Source: an optimization exercise on an open RTL-to-GDS flow (aim: small area and a short achievable clock period). Production flows keep margins and buffers that such runs may drop.
Where RTL was checked, it was by simulation tests only, not by an equivalence proof against the original.
The series may have gaps, and a smaller design here may also do less where the tests do not look.
For runs 2 to 5, only the layout was checked, not whether the RTL still works.

### The metal 1 layer, run 1

Scale: 2 px per µm. Supply wires on this layer in grey.
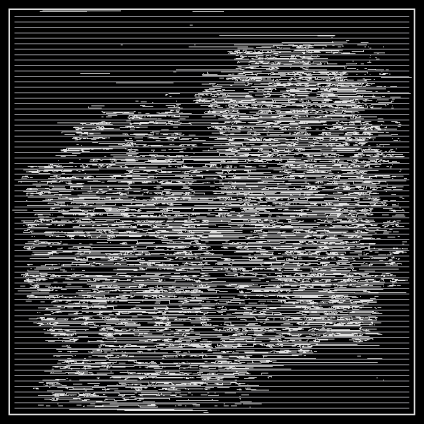
### Met2 routing, run 1

Scale: 3 px per µm.
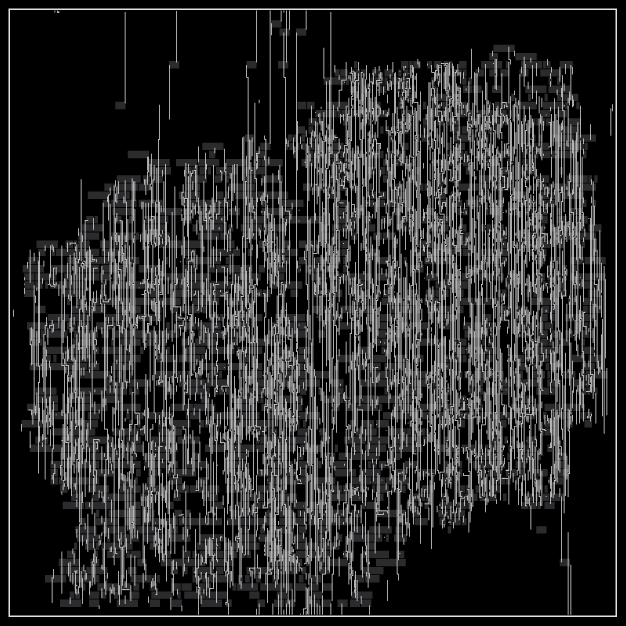
### Met3 routing, run 1

Scale: 2 px per µm.
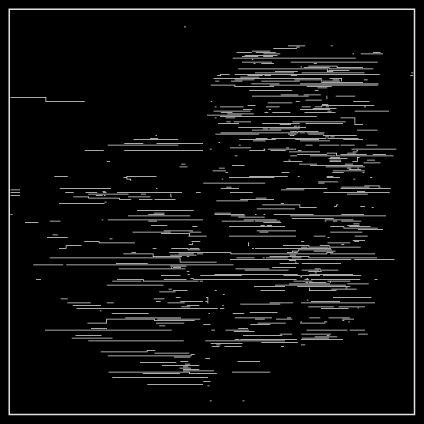
===== config.mk =====
export PLATFORM = sky130hd
export DESIGN_NAME = mproc
export DESIGN_NICKNAME = mproc
export VERILOG_FILES = /design/flow/design.v
export SDC_FILE = /design/flow/constraint.sdc
export NUM_CORES = 4
export LEC_CHECK = 0
export CAP_MARGIN = 20
export CORE_MARGIN = 2
export CORE_UTILIZATION = 40
export SLEW_MARGIN = 20

===== constraint.sdc =====
create_clock -name core_clock -period 10.0 [get_ports {clk}]
set_input_delay 2.0000 -clock core_clock [delete_from_list [all_inputs] [get_ports {clk}]]
set_output_delay 2.0000 -clock core_clock [all_outputs]
set_load 0.01 [all_outputs]

===== design.v =====
module invert (input wire i, output wire o);
   assign o = !i;
endmodule
module and2 (input wire i0, i1, output wire o);
  assign o = i0 & i1;
endmodule
module or2 (input wire i0, i1, output wire o);
  assign o = i0 | i1;
endmodule
module xor2 (input wire i0, i1, output wire o);
  assign o = i0 ^ i1;
endmodule
module nand2 (input wire i0, i1, output wire o);
   wire t;
   and2 and2_0 (i0, i1, t);
   invert invert_0 (t, o);
endmodule
module nor2 (input wire i0, i1, output wire o);
   wire t;
   or2 or2_0 (i0, i1, t);
   invert invert_0 (t, o);
endmodule
module xnor2 (input wire i0, i1, output wire o);
   wire t;
   xor2 xor2_0 (i0, i1, t);
   invert invert_0 (t, o);
endmodule
module and3 (input wire i0, i1, i2, output wire o);
   wire t;
   and2 and2_0 (i0, i1, t);
   and2 and2_1 (i2, t, o);
endmodule
module or3 (input wire i0, i1, i2, output wire o);
   wire t;
   or2 or2_0 (i0, i1, t);
   or2 or2_1 (i2, t, o);
endmodule
module nor3 (input wire i0, i1, i2, output wire o);
   wire t;
   or2 or2_0 (i0, i1, t);
   nor2 nor2_0 (i2, t, o);
endmodule
module nand3 (input wire i0, i1, i2, output wire o);
   wire t;
   and2 and2_0 (i0, i1, t);
   nand2 nand2_1 (i2, t, o);
endmodule
module xor3 (input wire i0, i1, i2, output wire o);
   wire t;
   xor2 xor2_0 (i0, i1, t);
   xor2 xor2_1 (i2, t, o);
endmodule
module xnor3 (input wire i0, i1, i2, output wire o);
   wire t;
   xor2 xor2_0 (i0, i1, t);
   xnor2 xnor2_0 (i2, t, o);
endmodule
module mux2 (input wire i0, i1, j, output wire o);
  assign o = (j==0)?i0:i1;
endmodule
module mux4 (input wire [0:3] i, input wire j1, j0, output wire o);
  wire  t0, t1;
  mux2 mux2_0 (i[0], i[1], j1, t0);
  mux2 mux2_1 (i[2], i[3], j1, t1);
  mux2 mux2_2 (t0, t1, j0, o);
endmodule
module mux8 (input wire [0:7] i, input wire j2, j1, j0, output wire o);
  wire  t0, t1;
  mux4 mux4_0 (i[0:3], j2, j1, t0);
  mux4 mux4_1 (i[4:7], j2, j1, t1);
  mux2 mux2_0 (t0, t1, j0, o);
endmodule
module demux2 (input wire i, j, output wire o0, o1);
  assign o0 = (j==0)?i:1'b0;
  assign o1 = (j==1)?i:1'b0;
endmodule
module demux4 (input wire i, j1, j0, output wire [0:3] o);
  wire  t0, t1;
  demux2 demux2_0 (i, j1, t0, t1);
  demux2 demux2_1 (t0, j0, o[0], o[1]);
  demux2 demux2_2 (t1, j0, o[2], o[3]);
endmodule
module demux8 (input wire i, j2, j1, j0, output wire [0:7] o);
  wire  t0, t1;
  demux2 demux2_0 (i, j2, t0, t1);
  demux4 demux4_0 (t0, j1, j0, o[0:3]);
  demux4 demux4_1 (t1, j1, j0, o[4:7]);
endmodule
module df (input wire clk, in, output wire out);
  reg df_out;
  always@(posedge clk) df_out <= in;
  assign out = df_out;
endmodule
module dfr (input wire clk, reset, in, output wire out);
  wire reset_, df_in;
  invert invert_0 (reset, reset_);
  and2 and2_0 (in, reset_, df_in);
  df df_0 (clk, df_in, out);
endmodule
module dfrl (input wire clk, reset, load, in, output wire out);
  wire _in;
  mux2 mux2_0(out, in, load, _in);
  dfr dfr_1(clk, reset, _in, out);
endmodule
module dfs (input wire clk, set, in, output wire out);
  wire dfr_in,dfr_out;
  invert invert_0(in, dfr_in);
  invert invert_1(dfr_out, out);
  dfr dfr_2(clk, set, dfr_in, dfr_out);
endmodule
module dfsl (input wire clk, set, load, in, output wire out);
  wire _in;
  mux2 mux2_0(out, in, load, _in);
  dfs dfs_1(clk, set, _in, out);
endmodule
module fa (input wire i0, i1, cin, output wire sum, cout);
   wire t0, t1, t2;
   xor3 _i0 (i0, i1, cin, sum);
   and2 _i1 (i0, i1, t0);
   and2 _i2 (i1, cin, t1);
   and2 _i3 (cin, i0, t2);
   or3 _i4 (t0, t1, t2, cout);
endmodule
module addsub (input wire addsub, i0, i1, cin, output wire sumdiff, cout);
  wire t;
  fa _i0 (i0, t, cin, sumdiff, cout);
  xor2 _i1 (i1, addsub, t);
endmodule
module add2 (input wire i0, i1, cin, output wire sum, cout);
	wire w1, w2, w3;
	and2 g1(i0, i1, w1);
	and2 g2(i1, cin, w2);
	and2 g3(cin, i0, w3);
	xor3 g4(i0, i1, cin, sum);
	or3 g5(w1, w2, w3, cout);
endmodule
module mux8_16(input wire [15:0] a,b,c,d,e,f,g,h, input wire [2:0]address,output wire [15:0]y);
mux8 m0({a[0], b[0], c[0], d[0], e[0], f[0], g[0], h[0]}, address[2], address[1], address[0], y[0]);
mux8 m1({a[1], b[1], c[1], d[1], e[1], f[1], g[1], h[1]}, address[2], address[1], address[0], y[1]);
mux8 m2({a[2], b[2], c[2], d[2], e[2], f[2], g[2], h[2]}, address[2], address[1], address[0], y[2]);
mux8 m3({a[3], b[3], c[3], d[3], e[3], f[3], g[3], h[3]}, address[2], address[1], address[0], y[3]);
mux8 m4({a[4], b[4], c[4], d[4], e[4], f[4], g[4], h[4]}, address[2], address[1], address[0], y[4]);
mux8 m5({a[5], b[5], c[5], d[5], e[5], f[5], g[5], h[5]}, address[2], address[1], address[0], y[5]);
mux8 m6({a[6], b[6], c[6], d[6], e[6], f[6], g[6], h[6]}, address[2], address[1], address[0], y[6]);
mux8 m7({a[7], b[7], c[7], d[7], e[7], f[7], g[7], h[7]}, address[2], address[1], address[0], y[7]);
mux8 m8({a[8], b[8], c[8], d[8], e[8], f[8], g[8], h[8]}, address[2], address[1], address[0], y[8]);
mux8 m9({a[9], b[9], c[9], d[9], e[9], f[9], g[9], h[9]}, address[2], address[1], address[0], y[9]);
mux8 m10({a[10], b[10], c[10], d[10], e[10], f[10], g[10], h[10]}, address[2], address[1], address[0], y[10]);
mux8 m11({a[11], b[11], c[11], d[11], e[11], f[11], g[11], h[11]}, address[2], address[1], address[0], y[11]);
mux8 m12({a[12], b[12], c[12], d[12], e[12], f[12], g[12], h[12]}, address[2], address[1], address[0], y[12]);
mux8 m13({a[13], b[13], c[13], d[13], e[13], f[13], g[13], h[13]}, address[2], address[1], address[0], y[13]);
mux8 m14({a[14], b[14], c[14], d[14], e[14], f[14], g[14], h[14]}, address[2], address[1], address[0], y[14]);
mux8 m15({a[15], b[15], c[15], d[15], e[15], f[15], g[15], h[15]}, address[2], address[1], address[0], y[15]);
endmodule
module add16 (input wire [15:0] i0, i1, output wire [15:0] o, output wire cout);
	wire c[15:1];
	add2 a1(i0[0], i1[0], 1'b0, o[0], c[1]);
	add2 a2(i0[1], i1[1], c[1], o[1], c[2]);
	add2 a3(i0[2], i1[2], c[2], o[2], c[3]);
	add2 a4(i0[3], i1[3], c[3], o[3], c[4]);
	add2 a5(i0[4], i1[4], c[4], o[4], c[5]);
	add2 a6(i0[5], i1[5], c[5], o[5], c[6]);
	add2 a7(i0[6], i1[6], c[6], o[6], c[7]);
	add2 a8(i0[7], i1[7], c[7], o[7], c[8]);
	add2 a9(i0[8], i1[8], c[8], o[8], c[9]);
	add2 a10(i0[9], i1[9], c[9], o[9], c[10]);
	add2 a11(i0[10], i1[10], c[10], o[10], c[11]);
	add2 a12(i0[11], i1[11], c[11], o[11], c[12]);
	add2 a13(i0[12], i1[12], c[12], o[12], c[13]);
	add2 a14(i0[13], i1[13], c[13], o[13], c[14]);
	add2 a15(i0[14], i1[14], c[14], o[14], c[15]);
	add2 a16(i0[15], i1[15], c[15], o[15], cout);
endmodule
module sub16 (input wire [15:0] i0, i1, output wire [15:0] o, output wire cout);
	wire c[15:1];
	wire i2[15:0];
	xor2 x1(i1[0], 1'b1, i2[0]);
	xor2 x2(i1[1], 1'b1, i2[1]);
	xor2 x3(i1[2], 1'b1, i2[2]);
	xor2 x4(i1[3], 1'b1, i2[3]);
	xor2 x5(i1[4], 1'b1, i2[4]);
	xor2 x6(i1[5], 1'b1, i2[5]);
	xor2 x7(i1[6], 1'b1, i2[6]);
	xor2 x8(i1[7], 1'b1, i2[7]);
	xor2 x9(i1[8], 1'b1, i2[8]);
	xor2 x10(i1[9], 1'b1, i2[9]);
	xor2 x11(i1[10], 1'b1, i2[10]);
	xor2 x12(i1[11], 1'b1, i2[11]);
	xor2 x13(i1[12], 1'b1, i2[12]);
	xor2 x14(i1[13], 1'b1, i2[13]);
	xor2 x15(i1[14], 1'b1, i2[14]);
	xor2 x16(i1[15], 1'b1, i2[15]);
	add2 a1(i0[0], i2[0], 1'b1, o[0], c[1]);
	add2 a2(i0[1], i2[1], c[1], o[1], c[2]);
	add2 a3(i0[2], i2[2], c[2], o[2], c[3]);
	add2 a4(i0[3], i2[3], c[3], o[3], c[4]);
	add2 a5(i0[4], i2[4], c[4], o[4], c[5]);
	add2 a6(i0[5], i2[5], c[5], o[5], c[6]);
	add2 a7(i0[6], i2[6], c[6], o[6], c[7]);
	add2 a8(i0[7], i2[7], c[7], o[7], c[8]);
	add2 a9(i0[8], i2[8], c[8], o[8], c[9]);
	add2 a10(i0[9], i2[9], c[9], o[9], c[10]);
	add2 a11(i0[10], i2[10], c[10], o[10], c[11]);
	add2 a12(i0[11], i2[11], c[11], o[11], c[12]);
	add2 a13(i0[12], i2[12], c[12], o[12], c[13]);
	add2 a14(i0[13], i2[13], c[13], o[13], c[14]);
	add2 a15(i0[14], i2[14], c[14], o[14], c[15]);
	add2 a16(i0[15], i2[15], c[15], o[15], cout);
endmodule
module and16(input wire [15:0] i0, i1, output wire [15:0] o);
	and2 a1(i0[0], i1[0], o[0]);
	and2 a2(i0[1], i1[1], o[1]);
	and2 a3(i0[2], i1[2], o[2]);
	and2 a4(i0[3], i1[3], o[3]);
	and2 a5(i0[4], i1[4], o[4]);
	and2 a6(i0[5], i1[5], o[5]);
	and2 a7(i0[6], i1[6], o[6]);
	and2 a8(i0[7], i1[7], o[7]);
	and2 a9(i0[8], i1[8], o[8]);
	and2 a10(i0[9], i1[9], o[9]);
	and2 a11(i0[10], i1[10], o[10]);
	and2 a12(i0[11], i1[11], o[11]);
	and2 a13(i0[12], i1[12], o[12]);
	and2 a14(i0[13], i1[13], o[13]);
	and2 a15(i0[14], i1[14], o[14]);
	and2 a16(i0[15], i1[15], o[15]);
endmodule
module or16(input wire [15:0] i0, i1, output wire [15:0] o);
	or2 o1(i0[0], i1[0], o[0]);
	or2 o2(i0[1], i1[1], o[1]);
	or2 o3(i0[2], i1[2], o[2]);
	or2 o4(i0[3], i1[3], o[3]);
	or2 o5(i0[4], i1[4], o[4]);
	or2 o6(i0[5], i1[5], o[5]);
	or2 o7(i0[6], i1[6], o[6]);
	or2 o8(i0[7], i1[7], o[7]);
	or2 o9(i0[8], i1[8], o[8]);
	or2 o10(i0[9], i1[9], o[9]);
	or2 o11(i0[10], i1[10], o[10]);
	or2 o12(i0[11], i1[11], o[11]);
	or2 o13(i0[12], i1[12], o[12]);
	or2 o14(i0[13], i1[13], o[13]);
	or2 o15(i0[14], i1[14], o[14]);
	or2 o16(i0[15], i1[15], o[15]);
endmodule
module xor16(input wire [15:0] i0, i1, output wire [15:0] o);
	xor2 o1(i0[0], i1[0], o[0]);
	xor2 o2(i0[1], i1[1], o[1]);
	xor2 o3(i0[2], i1[2], o[2]);
	xor2 o4(i0[3], i1[3], o[3]);
	xor2 o5(i0[4], i1[4], o[4]);
	xor2 o6(i0[5], i1[5], o[5]);
	xor2 o7(i0[6], i1[6], o[6]);
	xor2 o8(i0[7], i1[7], o[7]);
	xor2 o9(i0[8], i1[8], o[8]);
	xor2 o10(i0[9], i1[9], o[9]);
	xor2 o11(i0[10], i1[10], o[10]);
	xor2 o12(i0[11], i1[11], o[11]);
	xor2 o13(i0[12], i1[12], o[12]);
	xor2 o14(i0[13], i1[13], o[13]);
	xor2 o15(i0[14], i1[14], o[14]);
	xor2 o16(i0[15], i1[15], o[15]);
endmodule
module partialproduct(i,s,o);
	input [15:0] i;
	input [2:0] s;
	output reg [31:0] o;
		always @(*) begin
			case (s)
				3'b000:o=$signed(1'b0);
				3'b001:o=$signed(i);
				3'b010:o=$signed(i);
				3'b011:
					begin
					o=$signed(i);
					o=$signed(i)<<<1;
					end
				3'b100:begin
					o=$signed(i);
					o=$signed(~o+1'b1);
					o=$signed(o)<<<1;
					end
				3'b101:begin
					o=$signed(i);
					o=$signed(~o+1'b1);
					end
				3'b110:begin
					o=$signed(i);
					o=$signed(~o+1'b1);
					end
				3'b111:o=$signed(32'b0);	
			endcase
		end
endmodule
module boothmulitplier(a,b,c);
	input [15:0] a;
	input [15:0] b;
	output [15:0] c;
	wire [31:0] t [7:0];
	partialproduct p0(a,{b[1:0],1'b0},t[0]);
	partialproduct p1(a,b[3:1],t[1]);
	partialproduct p2(a,b[5:3],t[2]);
	partialproduct p3(a,b[7:5],t[3]);
	partialproduct p4(a,b[9:7],t[4]);
	partialproduct p5(a,b[11:9],t[5]);
    partialproduct p6(a,b[13:11],t[6]);
    partialproduct p7(a,b[15:13],t[7]);
	assign c = $signed(t[0])+$signed(t[1]<<<2)+$signed(t[2]<<<4)+$signed(t[3]<<<6)+$signed(t[4]<<<8)+$signed(t[5]<<<10)+$signed(t[6]<<<12)+$signed(t[7]<<<14);
endmodule
module mux16(input wire [1'b0:15]i,input wire j3, j2, j1,j0,output wire o);
wire  t0, t1;
mux8 m0(i[1'b0:7],j3,j2,j1,t0);
mux8 m1(i[8:15],j3,j2,j1,t1);
mux2 m3(t0,t1,j0,o);
endmodule
module multiplexer_16_4(output wire y,input wire a,b,c,d,e,f,g,h,i,j,k,l,m,n,o,p,input wire [1'b0:3]address);
mux16 m0({a, b, c, d, e, f, g, h,i, j, k, l, m, n, o, p}, address[3], address[2], address[1], address[1'b0], y);
endmodule
module rightshift(A,t,Y);
   output [15:1'b0] Y; 
   input [15:1'b0]  A; 
   input [15:0] t; 
   wire [3:0]S;
   assign S= t[3:0];
   multiplexer_16_4  m0(Y[0], A[0], A[1], A[2], A[3], A[4], A[5], A[6], A[7],A[8], A[9], A[10], A[11], A[12], A[13], A[14], A[15],S[3:0]);
   multiplexer_16_4  m1(Y[1], A[1], A[2], A[3], A[4], A[5], A[6], A[7], A[8],A[9], A[10], A[11], A[12], A[13], A[14], A[15], 1'b0,S[3:0]);
   multiplexer_16_4  m2(Y[2], A[2], A[3], A[4], A[5], A[6], A[7], A[8], A[9],A[10], A[11], A[12], A[13], A[14], A[15], 1'b0, 1'b0,S[3:0]);
   multiplexer_16_4  m3(Y[3], A[3], A[4], A[5], A[6], A[7], A[8], A[9], A[10],A[11], A[12], A[13], A[14], A[15],1'b0,1'b0,1'b0,S[3:0]);
   multiplexer_16_4  m4(Y[4], A[4], A[5], A[6], A[7], A[8], A[9], A[10], A[11],A[12], A[13], A[14], A[15],1'b0,1'b0,1'b0,1'b0,S[3:0]);
   multiplexer_16_4  m5(Y[5], A[5], A[6], A[7], A[8], A[9], A[10], A[11], A[12],A[13], A[14], A[15],1'b0,1'b0,1'b0,1'b0,1'b0,S[3:0]);
   multiplexer_16_4  m6(Y[6], A[6], A[7], A[8], A[9], A[10], A[11], A[12], A[13],A[14], A[15],1'b0,1'b0,1'b0,1'b0,1'b0,1'b0,S[3:0]);
   multiplexer_16_4  m7(Y[7], A[7], A[8], A[9], A[10], A[11], A[12], A[13], A[14],A[15],1'b0,1'b0,1'b0,1'b0,1'b0,1'b0,1'b0,S[3:0]);
   multiplexer_16_4  m8(Y[8], A[8], A[9], A[10], A[11], A[12], A[13], A[14], 1'b0,1'b0,1'b0,1'b0,1'b0,1'b0,1'b0,1'b0,1'b0,S[3:0]);
   multiplexer_16_4  m9(Y[9], A[9], A[10], A[11], A[12], A[13], A[14],1'b0,1'b0,1'b0,1'b0,1'b0,1'b0,1'b0,1'b0,1'b0,1'b0,S[3:0]);
   multiplexer_16_4 m10(Y[10],A[10], A[11], A[12], A[13], A[14], A[15],1'b0,1'b0,1'b0,1'b0,1'b0,1'b0,1'b0,1'b0,1'b0,1'b0,S[3:0]);
   multiplexer_16_4 m11(Y[11],A[11], A[12], A[13], A[14], A[15],1'b0,1'b0,1'b0,1'b0,1'b0,1'b0,1'b0,1'b0,1'b0,1'b0,1'b0,S[3:0]);
   multiplexer_16_4 m12(Y[12],A[12], A[13], A[14], A[15],1'b0,1'b0,1'b0,1'b0,1'b0,1'b0,1'b0,1'b0,1'b0,1'b0,1'b0,1'b0,S[3:0]);
   multiplexer_16_4 m13(Y[13],A[13], A[14], A[15],1'b0,1'b0,1'b0,1'b0,1'b0,1'b0,1'b0,1'b0,1'b0,1'b0,1'b0,1'b0,1'b0,S[3:0]);
   multiplexer_16_4 m14(Y[14],A[14], A[15],1'b0,1'b0,1'b0,1'b0,1'b0,1'b0,1'b0,1'b0,1'b0,1'b0,1'b0,1'b0,1'b0,1'b0,S[3:0]);
   multiplexer_16_4 m15(Y[15],A[15],1'b0,1'b0,1'b0,1'b0,1'b0,1'b0,1'b0,1'b0,1'b0,1'b0,1'b0,1'b0,1'b0,1'b0,1'b0,S[3:0]);
endmodule
module leftshift(A,t,Y);
   output [15:1'b0] Y; 
   input [15:1'b0]  A; 
   input [15:0] t; 
   wire [3:0]S;
   assign S= t[3:0];
   multiplexer_16_4  m0(Y[0], A[0], 1'b0,1'b0,1'b0,1'b0,1'b0,1'b0,1'b0,1'b0,1'b0,1'b0,1'b0,1'b0,1'b0,1'b0,1'b0,S[3:0]);
   multiplexer_16_4  m1(Y[1], A[1], A[0],1'b0,1'b0,1'b0,1'b0,1'b0,1'b0,1'b0,1'b0,1'b0,1'b0,1'b0,1'b0,1'b0, 1'b0,S[3:0]);
   multiplexer_16_4  m2(Y[2], A[2], A[1],A[0],1'b0,1'b0,1'b0,1'b0,1'b0,1'b0,1'b0,1'b0,1'b0,1'b0,1'b0,1'b0,1'b0,S[3:0]);
   multiplexer_16_4  m3(Y[3], A[3], A[2], A[1], A[0],1'b0,1'b0,1'b0,1'b0,1'b0,1'b0,1'b0,1'b0,1'b0,1'b0,1'b0,1'b0,S[3:0]);
   multiplexer_16_4  m4(Y[4], A[4], A[3], A[2], A[1], A[0], 1'b0,1'b0,1'b0,1'b0,1'b0,1'b0,1'b0,1'b0,1'b0,1'b0,1'b0,S[3:0]);
   multiplexer_16_4  m5(Y[5], A[5], A[4], A[3], A[2], A[1], A[0],1'b0,1'b0,1'b0,1'b0,1'b0,1'b0,1'b0,1'b0,1'b0,1'b0,S[3:0]);
   multiplexer_16_4  m6(Y[6], A[6], A[5], A[4], A[3], A[2],A[1],A[0],1'b0,1'b0,1'b0,1'b0,1'b0,1'b0,1'b0,1'b0,1'b0,S[3:0]);
   multiplexer_16_4  m7(Y[7], A[7], A[6], A[5], A[4], A[3],A[2],A[1],A[0],1'b0,1'b0,1'b0,1'b0,1'b0,1'b0,1'b0,1'b0,S[3:0]);
   multiplexer_16_4  m8(Y[8], A[8], A[7], A[6], A[5], A[4], A[3], A[2],A[1],A[0],1'b0,1'b0,1'b0,1'b0,1'b0,1'b0,1'b0,S[3:0]);
   multiplexer_16_4  m9(Y[9], A[9], A[8], A[7], A[6], A[5], A[4],A[3],A[2],A[1],A[0],1'b0,1'b0,1'b0,1'b0,1'b0,1'b0,S[3:0]);
   multiplexer_16_4 m10(Y[10],A[10], A[9], A[8], A[7], A[6], A[5],A[4],A[3],A[2],A[1],A[0],1'b0,1'b0,1'b0,1'b0,1'b0,S[3:0]);
   multiplexer_16_4 m11(Y[11],A[11], A[10], A[9], A[8], A[7],A[6],A[5],A[4],A[3],A[2],A[1],A[0],1'b0,1'b0,1'b0,1'b0,S[3:0]);
   multiplexer_16_4 m12(Y[12],A[12], A[11], A[10], A[9],A[8],A[7],A[6],A[5],A[4],A[3],A[2],A[1],A[0],1'b0,1'b0,1'b0,S[3:0]);
   multiplexer_16_4 m13(Y[13],A[13], A[12], A[11],A[10],A[9],A[8],A[7],A[6],A[5],A[4],A[3],A[2],A[1],A[0],1'b0,1'b0,S[3:0]);
   multiplexer_16_4 m14(Y[14],A[14], A[13], A[12],A[11],A[10],A[9],A[8],A[7],A[6],A[5],A[4],A[3],A[2],A[1],A[0],1'b0,S[3:0]);
   multiplexer_16_4 m15(Y[15],A[15], A[14], A[13],A[12],A[11],A[10],A[9],A[8],A[7],A[6],A[5],A[4],A[3],A[2],A[1],A[0],S[3:0]);
endmodule
module alu (input wire [2:0] op, input wire [15:0] i0, i1, output wire [15:0] o, output wire cout);
	wire [15:0] o0, o1, o2, o3,o4,o5,o6,o7;
	wire c0, c1;
	add16 g0(i0, i1, o0, c0);
	sub16 g1(i0, i1, o1, c1);
	and16 g2(i0, i1, o2);
	or16 g3(i0, i1, o3);
    xor16 g4(i0, i1, o4);
	boothmulitplier g5(i0, i1, o5);
	leftshift g6(i0, i1, o6);
	rightshift g7(i0, i1, o7);
	mux8_16 m1(o0[15:0], o1[15:0], o2[15:0], o3[15:0], o4[15:0],o5[15:0],o6[15:0],o7[15:0],{op[0],op[1],op[2]}, o);
	mux2 m2(c0, c1, op[0], cout);
endmodule
module register(input wire clk,reset,load,input wire [15:0]i,output wire [15:0]o);
dfrl d1(clk, reset, load,i[0],o[0]);
dfrl d2(clk, reset, load,i[1],o[1]);
dfrl d3(clk, reset, load,i[2],o[2]);
dfrl d4(clk, reset, load,i[3],o[3]);
dfrl d5(clk, reset, load,i[4],o[4]);
dfrl d6(clk, reset, load,i[5],o[5]);
dfrl d7(clk, reset, load,i[6],o[6]);
dfrl d8(clk, reset, load,i[7],o[7]);
dfrl d9(clk, reset, load,i[8],o[8]);
dfrl d10(clk, reset, load,i[9],o[9]);
dfrl d11(clk, reset, load,i[10],o[10]);
dfrl d12(clk, reset, load,i[11],o[11]);
dfrl d13(clk, reset, load,i[12],o[12]);
dfrl d14(clk, reset, load,i[13],o[13]);
dfrl d15(clk, reset, load,i[14],o[14]);
dfrl d16(clk, reset, load,i[15],o[15]);
endmodule
module mux2_16(input wire [15:0]a,b,input wire sel,output wire [15:0]o);
mux2 m1(a[0],b[0],sel,o[0]);
mux2 m2(a[1],b[1],sel,o[1]);
mux2 m3(a[2],b[2],sel,o[2]);
mux2 m4(a[3],b[3],sel,o[3]);
mux2 m5(a[4],b[4],sel,o[4]);
mux2 m6(a[5],b[5],sel,o[5]);
mux2 m7(a[6],b[6],sel,o[6]);
mux2 m8(a[7],b[7],sel,o[7]);
mux2 m9(a[8],b[8],sel,o[8]);
mux2 m10(a[9],b[9],sel,o[9]);
mux2 m11(a[10],b[10],sel,o[10]);
mux2 m12(a[11],b[11],sel,o[11]);
mux2 m13(a[12],b[12],sel,o[12]);
mux2 m14(a[13],b[13],sel,o[13]);
mux2 m15(a[14],b[14],sel,o[14]);
mux2 m16(a[15],b[15],sel,o[15]);
endmodule
module reg_file (input wire clk, reset, wr, input wire [2:0] rd_addr_a, rd_addr_b, wr_addr, input wire [15:0] d_in, output wire [15:0] d_out_a, d_out_b);
wire [7:0]t;
wire [15:0]t1,t2,t3,t4,t5,t6,t7,t8;
register r0(clk,reset,1'b0,16'h0,t1[15:0]);
register r1(clk,reset,t[1],d_in[15:0],t2[15:0]);
register r2(clk,reset,t[2],d_in[15:0],t3[15:0]);
register r3(clk,reset,t[3],d_in[15:0],t4[15:0]);
register r4(clk,reset,t[4],d_in[15:0],t5[15:0]);
register r5(clk,reset,t[5],d_in[15:0],t6[15:0]);
register r6(clk,reset,t[6],d_in[15:0],t7[15:0]);
register r7(clk,reset,t[7],d_in[15:0],t8[15:0]);
mux8_16 m1(.a(t1[15:0]),.b(t2[15:0]),.c(t3[15:0]),.d(t4[15:0]),.e(t5[15:0]),.f(t6[15:0]),.g(t7[15:0]),.h(t8[15:0]),.address(rd_addr_a[2:0]),.y(d_out_a[15:0]));
mux8_16 m2(.a(t1[15:0]),.b(t2[15:0]),.c(t3[15:0]),.d(t4[15:0]),.e(t5[15:0]),.f(t6[15:0]),.g(t7[15:0]),.h(t8[15:0]),.address(rd_addr_b[2:0]),.y(d_out_b[15:0]));
demux8 d1(wr,wr_addr[0],wr_addr[1],wr_addr[2],{t[0],t[1],t[2],t[3],t[4],t[5],t[6],t[7]});
endmodule
module reg_alu (input wire clk, reset, sel, wr, input wire [2:0] op, input wire [2:0] rd_addr_a,rd_addr_b, wr_addr, input wire [15:0] d_in, output wire [15:0] d_out_a, d_out_b, output wire cout);
wire [15:0]t,t2;
wire t1;
alu p1(op[2:0],d_out_a[15:0],d_out_b[15:0],t[15:0],t1);
dfr p2(clk,reset,t1,cout);
mux2_16 p3(d_in[15:0],t[15:0],sel,t2[15:0]);
reg_file p4(clk,reset,wr,rd_addr_a[2:0],rd_addr_b[2:0], wr_addr[2:0],t2[15:0],d_out_a[15:0],d_out_b[15:0]);
endmodule
module pc_slice (input wire clk, reset, cin, load, inc, sub, offset,
  output wire cout, pc);
  wire in, inc_;
  invert invert_0 (inc, inc_);
  and2 and2_0 (offset, inc_, t);
  addsub addsub_0 (sub, pc, t, cin, in, cout);
  dfrl dfrl_0 (clk, reset, load, in, pc);
endmodule
module pc_slice0 (input wire clk, reset, cin, load, inc, sub, offset,
  output wire cout, pc);
  wire in;
  or2 or2_0 (offset, inc, t);
  addsub addsub_0 (sub, pc, t, cin, in, cout);
  dfrl dfrl_0 (clk, reset, load, in, pc);
endmodule
module pc (input wire clk, reset, inc, add, sub, input wire [15:0] offset,
  output wire [15:0] pc);
  wire load; wire [15:0] c;
  or3 or3_0 (inc, add, sub, load);
  pc_slice0 pc_slice_0 (clk, reset, sub, load, inc, sub, offset[0], c[0], pc[0]);
  pc_slice pc_slice_1 (clk, reset, c[0], load, inc, sub, offset[1], c[1], pc[1]);
  pc_slice pc_slice_2 (clk, reset, c[1], load, inc, sub, offset[2], c[2], pc[2]);
  pc_slice pc_slice_3 (clk, reset, c[2], load, inc, sub, offset[3], c[3], pc[3]);
  pc_slice pc_slice_4 (clk, reset, c[3], load, inc, sub, offset[4], c[4], pc[4]);
  pc_slice pc_slice_5 (clk, reset, c[4], load, inc, sub, offset[5], c[5], pc[5]);
  pc_slice pc_slice_6 (clk, reset, c[5], load, inc, sub, offset[6], c[6], pc[6]);
  pc_slice pc_slice_7 (clk, reset, c[6], load, inc, sub, offset[7], c[7], pc[7]);
  pc_slice pc_slice_8 (clk, reset, c[7], load, inc, sub, offset[8], c[8], pc[8]);
  pc_slice pc_slice_9 (clk, reset, c[8], load, inc, sub, offset[9], c[9], pc[9]);
  pc_slice pc_slice_10 (clk, reset, c[9], load, inc, sub, offset[10], c[10], pc[10]);
  pc_slice pc_slice_11 (clk, reset, c[10], load, inc, sub, offset[11], c[11], pc[11]);
  pc_slice pc_slice_12 (clk, reset, c[11], load, inc, sub, offset[12], c[12], pc[12]);
  pc_slice pc_slice_13 (clk, reset, c[12], load, inc, sub, offset[13], c[13], pc[13]);
  pc_slice pc_slice_14 (clk, reset, c[13], load, inc, sub, offset[14], c[14], pc[14]);
  pc_slice pc_slice_15 (clk, reset, c[14], load, inc, sub, offset[15], c[15], pc[15]);
endmodule
module nor4 (input wire [0:3] i, output wire o);
  wire t;
  or2 or2_0 (i[0], i[1],t);
  nor3 nor3_0 (t, i[2], i[3], o);
endmodule
module ir (input wire clk, reset, load, input wire [15:0] din, output wire [15:0] dout);
  dfrl dfrl_0 (clk, reset, load, din['h0], dout['h0]);
  dfrl dfrl_1 (clk, reset, load, din['h1], dout['h1]);
  dfrl dfrl_2 (clk, reset, load, din['h2], dout['h2]);
  dfrl dfrl_3 (clk, reset, load, din['h3], dout['h3]);
  dfrl dfrl_4 (clk, reset, load, din['h4], dout['h4]);
  dfrl dfrl_5 (clk, reset, load, din['h5], dout['h5]);
  dfrl dfrl_6 (clk, reset, load, din['h6], dout['h6]);
  dfrl dfrl_7 (clk, reset, load, din['h7], dout['h7]);
  dfrl dfrl_8 (clk, reset, load, din['h8], dout['h8]);
  dfrl dfrl_9 (clk, reset, load, din['h9], dout['h9]);
  dfrl dfrl_a (clk, reset, load, din['ha], dout['ha]);
  dfrl dfrl_b (clk, reset, load, din['hb], dout['hb]);
  dfrl dfrl_c (clk, reset, load, din['hc], dout['hc]);
  dfrl dfrl_d (clk, reset, load, din['hd], dout['hd]);
  dfrl dfrl_e (clk, reset, load, din['he], dout['he]);
  dfrl dfrl_f (clk, reset, load, din['hf], dout['hf]);
endmodule
module control_logic (input wire clk, reset, input wire [15:0] cur_ins, output wire [2:0] rd_addr_a, rd_addr_b, wr_addr,
  output wire [2:0] op, output wire sel, jump, pc_inc, load_ir, wr_reg);
  wire s, t, u, v, w, ld_ins_, ld_ins, pc_inc1, pc_inc2, wr_reg1, wr_reg2;
   wire alu_ins;
   dfsl fetch1(clk,reset, 1'b1,t,pc_inc2);
   dfrl fetch2(clk,reset,1'b1,pc_inc2,load_ir);
   dfrl decexec(clk,reset,1'b1,load_ir,t);
   and2 a(t,alu_ins,wr_reg1);
   and2 a1(t,cur_ins[15],wr_reg2);
   or2  b(wr_reg1,wr_reg2,wr_reg);
   assign sel=~cur_ins[15];
   nor4 c(cur_ins[15:12],alu_ins);
   and2 d(t,cur_ins[15],pc_inc1);
   or2 e(pc_inc1,pc_inc2,pc_inc);
   and2 f(t,cur_ins[14],jump);
   assign rd_addr_a=cur_ins[2:0];
   assign rd_addr_b=cur_ins[5:3];
   assign wr_addr=cur_ins[8:6];
   assign op= cur_ins[11:9];
endmodule
module mproc (input wire clk, reset, input wire [15:0] d_in, output wire [6:0] addr, output wire [15:0] d_out);
  wire pc_inc, cout, cout_, sub, sel, sel_addr; wire [2:0] rd_addr_a, rd_addr_b, wr_addr; wire [2:0] op; wire [8:0] _addr;
  wire [15:0] cur_ins, d_out_a, d_out_b;
  and2 and2_0 (jump, cout, sub);
  pc pc_0 (clk, reset, pc_inc, 1'b0, sub, {8'b0, cur_ins[7:0]}, {_addr, addr});
  ir ir_0 (clk, reset, load_ir, d_in, cur_ins);
  control_logic control_logic_0 (clk, reset, cur_ins, rd_addr_a, rd_addr_b, wr_addr, op, sel, jump, pc_inc, load_ir, wr_reg);
  reg_alu reg_alu_0 (clk, reset, sel, wr_reg, op, rd_addr_a, rd_addr_b, wr_addr, d_in, d_out_a, d_out_b, cout);
  assign d_out = d_out_a;
endmodule

===== run.sh =====
#!/bin/bash
# synth_recipe.tcl (not shown) runs the flow's synth.tcl, then flattens the netlist and writes it again
# the make line also repeats each setting of config.mk as NAME=value (left out here)
make -C /OpenROAD-flow-scripts/flow DESIGN_CONFIG=/design/flow/config.mk WORK_HOME=/design/flow/orfs CLKGATE_MAP_FILE= SYNTH_SCRIPT=/design/flow/synth_recipe.tcl finish

==> impl_metrics.tcl, run 1 <==
set metrics [dict create \
    status "timing/DRC/antenna clean" \
    hold_violations 0 \
    synth_top_flop_cell "dfxtp_1" \
    grt-busiest-layer "met2" \
    netlist_area_mm2 0.0157 \
    synth_xor_xnor_area_share 0.0233 \
    inv_count 88 \
    drive_above_1_share 0.116 \
    cts.sinks 155 \
    drt-wirelength-per-cell_um 25.0 \
    synth_seq_cells 155 \
    ys_top_cells_by_area "dfxtp_1 (20%), mux4_2 (11%), fa_1 (8.7%)" \
    cts_tree "yes" \
    ff_latch_area_mm2 0.00311 \
    tapCellCount 518 \
    startpoint_type "flip-flop" \
    crit_arrival_ps 9540 \
    holdWs_ps 426 \
    min_to "control_logic_0.fetch2.dfr_1.df_0.df_out" \
    syn_area_per_cell_um2 8.16 \
    num-multi-input-gates 1491 \
    overflow 0 \
    routed_via_density 6.42 \
    synth_mux_area_frac 0.169 \
    grt_usage 0.288 \
    rsz0062_at_grt "no" \
    multi_input_area_mm2 0.0115 \
    ctsRootBufferMaster "clkbuf_16" \
    drt_pass1_iterations 5 \
    clk_latency_ps 430 \
    design.core.area_mm2 0.0386 \
    tightest_slew_ps 1080 \
    die_area_mm2 0.0407 \
    ctsHoldBuffers 0 \
    r2r_setup_slack_ps 760 \
    clkCellAreaFrac 0.0333 \
    async_flop_share 0 \
    chipHeight_um 202 \
    path_max_fanout 24 \
    wl_met1_um 24000 \
    post_cts_resized 0 \
    seq_area_frac_synth 0.198 \
    final.setup.tns_ps 0 \
    highest_layer "met4" \
    synthAdderAreaFrac 0.142 \
    r2r-end "reg_alu_0.p4.r6.d16.dfr_1.df_0.df_out" \
    io_buffers 40 \
    drc 0 \
    drv_cap 0 \
    path_common_cell "fa_1" \
    yosysTopAreaCellShare 0.198 \
    antenna_found_initial 0 \
    layout_commonest_cell "nor2_1" \
    path_clk_slew_ps 60 \
    wl_met3_um 5990 \
    syn_to_final_growth_pct 7.83 \
    grt_pass1_vias 14300 \
    hold_start "control_logic_0.fetch1.dfs_1.dfr_2.df_0.df_out" \
    finClkSkew_ps 6.72 \
    dp_hpwl_um 42500 \
    postRouteAntennaNets 0 \
    buffer_area_frac 0.0454 \
    synth_edf_count 0 \
    max_slew_margin 0.276 \
    cts_buffers 17 \
    grt_pass1_wl_um 90200 \
    routabilityCongestion 0.964 \
    finalCritPeriodShare 0.924 \
    slowest_delay_ps 640 \
    ys_warn_count 10 \
    clkbuf_count 18 \
    startpoint "ir_0.dfrl_0.dfr_1.df_0.df_out" \
    die_x_um 202 \
    post_cts.repair.setup_buffers 0 \
    largest_class "multi-input combinational cells" \
    yosys.area.top_type "dfxtp_1" \
    reg2reg_from "ir_0.dfrl_0.dfr_1.df_0.df_out" \
    yosys.area_share.simple 0.160 \
    synth_top_family_by_area "compound AO/OA/AOI/OAI gates" \
    synth_cells 1919 \
    fin_crit_ps 9240 \
    yosysMostFrequentCell "nor2_1" \
    grt_use_met3 0.0571 \
    multi_input_area_share 0.679 \
    synth_compound_area_frac 0.233 \
    crit_end "reg_alu_0.p4.r6.d16.dfr_1.df_0.df_out" \
    crit_type "reg -> reg" \
    critPathBufInv 2 \
    drt_iter0_drc 1718 \
    diodes 0 \
    io_pins 41 \
    core.rowCount 72 \
    ctsLongestPathBuffers 2 \
    seq_cell_count 155 \
    required_ps 10300 \
    finalMaxSlewViolations 0 \
    critPathTopFamily "adder cells" \
    buffers_excl_clock 89 \
    critPathSlowestCell "dfxtp_2" \
    nFillCells 3813 \
    finish.net_count 1995 \
    dp_slack_ps 777 \
]
-- 'The metal 1 layer' (at the start) --
share of all routed wire: 40%
nets with wire on the layer: 1858
wire length on this layer: 24.0 mm
longest straight run: 86.0 µm
main direction: horizontal
DR vias: 15200
met1 Use GR: 0.388
final WL: 59400 µm

-- 'Met2 routing' (at the start) --
main direction: vertical
nets with wire on the layer: 1557
wire length on this layer: 26.5 mm
share of all routed wire: 45%
longest straight run: 103 µm

-- 'Met3 routing' (at the start) --
main direction: horizontal
share of all routed wire: 10%
longest straight run: 83.3 µm

### Clock wires, drivers and flops, run 1

Scale: 3 px per µm.
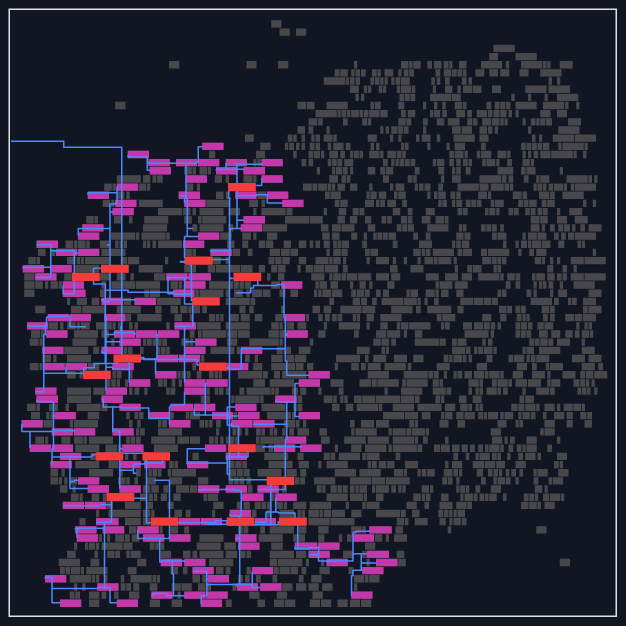

## Run 2: files that changed since run 1, shown whole
==> design.v <==
module alu (input wire [2:0] op, input wire [15:0] a, b,
  output wire [15:0] o, output wire mul_sel, output wire [15:0] mul, output wire cout);
  wire [16:0] s = {1'b0, a} + {1'b0, b ^ {16{op[0]}}} + {16'b0, op[0]};
  assign cout = s[16];
  assign mul = a * b;
  wire [3:0] n = b[3:0];
  wire [15:0] ar;
  genvar k;
  generate for (k = 0; k < 16; k = k + 1) begin : rv
    assign ar[k] = a[15-k];
  end endgenerate
  wire [15:0] si = op[0] ? ar : a;
  wire [15:0] sh = si << n;
  wire [15:0] shr;
  generate for (k = 0; k < 16; k = k + 1) begin : rv2
    assign shr[k] = sh[15-k];
  end endgenerate
  wire [15:0] shrq = {shr[15:10], shr[9] & (n != 4'd6), shr[8] & (n != 4'd7), shr[7:0]};
  reg [15:0] r;
  always @(*) begin
    case (op)
      3'd0, 3'd1: r = s[15:0];
      3'd2: r = a & b;
      3'd3: r = a | b;
      3'd4: r = a ^ b;
      3'd6: r = sh;
      3'd7: r = shrq;
      default: r = 16'h0000;
    endcase
  end
  assign o = r;
  assign mul_sel = (op == 3'd5);
endmodule
module reg_file (input wire clk, input wire [7:1] we, input wire [15:0] wdata,
  input wire [2:0] ra, rb, output wire [15:0] qa, qb);
  reg [15:0] r1, r2, r3, r4, r5, r6, r7;
  always @(posedge clk) begin
    if (we[1]) r1 <= wdata;
    if (we[2]) r2 <= wdata;
    if (we[3]) r3 <= wdata;
    if (we[4]) r4 <= wdata;
    if (we[5]) r5 <= wdata;
    if (we[6]) r6 <= wdata;
    if (we[7]) r7 <= wdata;
  end
  function [15:0] rd (input [2:0] x);
    case (x)
      3'd0: rd = 16'h0000;
      3'd1: rd = r1;
      3'd2: rd = r2;
      3'd3: rd = r3;
      3'd4: rd = r4;
      3'd5: rd = r5;
      3'd6: rd = r6;
      default: rd = r7;
    endcase
  endfunction
  assign qa = rd(ra);
  assign qb = rd(rb);
endmodule
module mproc (input wire clk, reset, input wire [15:0] d_in, output wire [6:0] addr, output wire [15:0] d_out);
  reg pa, pb, pc_;           
  reg [15:0] ir;             
  reg op0;                   
  reg carry;
  reg [6:0] pc;
  reg [15:0] opa, opb;
  always @(posedge clk) begin
    pa  <= reset | pc_;
    pb  <= ~reset & pa;
    pc_ <= ~reset & pb;
  end
  always @(posedge clk) ir <= d_in;
  always @(posedge clk)
    if (reset) op0 <= 1'b0;
    else if (pb) op0 <= d_in[9];
  wire ld = ir[15];
  wire is_alu = (ir[15:12] == 4'b0000);
  wire wr = ld | is_alu;
  wire [2:0] rd = ir[8:6];
  wire [15:0] alu_o, mul;
  wire mul_sel, cout;
  alu alu_0 ({ir[11:10], op0}, opa, opb, alu_o, mul_sel, mul, cout);
  always @(posedge clk) carry <= cout;
  wire sel_mul = pc_ & ~ld & mul_sel & ~reset;
  wire [15:0] other = reset ? 16'h0000 : (ld ? d_in : alu_o);
  wire [15:0] wdata = sel_mul ? mul : other;
  wire wen = pc_ & wr;
  wire [7:1] we;
  genvar i;
  generate for (i = 1; i < 8; i = i + 1) begin : g_we
    assign we[i] = reset | (wen & (rd == i));
  end endgenerate
  wire [15:0] qa, qb;
  reg_file rf (clk, we, wdata, d_in[2:0], d_in[5:3], qa, qb);
  wire fwa = wen & (rd == ir[2:0]) & (rd != 3'd0);
  wire fwb = wen & (rd == ir[5:3]) & (rd != 3'd0);
  always @(posedge clk) begin
    if (pb & ~reset) opa <= qa;
    else if (reset | fwa) opa <= wdata;
    if (pb & ~reset) opb <= qb;
    else if (reset | fwb) opb <= wdata;
  end
  wire j = pc_ & ir[14] & carry;
  wire [6:0] delta = ld ? (j ? 7'h7f : 7'h01) : (j ? (~ir[6:0] + 7'h01) : 7'h00);
  always @(posedge clk)
    if (reset) pc <= 7'h00;
    else if (pa) pc <= pc + 7'h01;
    else if (pc_) pc <= pc + delta;
  assign addr = pc;
  assign d_out = opa;
endmodule
==> config.mk <==
export PLATFORM = sky130hd
export DESIGN_NAME = mproc
export DESIGN_NICKNAME = mproc
export VERILOG_FILES = /design/flow/design.v
export SDC_FILE = /design/flow/constraint.sdc
export NUM_CORES = 4
export LEC_CHECK = 0
export CAP_MARGIN = 20
export CORE_MARGIN = 2
export CORE_UTILIZATION = 40
export SETUP_SLACK_MARGIN = 5
export SLEW_MARGIN = 20
### Clock wires, drivers and flops, run 2

Scale: 3 px per µm.
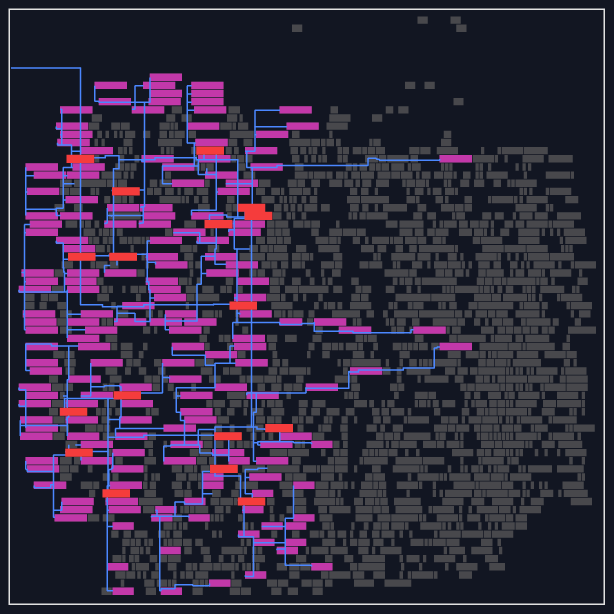
[blue] clock wires | length: 2180 µm
[magenta] flip-flops | count: 171
[red] cells driving clock nets | count: 17
routed clock nets: 18
Clock Skews: 16.1 ps
Worst-Skew Late Latency: 450 ps

### The metal 1 layer, run 2

Scale: 2 px per µm. Supply wires on this layer in grey.
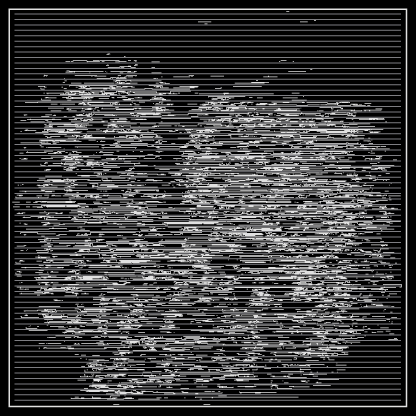
share of all routed wire: 39%
wire length on this layer: 20.3 mm
nets with wire on the layer: 1692
longest straight run: 51.5 µm

### Placement view, run 2

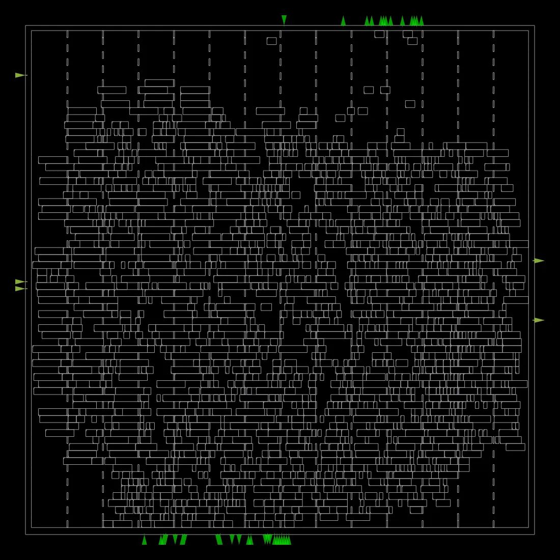
row cnt: 71
n_taps: 474
Finished Core Util: 0.489
Final Non-Filler Cells: 2098
register share of the cell area: 0.267

### Clock routing, run 2

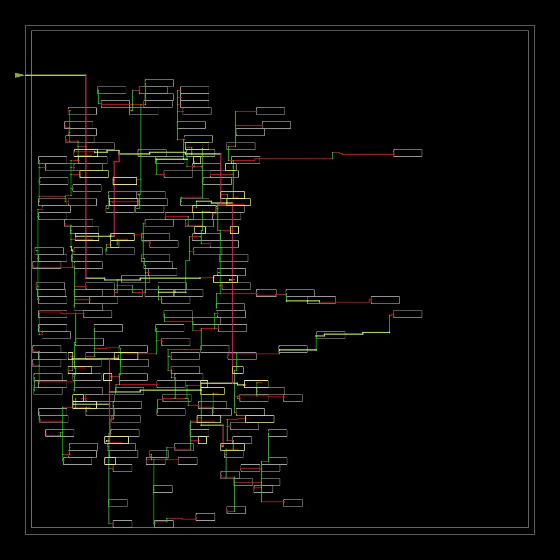
CLK BUF: 17
num sequential: 171
clk sinks: 171
CTS Buf Count: 17

==> impl_metrics.tcl, run 2 <==
set metrics [dict create \
    synth_xor_xnor_area_share 0.0423 \
    layout_commonest_cell "edfxtp_1" \
    highest_layer "met4" \
    wl_um 52400 \
    drt_pass1_iterations 6 \
    yosysMostFrequentCell "inv_1" \
    dp_slack_ps 3820 \
    design.core.area_mm2 0.0373 \
    path_clk_slew_ps 70 \
    routed_via_density 6.10 \
    synth_seq_cells 171 \
    clkCellAreaFrac 0.0344 \
    multi_input_area_mm2 0.00967 \
    post_cts_resized 110 \
    post_cts.repair.setup_buffers 72 \
    tightest_slew_ps 1150 \
    yosys.area_share.simple 0.103 \
    min_to "pc[0]" \
    drt-wirelength-per-cell_um 25.0 \
    async_flop_share 0 \
    antenna_found_initial 0 \
    buffer_area_frac 0.0956 \
    crit_type "reg -> reg" \
    wl_met1_um 20300 \
    finalMaxSlewViolations 0 \
    critPathBufInv 7 \
    netlist_area_mm2 0.0150 \
    syn_to_final_growth_pct 21.4 \
    synth_top_family_by_area "adder cells" \
    diodes 0 \
    ys_warn_count 3 \
    status "timing/DRC/antenna clean" \
    syn_area_per_cell_um2 9.91 \
    dp_hpwl_um 35100 \
    path_common_cell "fa_1" \
    synth_compound_area_frac 0.170 \
    grt_use_met3 0.0491 \
    path_max_fanout 6 \
    crit_end "opb[14]" \
    final.setup.tns_ps 0 \
    postRouteAntennaNets 0 \
    met1_usage 0.341 \
    startpoint "opb[6]" \
    slowest_delay_ps 540 \
    drc 0 \
    critPathSlowestCell "edfxtp_1" \
    drv_cap 0 \
    multi_input_area_share 0.530 \
    rsz0062_at_grt "yes" \
    grt_pass1_wl_um 77800 \
    die_area_mm2 0.0391 \
    ctsLongestPathBuffers 2 \
    drt_iter0_drc 1295 \
    hold_start "pc[0]" \
    hold_violations 0 \
    io_pins 41 \
    grt_usage 0.269 \
    drive_above_1_share 0.228 \
    crit_arrival_ps 5890 \
    wl_met3_um 4630 \
    ctsRootBufferMaster "clkbuf_16" \
    num-multi-input-gates 1080 \
    ff_latch_area_mm2 0.00487 \
    required_ps 10180 \
    inv_count 170 \
    overflow 0 \
    largest_class "multi-input combinational cells" \
    nFillCells 3447 \
]
### Met2 routing, run 2

Scale: 3 px per µm.
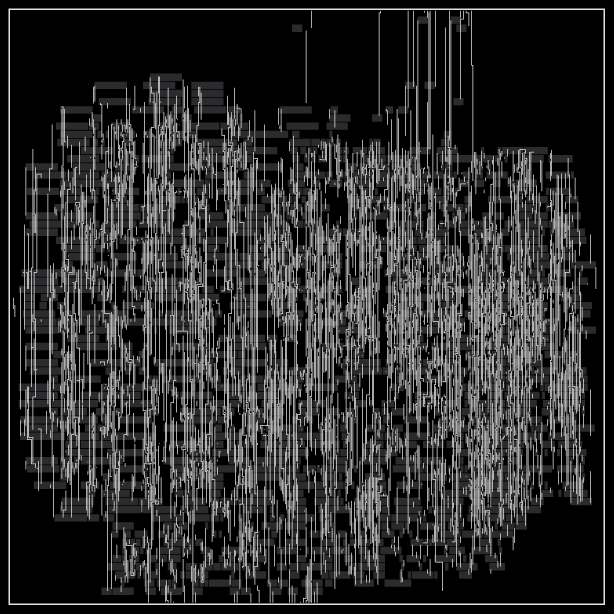

--- run 3 (changed files replaced; the others as in run 2) ---
==> design.v <==
module mul16lo (input wire [15:0] a, b, output wire [15:0] p);
  wire neg0 = b[1];
  wire one0 = b[0] ^ 1'b0;
  wire two0 = (b[1] & ~b[0] & ~1'b0) | (~b[1] & b[0] & 1'b0);
  wire pp0_0 = ((one0 & a[0]) | (two0 & 1'b0)) ^ neg0;
  wire pp0_1 = ((one0 & a[1]) | (two0 & a[0])) ^ neg0;
  wire pp0_2 = ((one0 & a[2]) | (two0 & a[1])) ^ neg0;
  wire pp0_3 = ((one0 & a[3]) | (two0 & a[2])) ^ neg0;
  wire pp0_4 = ((one0 & a[4]) | (two0 & a[3])) ^ neg0;
  wire pp0_5 = ((one0 & a[5]) | (two0 & a[4])) ^ neg0;
  wire pp0_6 = ((one0 & a[6]) | (two0 & a[5])) ^ neg0;
  wire pp0_7 = ((one0 & a[7]) | (two0 & a[6])) ^ neg0;
  wire pp0_8 = ((one0 & a[8]) | (two0 & a[7])) ^ neg0;
  wire pp0_9 = ((one0 & a[9]) | (two0 & a[8])) ^ neg0;
  wire pp0_10 = ((one0 & a[10]) | (two0 & a[9])) ^ neg0;
  wire pp0_11 = ((one0 & a[11]) | (two0 & a[10])) ^ neg0;
  wire pp0_12 = ((one0 & a[12]) | (two0 & a[11])) ^ neg0;
  wire pp0_13 = ((one0 & a[13]) | (two0 & a[12])) ^ neg0;
  wire pp0_14 = ((one0 & a[14]) | (two0 & a[13])) ^ neg0;
  wire pp0_15 = ((one0 & a[15]) | (two0 & a[14])) ^ neg0;
  wire neg1 = b[3];
  wire one1 = b[2] ^ b[1];
  wire two1 = (b[3] & ~b[2] & ~b[1]) | (~b[3] & b[2] & b[1]);
  wire pp1_0 = ((one1 & a[0]) | (two1 & 1'b0)) ^ neg1;
  wire pp1_1 = ((one1 & a[1]) | (two1 & a[0])) ^ neg1;
  wire pp1_2 = ((one1 & a[2]) | (two1 & a[1])) ^ neg1;
  wire pp1_3 = ((one1 & a[3]) | (two1 & a[2])) ^ neg1;
  wire pp1_4 = ((one1 & a[4]) | (two1 & a[3])) ^ neg1;
  wire pp1_5 = ((one1 & a[5]) | (two1 & a[4])) ^ neg1;
  wire pp1_6 = ((one1 & a[6]) | (two1 & a[5])) ^ neg1;
  wire pp1_7 = ((one1 & a[7]) | (two1 & a[6])) ^ neg1;
  wire pp1_8 = ((one1 & a[8]) | (two1 & a[7])) ^ neg1;
  wire pp1_9 = ((one1 & a[9]) | (two1 & a[8])) ^ neg1;
  wire pp1_10 = ((one1 & a[10]) | (two1 & a[9])) ^ neg1;
  wire pp1_11 = ((one1 & a[11]) | (two1 & a[10])) ^ neg1;
  wire pp1_12 = ((one1 & a[12]) | (two1 & a[11])) ^ neg1;
  wire pp1_13 = ((one1 & a[13]) | (two1 & a[12])) ^ neg1;
  wire neg2 = b[5];
  wire one2 = b[4] ^ b[3];
  wire two2 = (b[5] & ~b[4] & ~b[3]) | (~b[5] & b[4] & b[3]);
  wire pp2_0 = ((one2 & a[0]) | (two2 & 1'b0)) ^ neg2;
  wire pp2_1 = ((one2 & a[1]) | (two2 & a[0])) ^ neg2;
  wire pp2_2 = ((one2 & a[2]) | (two2 & a[1])) ^ neg2;
  wire pp2_3 = ((one2 & a[3]) | (two2 & a[2])) ^ neg2;
  wire pp2_4 = ((one2 & a[4]) | (two2 & a[3])) ^ neg2;
  wire pp2_5 = ((one2 & a[5]) | (two2 & a[4])) ^ neg2;
  wire pp2_6 = ((one2 & a[6]) | (two2 & a[5])) ^ neg2;
  wire pp2_7 = ((one2 & a[7]) | (two2 & a[6])) ^ neg2;
  wire pp2_8 = ((one2 & a[8]) | (two2 & a[7])) ^ neg2;
  wire pp2_9 = ((one2 & a[9]) | (two2 & a[8])) ^ neg2;
  wire pp2_10 = ((one2 & a[10]) | (two2 & a[9])) ^ neg2;
  wire pp2_11 = ((one2 & a[11]) | (two2 & a[10])) ^ neg2;
  wire neg3 = b[7];
  wire one3 = b[6] ^ b[5];
  wire two3 = (b[7] & ~b[6] & ~b[5]) | (~b[7] & b[6] & b[5]);
  wire pp3_0 = ((one3 & a[0]) | (two3 & 1'b0)) ^ neg3;
  wire pp3_1 = ((one3 & a[1]) | (two3 & a[0])) ^ neg3;
  wire pp3_2 = ((one3 & a[2]) | (two3 & a[1])) ^ neg3;
  wire pp3_3 = ((one3 & a[3]) | (two3 & a[2])) ^ neg3;
  wire pp3_4 = ((one3 & a[4]) | (two3 & a[3])) ^ neg3;
  wire pp3_5 = ((one3 & a[5]) | (two3 & a[4])) ^ neg3;
  wire pp3_6 = ((one3 & a[6]) | (two3 & a[5])) ^ neg3;
  wire pp3_7 = ((one3 & a[7]) | (two3 & a[6])) ^ neg3;
  wire pp3_8 = ((one3 & a[8]) | (two3 & a[7])) ^ neg3;
  wire pp3_9 = ((one3 & a[9]) | (two3 & a[8])) ^ neg3;
  wire neg4 = b[9];
  wire one4 = b[8] ^ b[7];
  wire two4 = (b[9] & ~b[8] & ~b[7]) | (~b[9] & b[8] & b[7]);
  wire pp4_0 = ((one4 & a[0]) | (two4 & 1'b0)) ^ neg4;
  wire pp4_1 = ((one4 & a[1]) | (two4 & a[0])) ^ neg4;
  wire pp4_2 = ((one4 & a[2]) | (two4 & a[1])) ^ neg4;
  wire pp4_3 = ((one4 & a[3]) | (two4 & a[2])) ^ neg4;
  wire pp4_4 = ((one4 & a[4]) | (two4 & a[3])) ^ neg4;
  wire pp4_5 = ((one4 & a[5]) | (two4 & a[4])) ^ neg4;
  wire pp4_6 = ((one4 & a[6]) | (two4 & a[5])) ^ neg4;
  wire pp4_7 = ((one4 & a[7]) | (two4 & a[6])) ^ neg4;
  wire neg5 = b[11];
  wire one5 = b[10] ^ b[9];
  wire two5 = (b[11] & ~b[10] & ~b[9]) | (~b[11] & b[10] & b[9]);
  wire pp5_0 = ((one5 & a[0]) | (two5 & 1'b0)) ^ neg5;
  wire pp5_1 = ((one5 & a[1]) | (two5 & a[0])) ^ neg5;
  wire pp5_2 = ((one5 & a[2]) | (two5 & a[1])) ^ neg5;
  wire pp5_3 = ((one5 & a[3]) | (two5 & a[2])) ^ neg5;
  wire pp5_4 = ((one5 & a[4]) | (two5 & a[3])) ^ neg5;
  wire pp5_5 = ((one5 & a[5]) | (two5 & a[4])) ^ neg5;
  wire neg6 = b[13];
  wire one6 = b[12] ^ b[11];
  wire two6 = (b[13] & ~b[12] & ~b[11]) | (~b[13] & b[12] & b[11]);
  wire pp6_0 = ((one6 & a[0]) | (two6 & 1'b0)) ^ neg6;
  wire pp6_1 = ((one6 & a[1]) | (two6 & a[0])) ^ neg6;
  wire pp6_2 = ((one6 & a[2]) | (two6 & a[1])) ^ neg6;
  wire pp6_3 = ((one6 & a[3]) | (two6 & a[2])) ^ neg6;
  wire neg7 = b[15];
  wire one7 = b[14] ^ b[13];
  wire two7 = (b[15] & ~b[14] & ~b[13]) | (~b[15] & b[14] & b[13]);
  wire pp7_0 = ((one7 & a[0]) | (two7 & 1'b0)) ^ neg7;
  wire pp7_1 = ((one7 & a[1]) | (two7 & a[0])) ^ neg7;
  wire s0 = pp0_10 ^ pp1_8;
  wire c0 = pp0_10 & pp1_8;
  wire s1 = pp0_11 ^ pp1_9;
  wire c1 = pp0_11 & pp1_9;
  wire s2 = pp0_12 ^ pp1_10 ^ pp2_8;
  wire c2 = (pp0_12 & pp1_10) | (pp0_12 & pp2_8) | (pp1_10 & pp2_8);
  wire s3 = pp3_6 ^ pp4_4;
  wire c3 = pp3_6 & pp4_4;
  wire s4 = pp0_13 ^ pp1_11 ^ pp2_9;
  wire c4 = (pp0_13 & pp1_11) | (pp0_13 & pp2_9) | (pp1_11 & pp2_9);
  wire s5 = pp3_7 ^ pp4_5;
  wire c5 = pp3_7 & pp4_5;
  wire s6 = pp0_14 ^ pp1_12 ^ pp2_10;
  wire c6 = (pp0_14 & pp1_12) | (pp0_14 & pp2_10) | (pp1_12 & pp2_10);
  wire s7 = pp3_8 ^ pp4_6 ^ pp5_4;
  wire c7 = (pp3_8 & pp4_6) | (pp3_8 & pp5_4) | (pp4_6 & pp5_4);
  wire s8 = pp6_2 ^ pp7_0;
  wire c8 = pp6_2 & pp7_0;
  wire s9 = pp0_15 ^ pp1_13 ^ pp2_11;
  wire s10 = pp3_9 ^ pp4_7 ^ pp5_5;
  wire s11 = pp6_3 ^ pp7_1;
  wire s12 = pp0_6 ^ pp1_4;
  wire c12 = pp0_6 & pp1_4;
  wire s13 = pp0_7 ^ pp1_5;
  wire c13 = pp0_7 & pp1_5;
  wire s14 = pp0_8 ^ pp1_6 ^ pp2_4;
  wire c14 = (pp0_8 & pp1_6) | (pp0_8 & pp2_4) | (pp1_6 & pp2_4);
  wire s15 = pp3_2 ^ pp4_0;
  wire c15 = pp3_2 & pp4_0;
  wire s16 = pp0_9 ^ pp1_7 ^ pp2_5;
  wire c16 = (pp0_9 & pp1_7) | (pp0_9 & pp2_5) | (pp1_7 & pp2_5);
  wire s17 = pp3_3 ^ pp4_1;
  wire c17 = pp3_3 & pp4_1;
  wire s18 = s0 ^ pp2_6 ^ pp3_4;
  wire c18 = (s0 & pp2_6) | (s0 & pp3_4) | (pp2_6 & pp3_4);
  wire s19 = pp4_2 ^ pp5_0 ^ neg5;
  wire c19 = (pp4_2 & pp5_0) | (pp4_2 & neg5) | (pp5_0 & neg5);
  wire s20 = s1 ^ pp2_7 ^ pp3_5;
  wire c20 = (s1 & pp2_7) | (s1 & pp3_5) | (pp2_7 & pp3_5);
  wire s21 = pp4_3 ^ pp5_1 ^ c0;
  wire c21 = (pp4_3 & pp5_1) | (pp4_3 & c0) | (pp5_1 & c0);
  wire s22 = s2 ^ s3 ^ pp5_2;
  wire c22 = (s2 & s3) | (s2 & pp5_2) | (s3 & pp5_2);
  wire s23 = pp6_0 ^ neg6 ^ c1;
  wire c23 = (pp6_0 & neg6) | (pp6_0 & c1) | (neg6 & c1);
  wire s24 = s4 ^ s5 ^ pp5_3;
  wire c24 = (s4 & s5) | (s4 & pp5_3) | (s5 & pp5_3);
  wire s25 = pp6_1 ^ c2 ^ c3;
  wire c25 = (pp6_1 & c2) | (pp6_1 & c3) | (c2 & c3);
  wire s26 = s6 ^ s7 ^ s8;
  wire c26 = (s6 & s7) | (s6 & s8) | (s7 & s8);
  wire s27 = neg7 ^ c4 ^ c5;
  wire c27 = (neg7 & c4) | (neg7 & c5) | (c4 & c5);
  wire s28 = s9 ^ s10 ^ s11;
  wire s29 = c6 ^ c7 ^ c8;
  wire s30 = pp0_4 ^ pp1_2;
  wire c30 = pp0_4 & pp1_2;
  wire s31 = pp0_5 ^ pp1_3;
  wire c31 = pp0_5 & pp1_3;
  wire s32 = s12 ^ pp2_2 ^ pp3_0;
  wire c32 = (s12 & pp2_2) | (s12 & pp3_0) | (pp2_2 & pp3_0);
  wire s33 = s13 ^ pp2_3 ^ pp3_1;
  wire c33 = (s13 & pp2_3) | (s13 & pp3_1) | (pp2_3 & pp3_1);
  wire s34 = s14 ^ s15 ^ neg4;
  wire c34 = (s14 & s15) | (s14 & neg4) | (s15 & neg4);
  wire s35 = s16 ^ s17 ^ c14;
  wire c35 = (s16 & s17) | (s16 & c14) | (s17 & c14);
  wire s36 = s18 ^ s19 ^ c16;
  wire c36 = (s18 & s19) | (s18 & c16) | (s19 & c16);
  wire s37 = s20 ^ s21 ^ c18;
  wire c37 = (s20 & s21) | (s20 & c18) | (s21 & c18);
  wire s38 = s22 ^ s23 ^ c20;
  wire c38 = (s22 & s23) | (s22 & c20) | (s23 & c20);
  wire s39 = s24 ^ s25 ^ c22;
  wire c39 = (s24 & s25) | (s24 & c22) | (s25 & c22);
  wire s40 = s26 ^ s27 ^ c24;
  wire c40 = (s26 & s27) | (s26 & c24) | (s27 & c24);
  wire s41 = s28 ^ s29 ^ c26;
  wire s42 = pp0_2 ^ pp1_0;
  wire c42 = pp0_2 & pp1_0;
  wire s43 = pp0_3 ^ pp1_1;
  wire c43 = pp0_3 & pp1_1;
  wire s44 = s30 ^ pp2_0 ^ neg2;
  wire c44 = (s30 & pp2_0) | (s30 & neg2) | (pp2_0 & neg2);
  wire s45 = s31 ^ pp2_1 ^ c30;
  wire c45 = (s31 & pp2_1) | (s31 & c30) | (pp2_1 & c30);
  wire s46 = s32 ^ neg3 ^ c31;
  wire c46 = (s32 & neg3) | (s32 & c31) | (neg3 & c31);
  wire s47 = s33 ^ c12 ^ c32;
  wire c47 = (s33 & c12) | (s33 & c32) | (c12 & c32);
  wire s48 = s34 ^ c13 ^ c33;
  wire c48 = (s34 & c13) | (s34 & c33) | (c13 & c33);
  wire s49 = s35 ^ c15 ^ c34;
  wire c49 = (s35 & c15) | (s35 & c34) | (c15 & c34);
  wire s50 = s36 ^ c17 ^ c35;
  wire c50 = (s36 & c17) | (s36 & c35) | (c17 & c35);
  wire s51 = s37 ^ c19 ^ c36;
  wire c51 = (s37 & c19) | (s37 & c36) | (c19 & c36);
  wire s52 = s38 ^ c21 ^ c37;
  wire c52 = (s38 & c21) | (s38 & c37) | (c21 & c37);
  wire s53 = s39 ^ c23 ^ c38;
  wire c53 = (s39 & c23) | (s39 & c38) | (c23 & c38);
  wire s54 = s40 ^ c25 ^ c39;
  wire c54 = (s40 & c25) | (s40 & c39) | (c25 & c39);
  wire s55 = s41 ^ c27 ^ c40;
  wire [15:0] x = {s55, s54, s53, s52, s51, s50, s49, s48, s47, s46, s45, s44, s43, s42, pp0_1, pp0_0};
  wire [15:0] y = {c54, c53, c52, c51, c50, c49, c48, c47, c46, c45, c44, c43, c42, neg1, 1'b0, neg0};
  assign p = x + y;
endmodule
module alu (input wire [2:0] op, input wire [15:0] a, b,
  output wire [15:0] o, output wire mul_sel, output wire [15:0] mul, output wire cout);
  wire [16:0] s = {1'b0, a} + {1'b0, b ^ {16{op[0]}}} + {16'b0, op[0]};
  assign cout = s[16];
  mul16lo m (a, b, mul);
  wire [3:0] n = b[3:0];
  wire [15:0] ar;
  genvar k;
  generate for (k = 0; k < 16; k = k + 1) begin : rv
    assign ar[k] = a[15-k];
  end endgenerate
  wire [15:0] si = op[0] ? ar : a;
  wire [15:0] sh = si << n;
  wire [15:0] shr;
  generate for (k = 0; k < 16; k = k + 1) begin : rv2
    assign shr[k] = sh[15-k];
  end endgenerate
  wire [15:0] shrq = {shr[15:10], shr[9] & (n != 4'd6), shr[8] & (n != 4'd7), shr[7:0]};
  reg [15:0] r;
  always @(*) begin
    case (op)
      3'd0, 3'd1: r = s[15:0];
      3'd2: r = a & b;
      3'd3: r = a | b;
      3'd4: r = a ^ b;
      3'd6: r = sh;
      3'd7: r = shrq;
      default: r = 16'h0000;
    endcase
  end
  assign o = r;
  assign mul_sel = (op == 3'd5);
endmodule
module reg_file (input wire clk, input wire [7:1] we, input wire [15:0] wdata,
  input wire [2:0] ra, rb, output wire [15:0] qa, qb);
  reg [15:0] r1, r2, r3, r4, r5, r6, r7;
  always @(posedge clk) begin
    if (we[1]) r1 <= wdata;
    if (we[2]) r2 <= wdata;
    if (we[3]) r3 <= wdata;
    if (we[4]) r4 <= wdata;
    if (we[5]) r5 <= wdata;
    if (we[6]) r6 <= wdata;
    if (we[7]) r7 <= wdata;
  end
  function [15:0] rd (input [2:0] x);
    case (x)
      3'd0: rd = 16'h0000;
      3'd1: rd = r1;
      3'd2: rd = r2;
      3'd3: rd = r3;
      3'd4: rd = r4;
      3'd5: rd = r5;
      3'd6: rd = r6;
      default: rd = r7;
    endcase
  endfunction
  assign qa = rd(ra);
  assign qb = rd(rb);
endmodule
module mproc (input wire clk, reset, input wire [15:0] d_in, output wire [6:0] addr, output wire [15:0] d_out);
  reg pa, pb, pc_;           
  reg [15:0] ir;             
  reg op0;                   
  reg carry;
  reg [6:0] pc;
  reg [15:0] opa, opb;
  always @(posedge clk) begin
    pa  <= reset | pc_;
    pb  <= ~reset & pa;
    pc_ <= ~reset & pb;
  end
  always @(posedge clk) ir <= d_in;
  always @(posedge clk)
    if (reset) op0 <= 1'b0;
    else if (pb) op0 <= d_in[9];
  wire ld = ir[15];
  wire is_alu = (ir[15:12] == 4'b0000);
  wire wr = ld | is_alu;
  wire [2:0] rd = ir[8:6];
  wire [15:0] alu_o, mul;
  wire mul_sel, cout;
  alu alu_0 ({ir[11:10], op0}, opa, opb, alu_o, mul_sel, mul, cout);
  always @(posedge clk) carry <= cout;
  wire sel_mul = pc_ & ~ld & mul_sel & ~reset;
  wire [15:0] other = reset ? 16'h0000 : (ld ? d_in : alu_o);
  wire [15:0] wdata = sel_mul ? mul : other;
  wire wen = pc_ & wr;
  wire [7:1] we;
  genvar i;
  generate for (i = 1; i < 8; i = i + 1) begin : g_we
    assign we[i] = reset | (wen & (rd == i));
  end endgenerate
  wire [15:0] qa, qb;
  reg_file rf (clk, we, wdata, d_in[2:0], d_in[5:3], qa, qb);
  wire fwa = wen & (rd == ir[2:0]) & (rd != 3'd0);
  wire fwb = wen & (rd == ir[5:3]) & (rd != 3'd0);
  always @(posedge clk) begin
    if (pb & ~reset) opa <= qa;
    else if (reset | fwa) opa <= wdata;
    if (pb & ~reset) opb <= qb;
    else if (reset | fwb) opb <= wdata;
  end
  wire j = pc_ & ir[14] & carry;
  wire [6:0] delta = ld ? (j ? 7'h7f : 7'h01) : (j ? (~ir[6:0] + 7'h01) : 7'h00);
  always @(posedge clk)
    if (reset) pc <= 7'h00;
    else if (pa) pc <= pc + 7'h01;
    else if (pc_) pc <= pc + delta;
  assign addr = pc;
  assign d_out = opa;
endmodule
### Met2 routing, run 3

Scale: 3 px per µm.
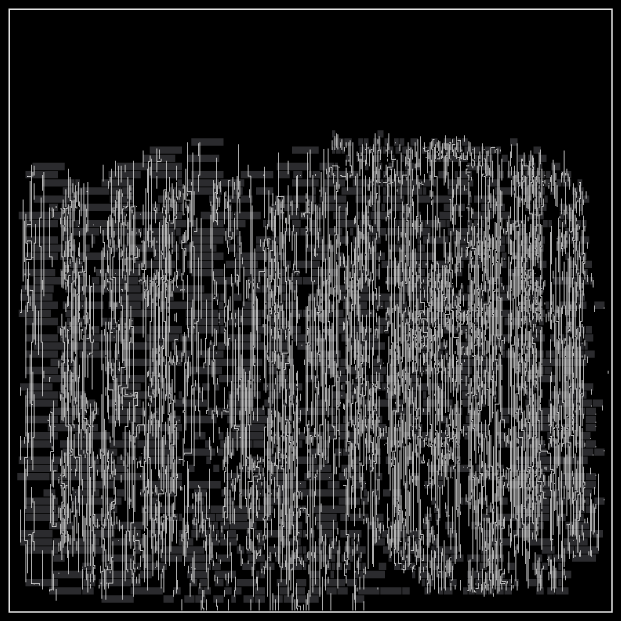
main direction: vertical
wire length on this layer: 25.2 mm
share of all routed wire: 45%
longest straight run: 68.3 µm
nets with wire on the layer: 1492
final WL: 55500 µm
DR vias: 14300

### Clock wires, drivers and flops, run 3

Scale: 3 px per µm.
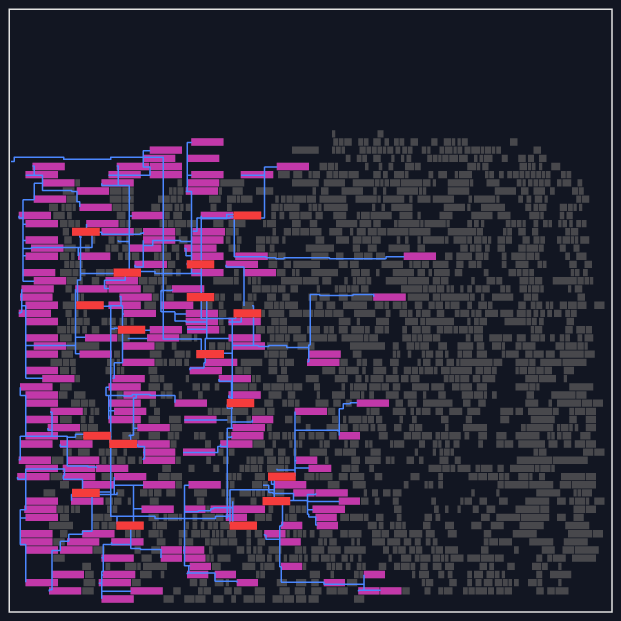
[magenta] flip-flops | count: 171
[red] cells driving clock nets | count: 17
[blue] clock wires | length: 2060 µm
routed clock nets: 18
Clock Skews: 12.2 ps
Worst-Skew Late Latency: 440 ps

==> impl_metrics.tcl, run 3 <==
set metrics [dict create \
    syn_to_final_growth_pct 16.0 \
    postRouteAntennaNets 0 \
    dp_slack_ps 3390 \
    layout_commonest_cell "a21oi_1" \
    synth_compound_area_frac 0.260 \
    antenna_found_initial 0 \
    tightest_slew_ps 1050 \
    grt_pass1_wl_um 82300 \
    drc 0 \
    drt_iter0_drc 1758 \
    nFillCells 3592 \
    critPathBufInv 7 \
    io_pins 41 \
    finalMaxSlewViolations 0 \
    grt_usage 0.265 \
    netlist_area_mm2 0.0154 \
    grt_use_met3 0.0479 \
    path_max_fanout 13 \
    post_cts_resized 75 \
    die_area_mm2 0.0402 \
    post_cts.repair.setup_buffers 31 \
    crit_end "rf.r5[15]" \
    drt_pass1_iterations 8 \
    buffer_area_frac 0.0813 \
    seq_share 0.272 \
    required_ps 10170 \
    clkCellAreaFrac 0.0328 \
    hold_violations 0 \
    cts_buffers 17 \
    crit_arrival_ps 5790 \
    async_flop_share 0 \
    synth_top_family_by_area "compound AO/OA/AOI/OAI gates" \
    syn_area_per_cell_um2 9.27 \
    ff_latch_area_mm2 0.00487 \
    cts.sinks 171 \
    drive_above_1_share 0.178 \
    drv_cap 0 \
    synth_seq_cells 171 \
    largest_class "multi-input combinational cells" \
    crit_type "reg -> reg" \
    overflow 0 \
    diodes 0 \
    critPathSlowestCell "fa_1" \
    synth_xor_xnor_area_share 0.0566 \
    startpoint "opb[2]" \
    yosys.area_share.simple 0.0954 \
    rsz0062_at_grt "yes" \
    finalNonFillerCells 2199 \
    routed_via_density 6.50 \
    ctsRootBufferMaster "clkbuf_16" \
    clkbuf_count 17 \
    core.rowCount 71 \
    drt-wirelength-per-cell_um 25.2 \
    path_common_cell "fa_1" \
    status "timing/DRC/antenna clean" \
]
### Placement view, run 3

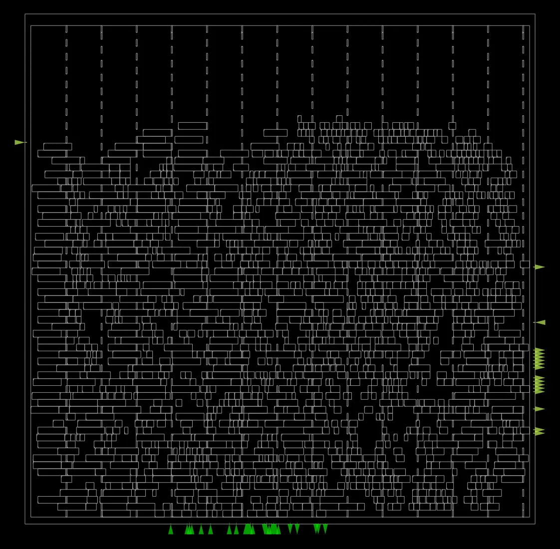
Finished Core Util: 0.473
core area: 0.0378 mm²
n_taps: 511

### Clock routing, run 3

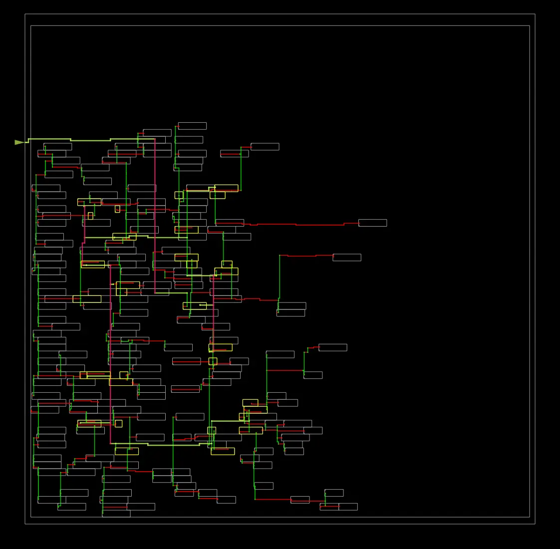

### The metal 1 layer, run 3

Scale: 2 px per µm. Supply wires on this layer in grey.
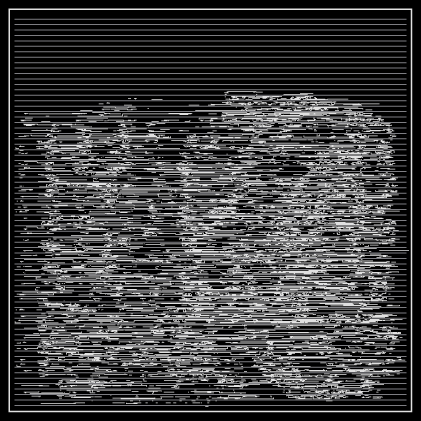

==> inputs of run 4 (changes only) <==
--- a/config.mk
+++ b/config.mk
@@ -10,3 +10,3 @@
 export CORE_UTILIZATION = 40
-export SETUP_SLACK_MARGIN = 5
+export SETUP_SLACK_MARGIN = 4.5
 export SLEW_MARGIN = 20
### The metal 1 layer, run 4

Scale: 2 px per µm. Supply wires on this layer in grey.
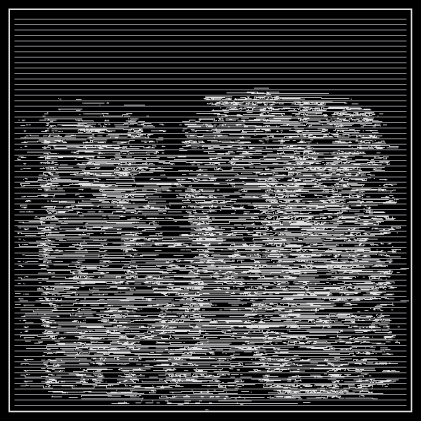
final WL: 54700 µm
DR vias: 14100
met1 Use GR: 0.375

### Clock routing, run 4

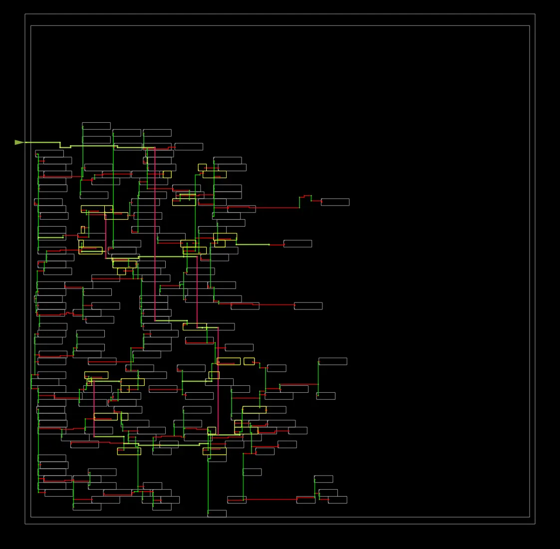
Worst-Skew Late Latency: 430 ps
Clock Skews: 9.73 ps

### Clock wires, drivers and flops, run 4

Scale: 3 px per µm.
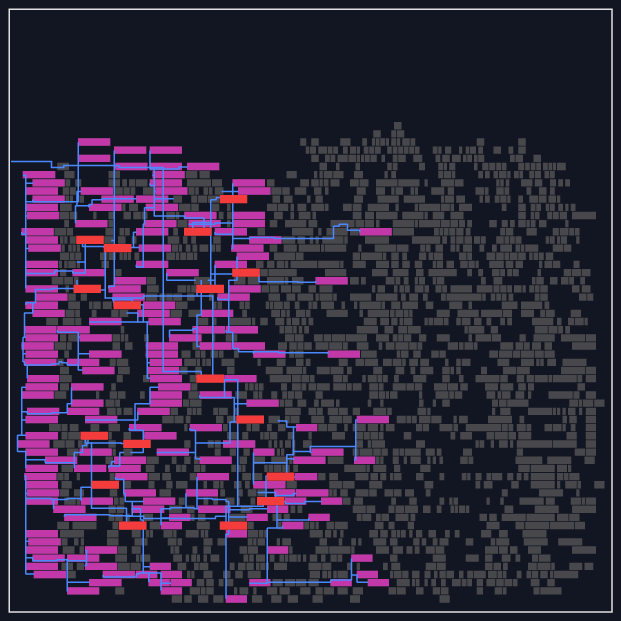
[magenta] flip-flops | count: 171
[red] cells driving clock nets | count: 17
[blue] clock wires | length: 2030 µm
routed clock nets: 18

### Placement view, run 4

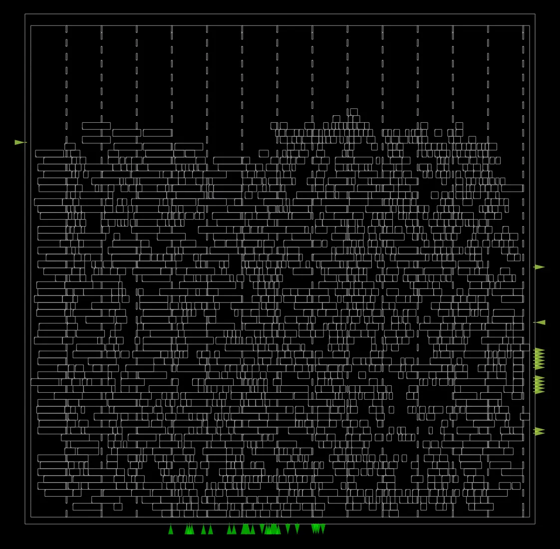
register share of the cell area: 0.276
filler instances: 3629
Finished Core Util: 0.467
Final Non-Filler Cells: 2195

==> impl_metrics.tcl, run 4 <==
set metrics [dict create \
    routed_via_density 6.45 \
    r2r_cells 19 \
    ctsLongestPathBuffers 2 \
    yosys.area_share.simple 0.0954 \
    io_pins 41 \
    layout_commonest_cell "a21oi_1" \
    critPathBufInv 4 \
    max_slew_margin 0.282 \
    final_cell_mix "a21oi_1 (179), edfxtp_1 (144), nor2_1 (104), nand2_1 (89)" \
    synthAdderAreaFrac 0.113 \
    hold_start "pc[0]" \
    fin_crit_ps 5640 \
    buffer_area_frac 0.0794 \
    synth.distinct_cells 79 \
    synth_cells 1664 \
    synth_top_flop_cell "edfxtp_1" \
    critPathTopFamily "adder cells" \
    worstPathCellList "buf_8 -> a21oi_1 -> a221oi_4 -> nor2_2 -> a221oi_4 -> fa_1 -> fa_1 -> inv_1 -> fa_1 -> inv_1 -> fa_1 -> ha_4 -> and2_4 -> or4_4 -> or3_4 -> o221ai_4 -> xnor2_2 -> a32oi_2 -> inv_2" \
    diodes 0 \
    grt_use_met3 0.0438 \
    ys_warn_count 3 \
    final_area_mm2 0.0177 \
    routabilityCongestion 0.934 \
    critPathSlowestCell "fa_1" \
    drt_pass1_iterations 6 \
    syn_to_final_growth_pct 14.4 \
    grt-busiest-layer "met2" \
    grt_usage 0.266 \
    slowest_delay_ps 540 \
    finalWorstSetupSlack_ps 4360 \
    path_common_cell "fa_1" \
    dp_slack_ps 3370 \
    cts_buffers 17 \
    finalCritPeriodShare 0.564 \
    holdWs_ps 489 \
    crit_arrival_ps 5800 \
    synth_top_family_by_area "compound AO/OA/AOI/OAI gates" \
    ctsHoldBuffers 0 \
    synth_edf_count 144 \
    whs_path_depth 2 \
    min_to "pc[0]" \
    yosysMostFrequentCell "a21oi_1" \
    clkCellAreaFrac 0.0315 \
    async_flop_share 0 \
    die_x_um 200 \
    ctsRootBufferMaster "clkbuf_16" \
    core.rowCount 71 \
    rsz0062_at_grt "yes" \
    cts.sinks 171 \
    required_ps 10160 \
    cp-end-kind "flip-flop" \
    startpoint_type "flip-flop" \
    synth_compound_area_frac 0.260 \
    finish.net_count 1806 \
    drt-wirelength-per-cell_um 24.9 \
    seq_area_frac_synth 0.315 \
    yosys.area.top_type "edfxtp_1" \
    finalMaxSlewViolations 0 \
    inv_count 90 \
    post_cts.repair.setup_buffers 26 \
    r2r-end "rf.r1[15]" \
    multi_input_area_share 0.556 \
    met2_usage 0.406 \
    drive_above_1_share 0.167 \
    ys_top_cells_by_area "edfxtp_1 (28%), ha_1 (6.6%), a21oi_1 (5.8%)" \
    yosysTopAreaCellShare 0.280 \
    grt_pass1_vias 12900 \
    overflow 0 \
    cts_tree "yes" \
    io_buffers 40 \
    wl_met1_um 22700 \
    netlist_top_cells_count "a21oi_1 (180), edfxtp_1 (144), clkbuf_1 (112), nor2_1 (108), nand2_1 (90)" \
    dpl-instance-area_mm2 0.0162 \
    crit_type "reg -> reg" \
    reg2reg_from "opb[2]" \
    final.setup.tns_ps 0 \
    ff_latch_area_mm2 0.00487 \
    die_area_mm2 0.0402 \
    synth_seq_cells 171 \
    drv_cap 0 \
    clkbuf_count 17 \
    startpoint "opb[2]" \
    synth.net_count 1799 \
    chipHeight_um 200 \
    netlist_area_mm2 0.0154 \
    r2r_setup_slack_ps 4360 \
    hold_path_class "reg -> reg" \
    hold_violations 0 \
    antenna_found_initial 0 \
    synth_xor_xnor_area_share 0.0566 \
    cp.depth 19 \
    htree_num_levels 4 \
    path_clk_slew_ps 70 \
    tightest_slew_ps 1080 \
    multi_input_area_mm2 0.00981 \
    grt_pass1_wl_um 82300 \
    drc 0 \
    status "timing/DRC/antenna clean" \
    wl_met2_um 24500 \
    clock.fmax_ghz 0.177 \
    drt_iter0_drc 1745 \
    num-multi-input-gates 1247 \
    syn_area_per_cell_um2 9.27 \
    design.core.area_mm2 0.0378 \
    largest_class "multi-input combinational cells" \
    tapCellCount 511 \
    highest_layer "met4" \
    setup_viol 0 \
    crit_end "rf.r1[15]" \
    dp.cells 2103 \
    path_max_fanout 35 \
    initial_utilization 0.408 \
    seq_cell_count 171 \
    synth_mux_area_frac 0.0976 \
    grt_max_degree 70 \
    wl_met3_um 5350 \
    buffers_excl_clock 144 \
    postRouteAntennaNets 0 \
    dp_hpwl_um 36400 \
    post_cts_resized 45 \
]
### Met2 routing, run 4

Scale: 3 px per µm.
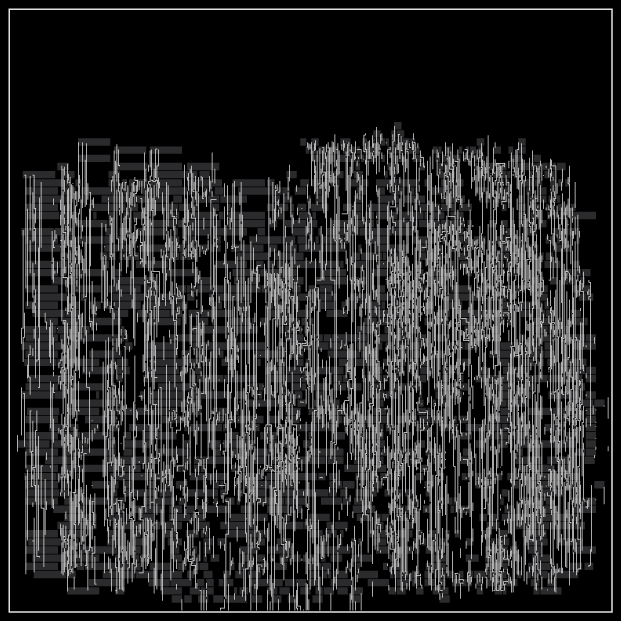

==> inputs of run 5 (changes only) <==
--- a/config.mk
+++ b/config.mk
@@ -10,3 +10,2 @@
 export CORE_UTILIZATION = 40
-export SETUP_SLACK_MARGIN = 4.5
 export SLEW_MARGIN = 20
### Met2 routing, run 5

Scale: 3 px per µm.
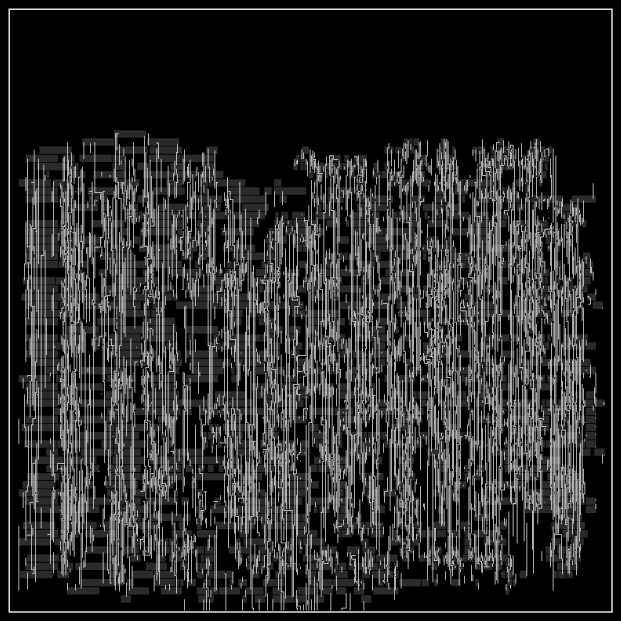
main direction: vertical
share of all routed wire: 45%
met2 usage: 0.401
DR vias: 13800
final WL: 54300 µm

### Met3 routing, run 5

Scale: 2 px per µm.
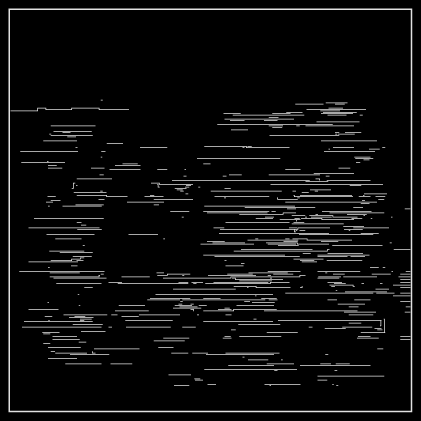
main direction: horizontal
longest straight run: 68.5 µm
nets with wire on the layer: 237
share of all routed wire: 9.4%
met3 Track Usage GR: 0.0369

### Placement view, run 5

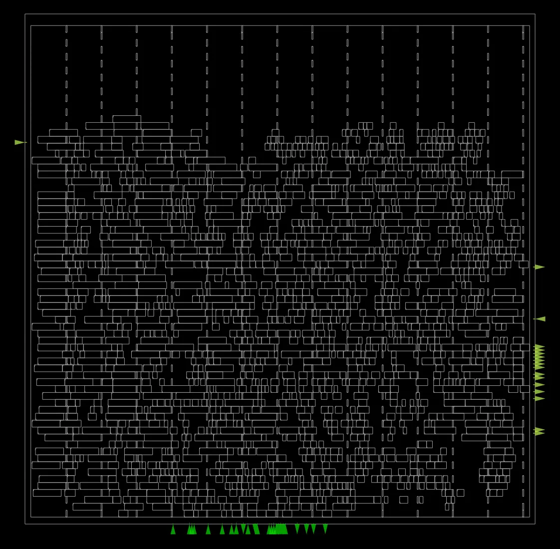
Final Non-Filler Cells: 2135
filler instances: 3725
Finished Core Util: 0.444

### Clock routing, run 5

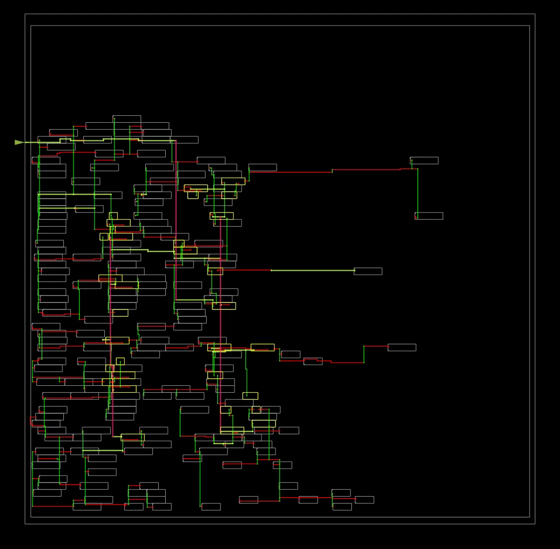
Clock Skews: 15.0 ps

==> impl_metrics.tcl, run 5 <==
set metrics [dict create \
    status "timing/DRC/antenna clean" \
    finalMaxSlewViolations 0 \
    critPathTopFamily "adder cells" \
    critPathSlowestCell "edfxtp_1" \
    yosys.area.top_type "edfxtp_1" \
    htree_num_levels 4 \
    initial_utilization 0.408 \
    ctsRootBufferMaster "clkbuf_16" \
    inv_count 89 \
    whs_path_depth 2 \
    num-multi-input-gates 1247 \
    netlist_area_mm2 0.0154 \
    synth.net_count 1799 \
    post_cts.repair.setup_buffers 0 \
    seq_area_frac_synth 0.315 \
    finalWorstSetupSlack_ps 3150 \
    path_max_fanout 22 \
    layout_commonest_cell "a21oi_1" \
    r2r_setup_slack_ps 3150 \
    dp_hpwl_um 37400 \
    synth_compound_area_frac 0.260 \
    ff_latch_area_mm2 0.00487 \
    dp.cells 2103 \
    wl_met1_um 23000 \
    crit_type "reg -> reg" \
    reg2reg_from "opb[4]" \
    routed_via_density 6.48 \
    r2r_cells 19 \
    worstPathCellList "inv_1 -> nor2_1 -> a22oi_1 -> o22ai_1 -> a21oi_1 -> fa_1 -> fa_1 -> inv_1 -> fa_1 -> inv_1 -> fa_1 -> ha_1 -> and2_1 -> or4_1 -> or3_1 -> o221ai_1 -> xnor2_1 -> a32oi_1 -> inv_1" \
    slowest_delay_ps 750 \
    yosysTopAreaCellShare 0.280 \
    syn_area_per_cell_um2 9.27 \
    synth_mux_area_frac 0.0976 \
    drt_pass1_iterations 5 \
    seq_share 0.290 \
    diodes 0 \
    largest_class "multi-input combinational cells" \
    ys_warn_count 3 \
    rsz0062_at_grt "no" \
    max_slew_margin 0.252 \
    holdWs_ps 495 \
    startpoint "opb[4]" \
    tapCellCount 511 \
    dpl-instance-area_mm2 0.0162 \
    cp.depth 19 \
    dp_slack_ps 3280 \
    synth.distinct_cells 79 \
    routabilityCongestion 0.945 \
    chipHeight_um 200 \
    io_buffers 40 \
    drive_above_1_share 0.110 \
    postRouteAntennaNets 0 \
    clock.fmax_ghz 0.146 \
    post_cts_resized 0 \
    seq_cell_count 171 \
    buffers_excl_clock 85 \
    ctsLongestPathBuffers 2 \
    met1_usage 0.373 \
    clk_latency_ps 430 \
    multi_input_area_share 0.573 \
    io_pins 41 \
    crit_arrival_ps 6980 \
    final.setup.tns_ps 0 \
    synth_edf_count 144 \
    synth_cells 1664 \
    grt_usage 0.262 \
    multi_input_area_mm2 0.00962 \
    synth_top_family_by_area "compound AO/OA/AOI/OAI gates" \
    critPathBufInv 4 \
    wl_met2_um 24300 \
    synth_seq_cells 171 \
    grt_pass1_vias 12800 \
    cts_buffers 17 \
    design.core.area_mm2 0.0378 \
    highest_layer "met4" \
    finish.net_count 1746 \
    setup_viol 0 \
    drt_iter0_drc 1800 \
    cp-end-kind "flip-flop" \
    yosys.area_share.simple 0.0954 \
    clkCellAreaFrac 0.0358 \
    ys_top_cells_by_area "edfxtp_1 (28%), ha_1 (6.6%), a21oi_1 (5.8%)" \
    antenna_found_initial 0 \
    wl_met3_um 5100 \
    cts_tree "yes" \
    drt-wirelength-per-cell_um 25.4 \
    hold_start "pc[0]" \
    grt_max_degree 65 \
    async_flop_share 0 \
    drc 0 \
    cts.sinks 171 \
    core.rowCount 71 \
    grt_pass1_wl_um 81000 \
    netlist_top_cells_count "a21oi_1 (180), edfxtp_1 (144), clkbuf_1 (112), nor2_1 (108), nand2_1 (90)" \
    grt-busiest-layer "met2" \
    die_x_um 200 \
    ctsHoldBuffers 0 \
]
### Clock wires, drivers and flops, run 5

Scale: 3 px per µm.
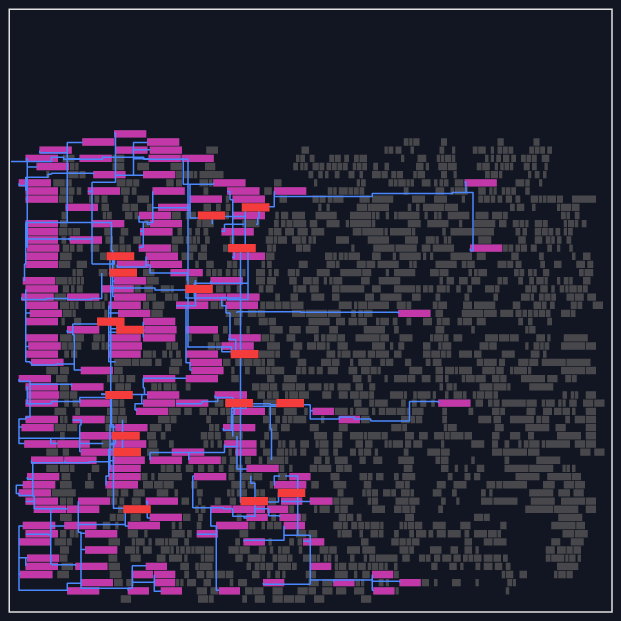

==> run 6: too many edits to list; what changed since run 5 <==
design.v: 318 -> 311 lines; modules unchanged: 1
  mul16lo_b: new, 182 lines
  alu: edited, 33 -> 31 lines
  booth_enc: new, 9 lines
  mproc: edited, 52 -> 62 lines
  removed: mul16lo
==> module alu as of run 6 <==
module alu (input wire [2:0] op, input wire [15:0] a, b,
  output wire [15:0] o, output wire cout);
  wire [16:0] s = {1'b0, a} + {1'b0, b ^ {16{op[0]}}} + {16'b0, op[0]};
  assign cout = s[16];
  wire [3:0] n = b[3:0];
  wire [15:0] ar;
  genvar k;
  generate for (k = 0; k < 16; k = k + 1) begin : rv
    assign ar[k] = a[15-k];
  end endgenerate
  wire [15:0] si = op[0] ? ar : a;
  wire [15:0] sh = si << n;
  wire [15:0] shr;
  generate for (k = 0; k < 16; k = k + 1) begin : rv2
    assign shr[k] = sh[15-k];
  end endgenerate
  wire [15:0] shrq = {shr[15:10], shr[9] & (n != 4'd6), shr[8] & (n != 4'd7), shr[7:0]};
  reg [15:0] r;
  always @(*) begin
    case (op)
      3'd0, 3'd1: r = s[15:0];
      3'd2: r = a & b;
      3'd3: r = a | b;
      3'd4: r = a ^ b;
      3'd6: r = sh;
      3'd7: r = shrq;
      default: r = 16'h0000;
    endcase
  end
  assign o = r;
endmodule
==> module booth_enc as of run 6 <==
module booth_enc (input wire [15:0] b, output wire [7:0] one, two, neg);
  wire [16:0] bb = {b, 1'b0};
  genvar k;
  generate for (k = 0; k < 8; k = k + 1) begin : g
    assign neg[k] = bb[2*k+2];
    assign one[k] = bb[2*k+1] ^ bb[2*k];
    assign two[k] = (bb[2*k+2] & ~bb[2*k+1] & ~bb[2*k]) | (~bb[2*k+2] & bb[2*k+1] & bb[2*k]);
  end endgenerate
endmodule
==> module mproc as of run 6 <==
module mproc (input wire clk, reset, input wire [15:0] d_in, output wire [6:0] addr, output wire [15:0] d_out);
  reg pa, pb, pc_;           
  reg [15:0] ir;             
  reg op0;                   
  reg carry;
  reg [6:0] pc;
  reg [15:0] opa, opb;
  reg [7:0] bone, btwo, bneg;  
  always @(posedge clk) begin
    pa  <= reset | pc_;
    pb  <= ~reset & pa;
    pc_ <= ~reset & pb;
  end
  always @(posedge clk) ir <= d_in;
  always @(posedge clk)
    if (reset) op0 <= 1'b0;
    else if (pb) op0 <= d_in[9];
  wire ld = ir[15];
  wire is_alu = (ir[15:12] == 4'b0000);
  wire wr = ld | is_alu;
  wire [2:0] rd = ir[8:6];
  wire [15:0] alu_o, mul;
  wire cout;
  alu alu_0 ({ir[11:10], op0}, opa, opb, alu_o, cout);
  mul16lo_b mul_0 (opa, bone, btwo, bneg, mul);
  always @(posedge clk) carry <= cout;
  wire sel_mul = pc_ & is_alu & ({ir[11:10], op0} == 3'd5) & ~reset;
  wire [15:0] other = reset ? 16'h0000 : (ld ? d_in : alu_o);
  wire [15:0] wdata = sel_mul ? mul : other;
  wire wen = pc_ & wr;
  wire [7:1] we;
  genvar i;
  generate for (i = 1; i < 8; i = i + 1) begin : g_we
    assign we[i] = reset | (wen & (rd == i));
  end endgenerate
  wire [15:0] qa, qb;
  reg_file rf (clk, we, wdata, d_in[2:0], d_in[5:3], qa, qb);
  wire [7:0] one_n, two_n, neg_n;
  booth_enc enc (qb, one_n, two_n, neg_n);
  always @(posedge clk) begin
    bone <= one_n;
    btwo <= two_n;
    bneg <= neg_n;
  end
  wire ldop = pb & ~reset;
  wire fwa = wen & (rd == ir[2:0]) & (rd != 3'd0);
  wire fwb = wen & (rd == ir[5:3]) & (rd != 3'd0);
  wire [15:0] opa_d = sel_mul ? mul : (ldop ? qa : other);
  wire [15:0] opb_d = sel_mul ? mul : (ldop ? qb : other);
  always @(posedge clk) begin
    if (ldop | reset | fwa) opa <= opa_d;
    if (ldop | reset | fwb) opb <= opb_d;
  end
  wire j = pc_ & ir[14] & carry;
  wire [6:0] delta = ld ? (j ? 7'h7f : 7'h01) : (j ? (~ir[6:0] + 7'h01) : 7'h00);
  always @(posedge clk)
    if (reset) pc <= 7'h00;
    else if (pa) pc <= pc + 7'h01;
    else if (pc_) pc <= pc + delta;
  assign addr = pc;
  assign d_out = opa;
endmodule
--- a/config.mk
+++ b/config.mk
@@ -9,3 +9,4 @@
 export CORE_MARGIN = 2
 export CORE_UTILIZATION = 40
+export SETUP_SLACK_MARGIN = 4
 export SLEW_MARGIN = 20
### Clock wires, drivers and flops, run 6

Scale: 3 px per µm.
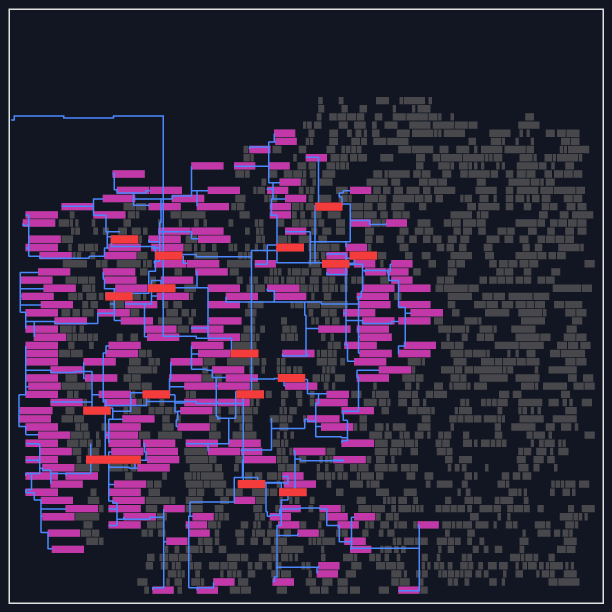
[magenta] flip-flops | count: 195
[blue] clock wires | length: 2290 µm
[red] cells driving clock nets | count: 17
routed clock nets: 18
Worst-Skew Late Latency: 440 ps

### Met3 routing, run 6

Scale: 2 px per µm.
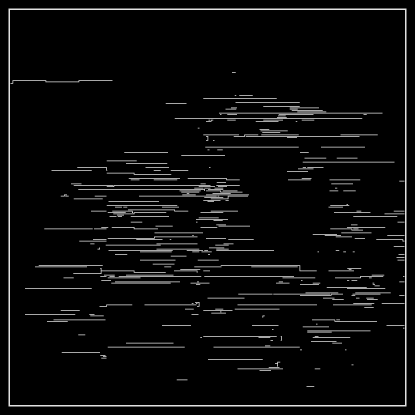
longest straight run: 93.4 µm
share of all routed wire: 8.0%
met3 Track Usage GR: 0.0318
final WL: 47500 µm

==> impl_metrics.tcl, run 6 <==
set metrics [dict create \
    crit_end "rf.r2[14]" \
    status "timing/DRC/antenna clean" \
    startpoint_type "flip-flop" \
    multi_input_area_share 0.546 \
    grt_pass1_wl_um 72500 \
    finalMaxSlewViolations 0 \
    ctsLongestPathBuffers 2 \
    drt_pass1_iterations 6 \
    nFillCells 3453 \
    clkCellAreaFrac 0.0341 \
    chipHeight_um 197 \
    r2r-end "rf.r2[14]" \
    min_to "pc[0]" \
    syn_to_final_growth_pct 9.24 \
    rsz0062_at_grt "no" \
    antenna_found_initial 0 \
    setup_viol 0 \
    drt_iter0_drc 1408 \
    yosys.area_share.simple 0.0865 \
    finClkSkew_ps 18.2 \
    htree_num_levels 4 \
    grt_pass1_vias 11500 \
    syn_area_per_cell_um2 10.2 \
    drive_above_1_share 0.109 \
    cts_buffers 17 \
    finish.net_count 1585 \
    tightest_slew_ps 1130 \
    synth_top_family_by_area "compound AO/OA/AOI/OAI gates" \
    io_pins 41 \
    num-multi-input-gates 1081 \
    critPathBufInv 1 \
    io_buffers 40 \
    die_x_um 197 \
    wl_met1_um 20700 \
    fin_util 0.446 \
    multi_input_area_mm2 0.00894 \
    inv_count 87 \
    synthAdderAreaFrac 0.115 \
    fin_crit_ps 5660 \
    reg2reg_from "opa[4]" \
    yosys.area.top_type "edfxtp_1" \
    drv_cap 0 \
    dpl-instance-area_mm2 0.0158 \
    synth_xor_xnor_area_share 0.0812 \
    post_cts.repair.setup_buffers 0 \
    netlist_top_cells_count "edfxtp_1 (144), nand2_1 (96), a22oi_1 (90), xnor2_1 (87)" \
    path_max_fanout 23 \
    initial_utilization 0.408 \
    worstPathCellList "a22oi_1 -> xor2_1 -> fa_1 -> inv_1 -> fa_1 -> fa_1 -> ha_1 -> a21o_1 -> a21o_1 -> a2111oi_0 -> nor3_1 -> a31o_2 -> xor2_1 -> nand2_1 -> o21ai_0" \
    drt-wirelength-per-cell_um 24.6 \
    dp.cells 1898 \
    dp_slack_ps 4480 \
    wl_met2_um 21700 \
    routed_via_density 6.25 \
    required_ps 10130 \
    critPathTopFamily "adder cells" \
    drc 0 \
    synth.net_count 1604 \
    clock.fmax_ghz 0.177 \
    hold_path_class "reg -> reg" \
    dp_hpwl_um 34100 \
    post_cts_resized 0 \
    synth_mux_area_frac 0.108 \
    ys_top_cells_by_area "edfxtp_1 (29%), ha_1 (6.9%), dfxtp_1 (6.8%)" \
    synth_seq_cells 195 \
    netlist_area_mm2 0.0150 \
    critPathSlowestCell "edfxtp_1" \
    startpoint "opa[4]" \
    highest_layer "met4" \
    wl_met3_um 3810 \
    buffer_area_frac 0.0369 \
    ff_latch_area_mm2 0.00535 \
    die_area_mm2 0.0390 \
    synth.distinct_cells 78 \
    routabilityCongestion 1.00 \
    whs_path_depth 2 \
    ctsRootBufferMaster "clkbuf_16" \
    path_common_cell "fa_1" \
    overflow 0 \
    synth_compound_area_frac 0.199 \
    ctsHoldBuffers 0 \
    max_slew_margin 0.238 \
    finalWorstSetupSlack_ps 4340 \
    final.setup.tns_ps 0 \
    buffers_excl_clock 68 \
    synth_cells 1469 \
    synth_top_flop_cell "edfxtp_1" \
    hold_start "pc[0]" \
    seq_share 0.327 \
    crit_arrival_ps 5790 \
    final_cell_mix "edfxtp_1 (144), nand2_1 (96), a22oi_1 (90), xnor2_1 (87)" \
    yosysMostFrequentCell "edfxtp_1" \
    cp-end-kind "flip-flop" \
    largest_class "multi-input combinational cells" \
    met2_usage 0.384 \
    postRouteAntennaNets 0 \
    r2r_cells 15 \
    cp.depth 15 \
    cts_tree "yes" \
    grt_max_degree 50 \
    grt-busiest-layer "met2" \
    diodes 0 \
    crit_type "reg -> reg" \
    grt_usage 0.246 \
    core.rowCount 70 \
    hold_violations 0 \
    async_flop_share 0 \
    slowest_delay_ps 900 \
    layout_commonest_cell "edfxtp_1" \
    synth_edf_count 144 \
    cts.sinks 195 \
    yosysTopAreaCellShare 0.289 \
    seq_area_frac_synth 0.357 \
    final_area_mm2 0.0164 \
    clkbuf_count 23 \
    r2r_setup_slack_ps 4340 \
    ys_warn_count 3 \
    holdWs_ps 484 \
    finalCritPeriodShare 0.566 \
    path_clk_slew_ps 80 \
]
### Placement view, run 6

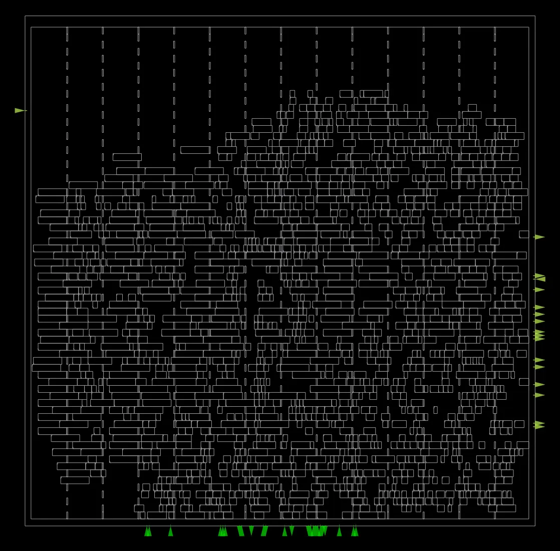
Final Non-Filler Cells: 1931
num sequential: 195
core area: 0.0367 mm²
n_taps: 468

### The metal 1 layer, run 6

Scale: 2 px per µm. Supply wires on this layer in grey.
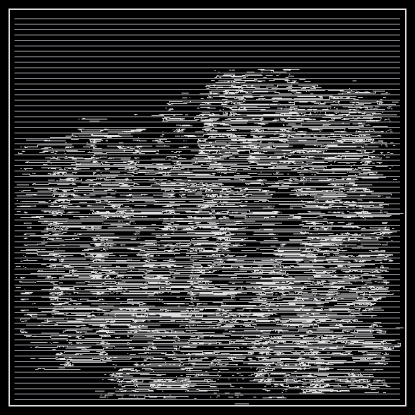
met1 Use GR: 0.355
DR vias: 12100

### Met2 routing, run 6

Scale: 3 px per µm.
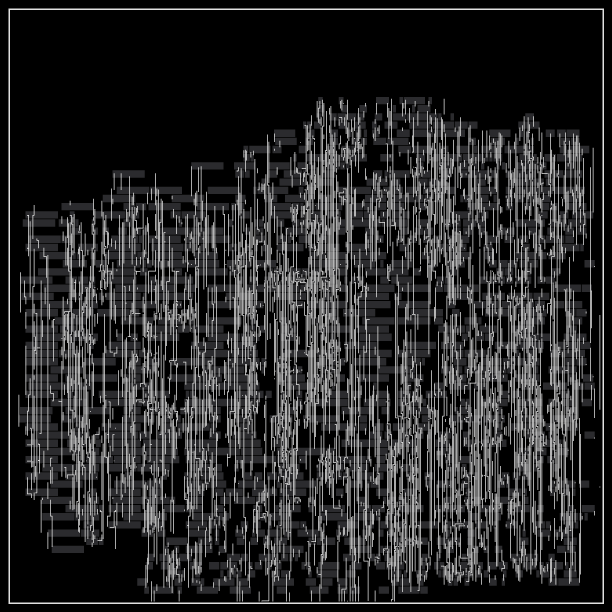

==> inputs of run 7 (changes only) <==
--- a/config.mk
+++ b/config.mk
@@ -10,3 +10,3 @@
 export CORE_UTILIZATION = 40
-export SETUP_SLACK_MARGIN = 4
+export SETUP_SLACK_MARGIN = 5
 export SLEW_MARGIN = 20
### Met2 routing, run 7

Scale: 3 px per µm.
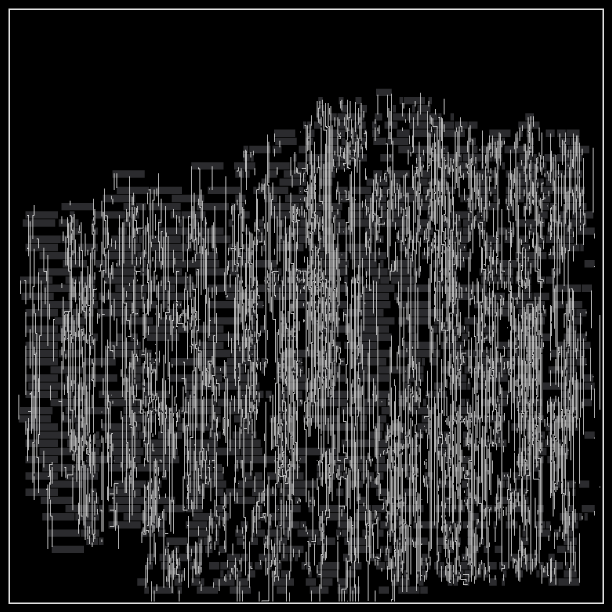
final WL: 48300 µm
met2 usage: 0.391
DR vias: 12200

### Clock routing, run 7

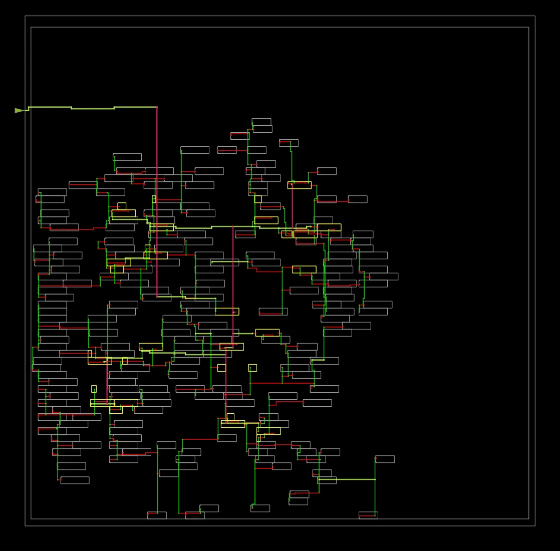
clk sinks: 195
Clock Skews: 15.1 ps
CLK BUF: 23

==> impl_metrics.tcl, run 7 <==
set metrics [dict create \
    synthAdderAreaFrac 0.115 \
    grt_usage 0.250 \
    crit_arrival_ps 5030 \
    post_cts.repair.setup_buffers 22 \
    inv_count 87 \
    ctsRootBufferMaster "clkbuf_16" \
    synth_compound_area_frac 0.199 \
    buffer_area_frac 0.0463 \
    grt_pass1_wl_um 73500 \
    grt_max_degree 50 \
    r2r-end "rf.r7[15]" \
    final_area_mm2 0.0166 \
    hold_start "pc[0]" \
    dp.cells 1898 \
    path_clk_slew_ps 80 \
    synth_mux_area_frac 0.108 \
    path_common_cell "fa_1" \
    syn_area_per_cell_um2 10.2 \
    synth_cells 1469 \
    post_cts_resized 12 \
    chipHeight_um 197 \
    drt-wirelength-per-cell_um 24.7 \
    slowest_delay_ps 520 \
    finalWorstSetupSlack_ps 5130 \
    yosys.area_share.simple 0.0865 \
    synth_seq_cells 195 \
    drt_pass1_iterations 6 \
    critPathTopFamily "adder cells" \
    synth_top_family_by_area "compound AO/OA/AOI/OAI gates" \
    netlist_top_cells_count "edfxtp_1 (144), nand2_1 (96), a22oi_1 (90), xnor2_1 (87)" \
    critPathBufInv 3 \
    cts_buffers 17 \
    tightest_slew_ps 1110 \
    clkCellAreaFrac 0.0336 \
    dpl-instance-area_mm2 0.0158 \
    reg2reg_from "opa[8]" \
    seq_area_frac_synth 0.357 \
    tapCellCount 468 \
    design.core.area_mm2 0.0367 \
    wl_met2_um 22100 \
    io_buffers 40 \
    r2r_cells 16 \
    critPathSlowestCell "fa_1" \
    required_ps 10160 \
    crit_end "rf.r7[15]" \
    synth_top_flop_cell "edfxtp_1" \
    layout_commonest_cell "edfxtp_1" \
    hold_violations 0 \
    synth_xor_xnor_area_share 0.0812 \
    cp.depth 16 \
    grt-busiest-layer "met2" \
    final.setup.tns_ps 0 \
    holdWs_ps 484 \
    synth_edf_count 144 \
    io_pins 41 \
    path_max_fanout 7 \
    clk_latency_ps 440 \
    netlist_area_mm2 0.0150 \
    routed_via_density 6.25 \
    buffers_excl_clock 90 \
    yosysMostFrequentCell "edfxtp_1" \
    multi_input_area_mm2 0.00901 \
    rsz0062_at_grt "yes" \
    drc 0 \
    htree_num_levels 4 \
    multi_input_area_share 0.543 \
    clock.fmax_ghz 0.205 \
    whs_path_depth 2 \
    setup_viol 0 \
    wl_met3_um 4600 \
    overflow 0 \
    crit_type "reg -> reg" \
    largest_class "multi-input combinational cells" \
    async_flop_share 0 \
    ctsLongestPathBuffers 2 \
    min_to "pc[0]" \
    syn_to_final_growth_pct 10.9 \
    seq_cell_count 195 \
    initial_utilization 0.408 \
    yosys.area.top_type "edfxtp_1" \
    final_cell_mix "edfxtp_1 (144), nand2_1 (96), a22oi_1 (89)" \
    status "timing/DRC/antenna clean" \
    startpoint_type "flip-flop" \
    cp-end-kind "flip-flop" \
    die_area_mm2 0.0390 \
    hold_path_class "reg -> reg" \
    postRouteAntennaNets 0 \
    ff_latch_area_mm2 0.00536 \
    dp_slack_ps 4480 \
    max_slew_margin 0.259 \
    worstPathCellList "buf_4 -> a22oi_1 -> xnor2_1 -> fa_1 -> fa_1 -> inv_1 -> fa_1 -> inv_1 -> fa_1 -> ha_1 -> a21oi_1 -> o21bai_1 -> a21oi_1 -> o21ai_1 -> xnor2_2 -> a22o_2" \
    ctsHoldBuffers 0 \
]
### Met3 routing, run 7

Scale: 2 px per µm.
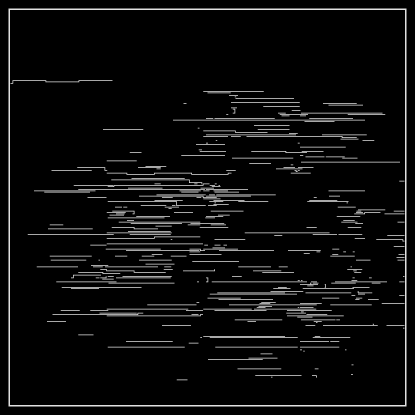
met3 Track Usage GR: 0.0331

### Placement view, run 7

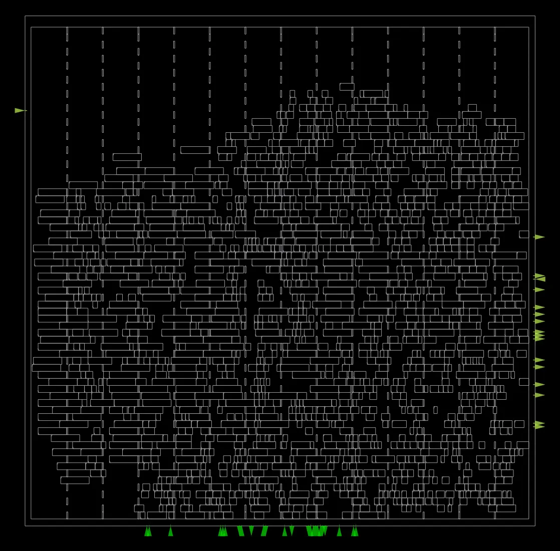
filler instances: 3426
Finished Core Util: 0.453
Final Non-Filler Cells: 1953
row cnt: 70

[port drivers added, routing unchanged]
The results above use ideal ports. As a check the final layouts listed here were re-extracted and re-timed, cells and wires unchanged.
Step 1, drivers: a clkbuf_16 drives clk and a buf_2 each remaining input, both assumed.
Step 2 times the ports against the registers' clock, not the clock port: input delays grow and output delays shrink by t, the midpoint of the rising clock arrivals with the driver on.
Slacks: ideal / step 1 / step 2; pairs: ideal / step 1.
run	shift t [ns]	setup slack, ns	worst setup path at the end
run 1	0.477	0.755 / 0.755 / 0.755	register to register
run 2	0.490	4.283 / 4.283 / 4.283	register to register
run 3	0.481	4.376 / 4.376 / 4.376	register to register
run 4	0.472	4.358 / 4.358 / 4.358	register to register
run 5	0.477	3.150 / 3.150 / 3.150	register to register
run 6	0.482	4.344 / 4.344 / 4.344	register to register
run 7	0.478	5.133 / 5.133 / 4.753	input to register
After both steps every run listed still meets setup and hold. For run 7, which loses most, drivers alone change the setup slack by 0.000 ns; drivers and shift together by -0.380 ns.
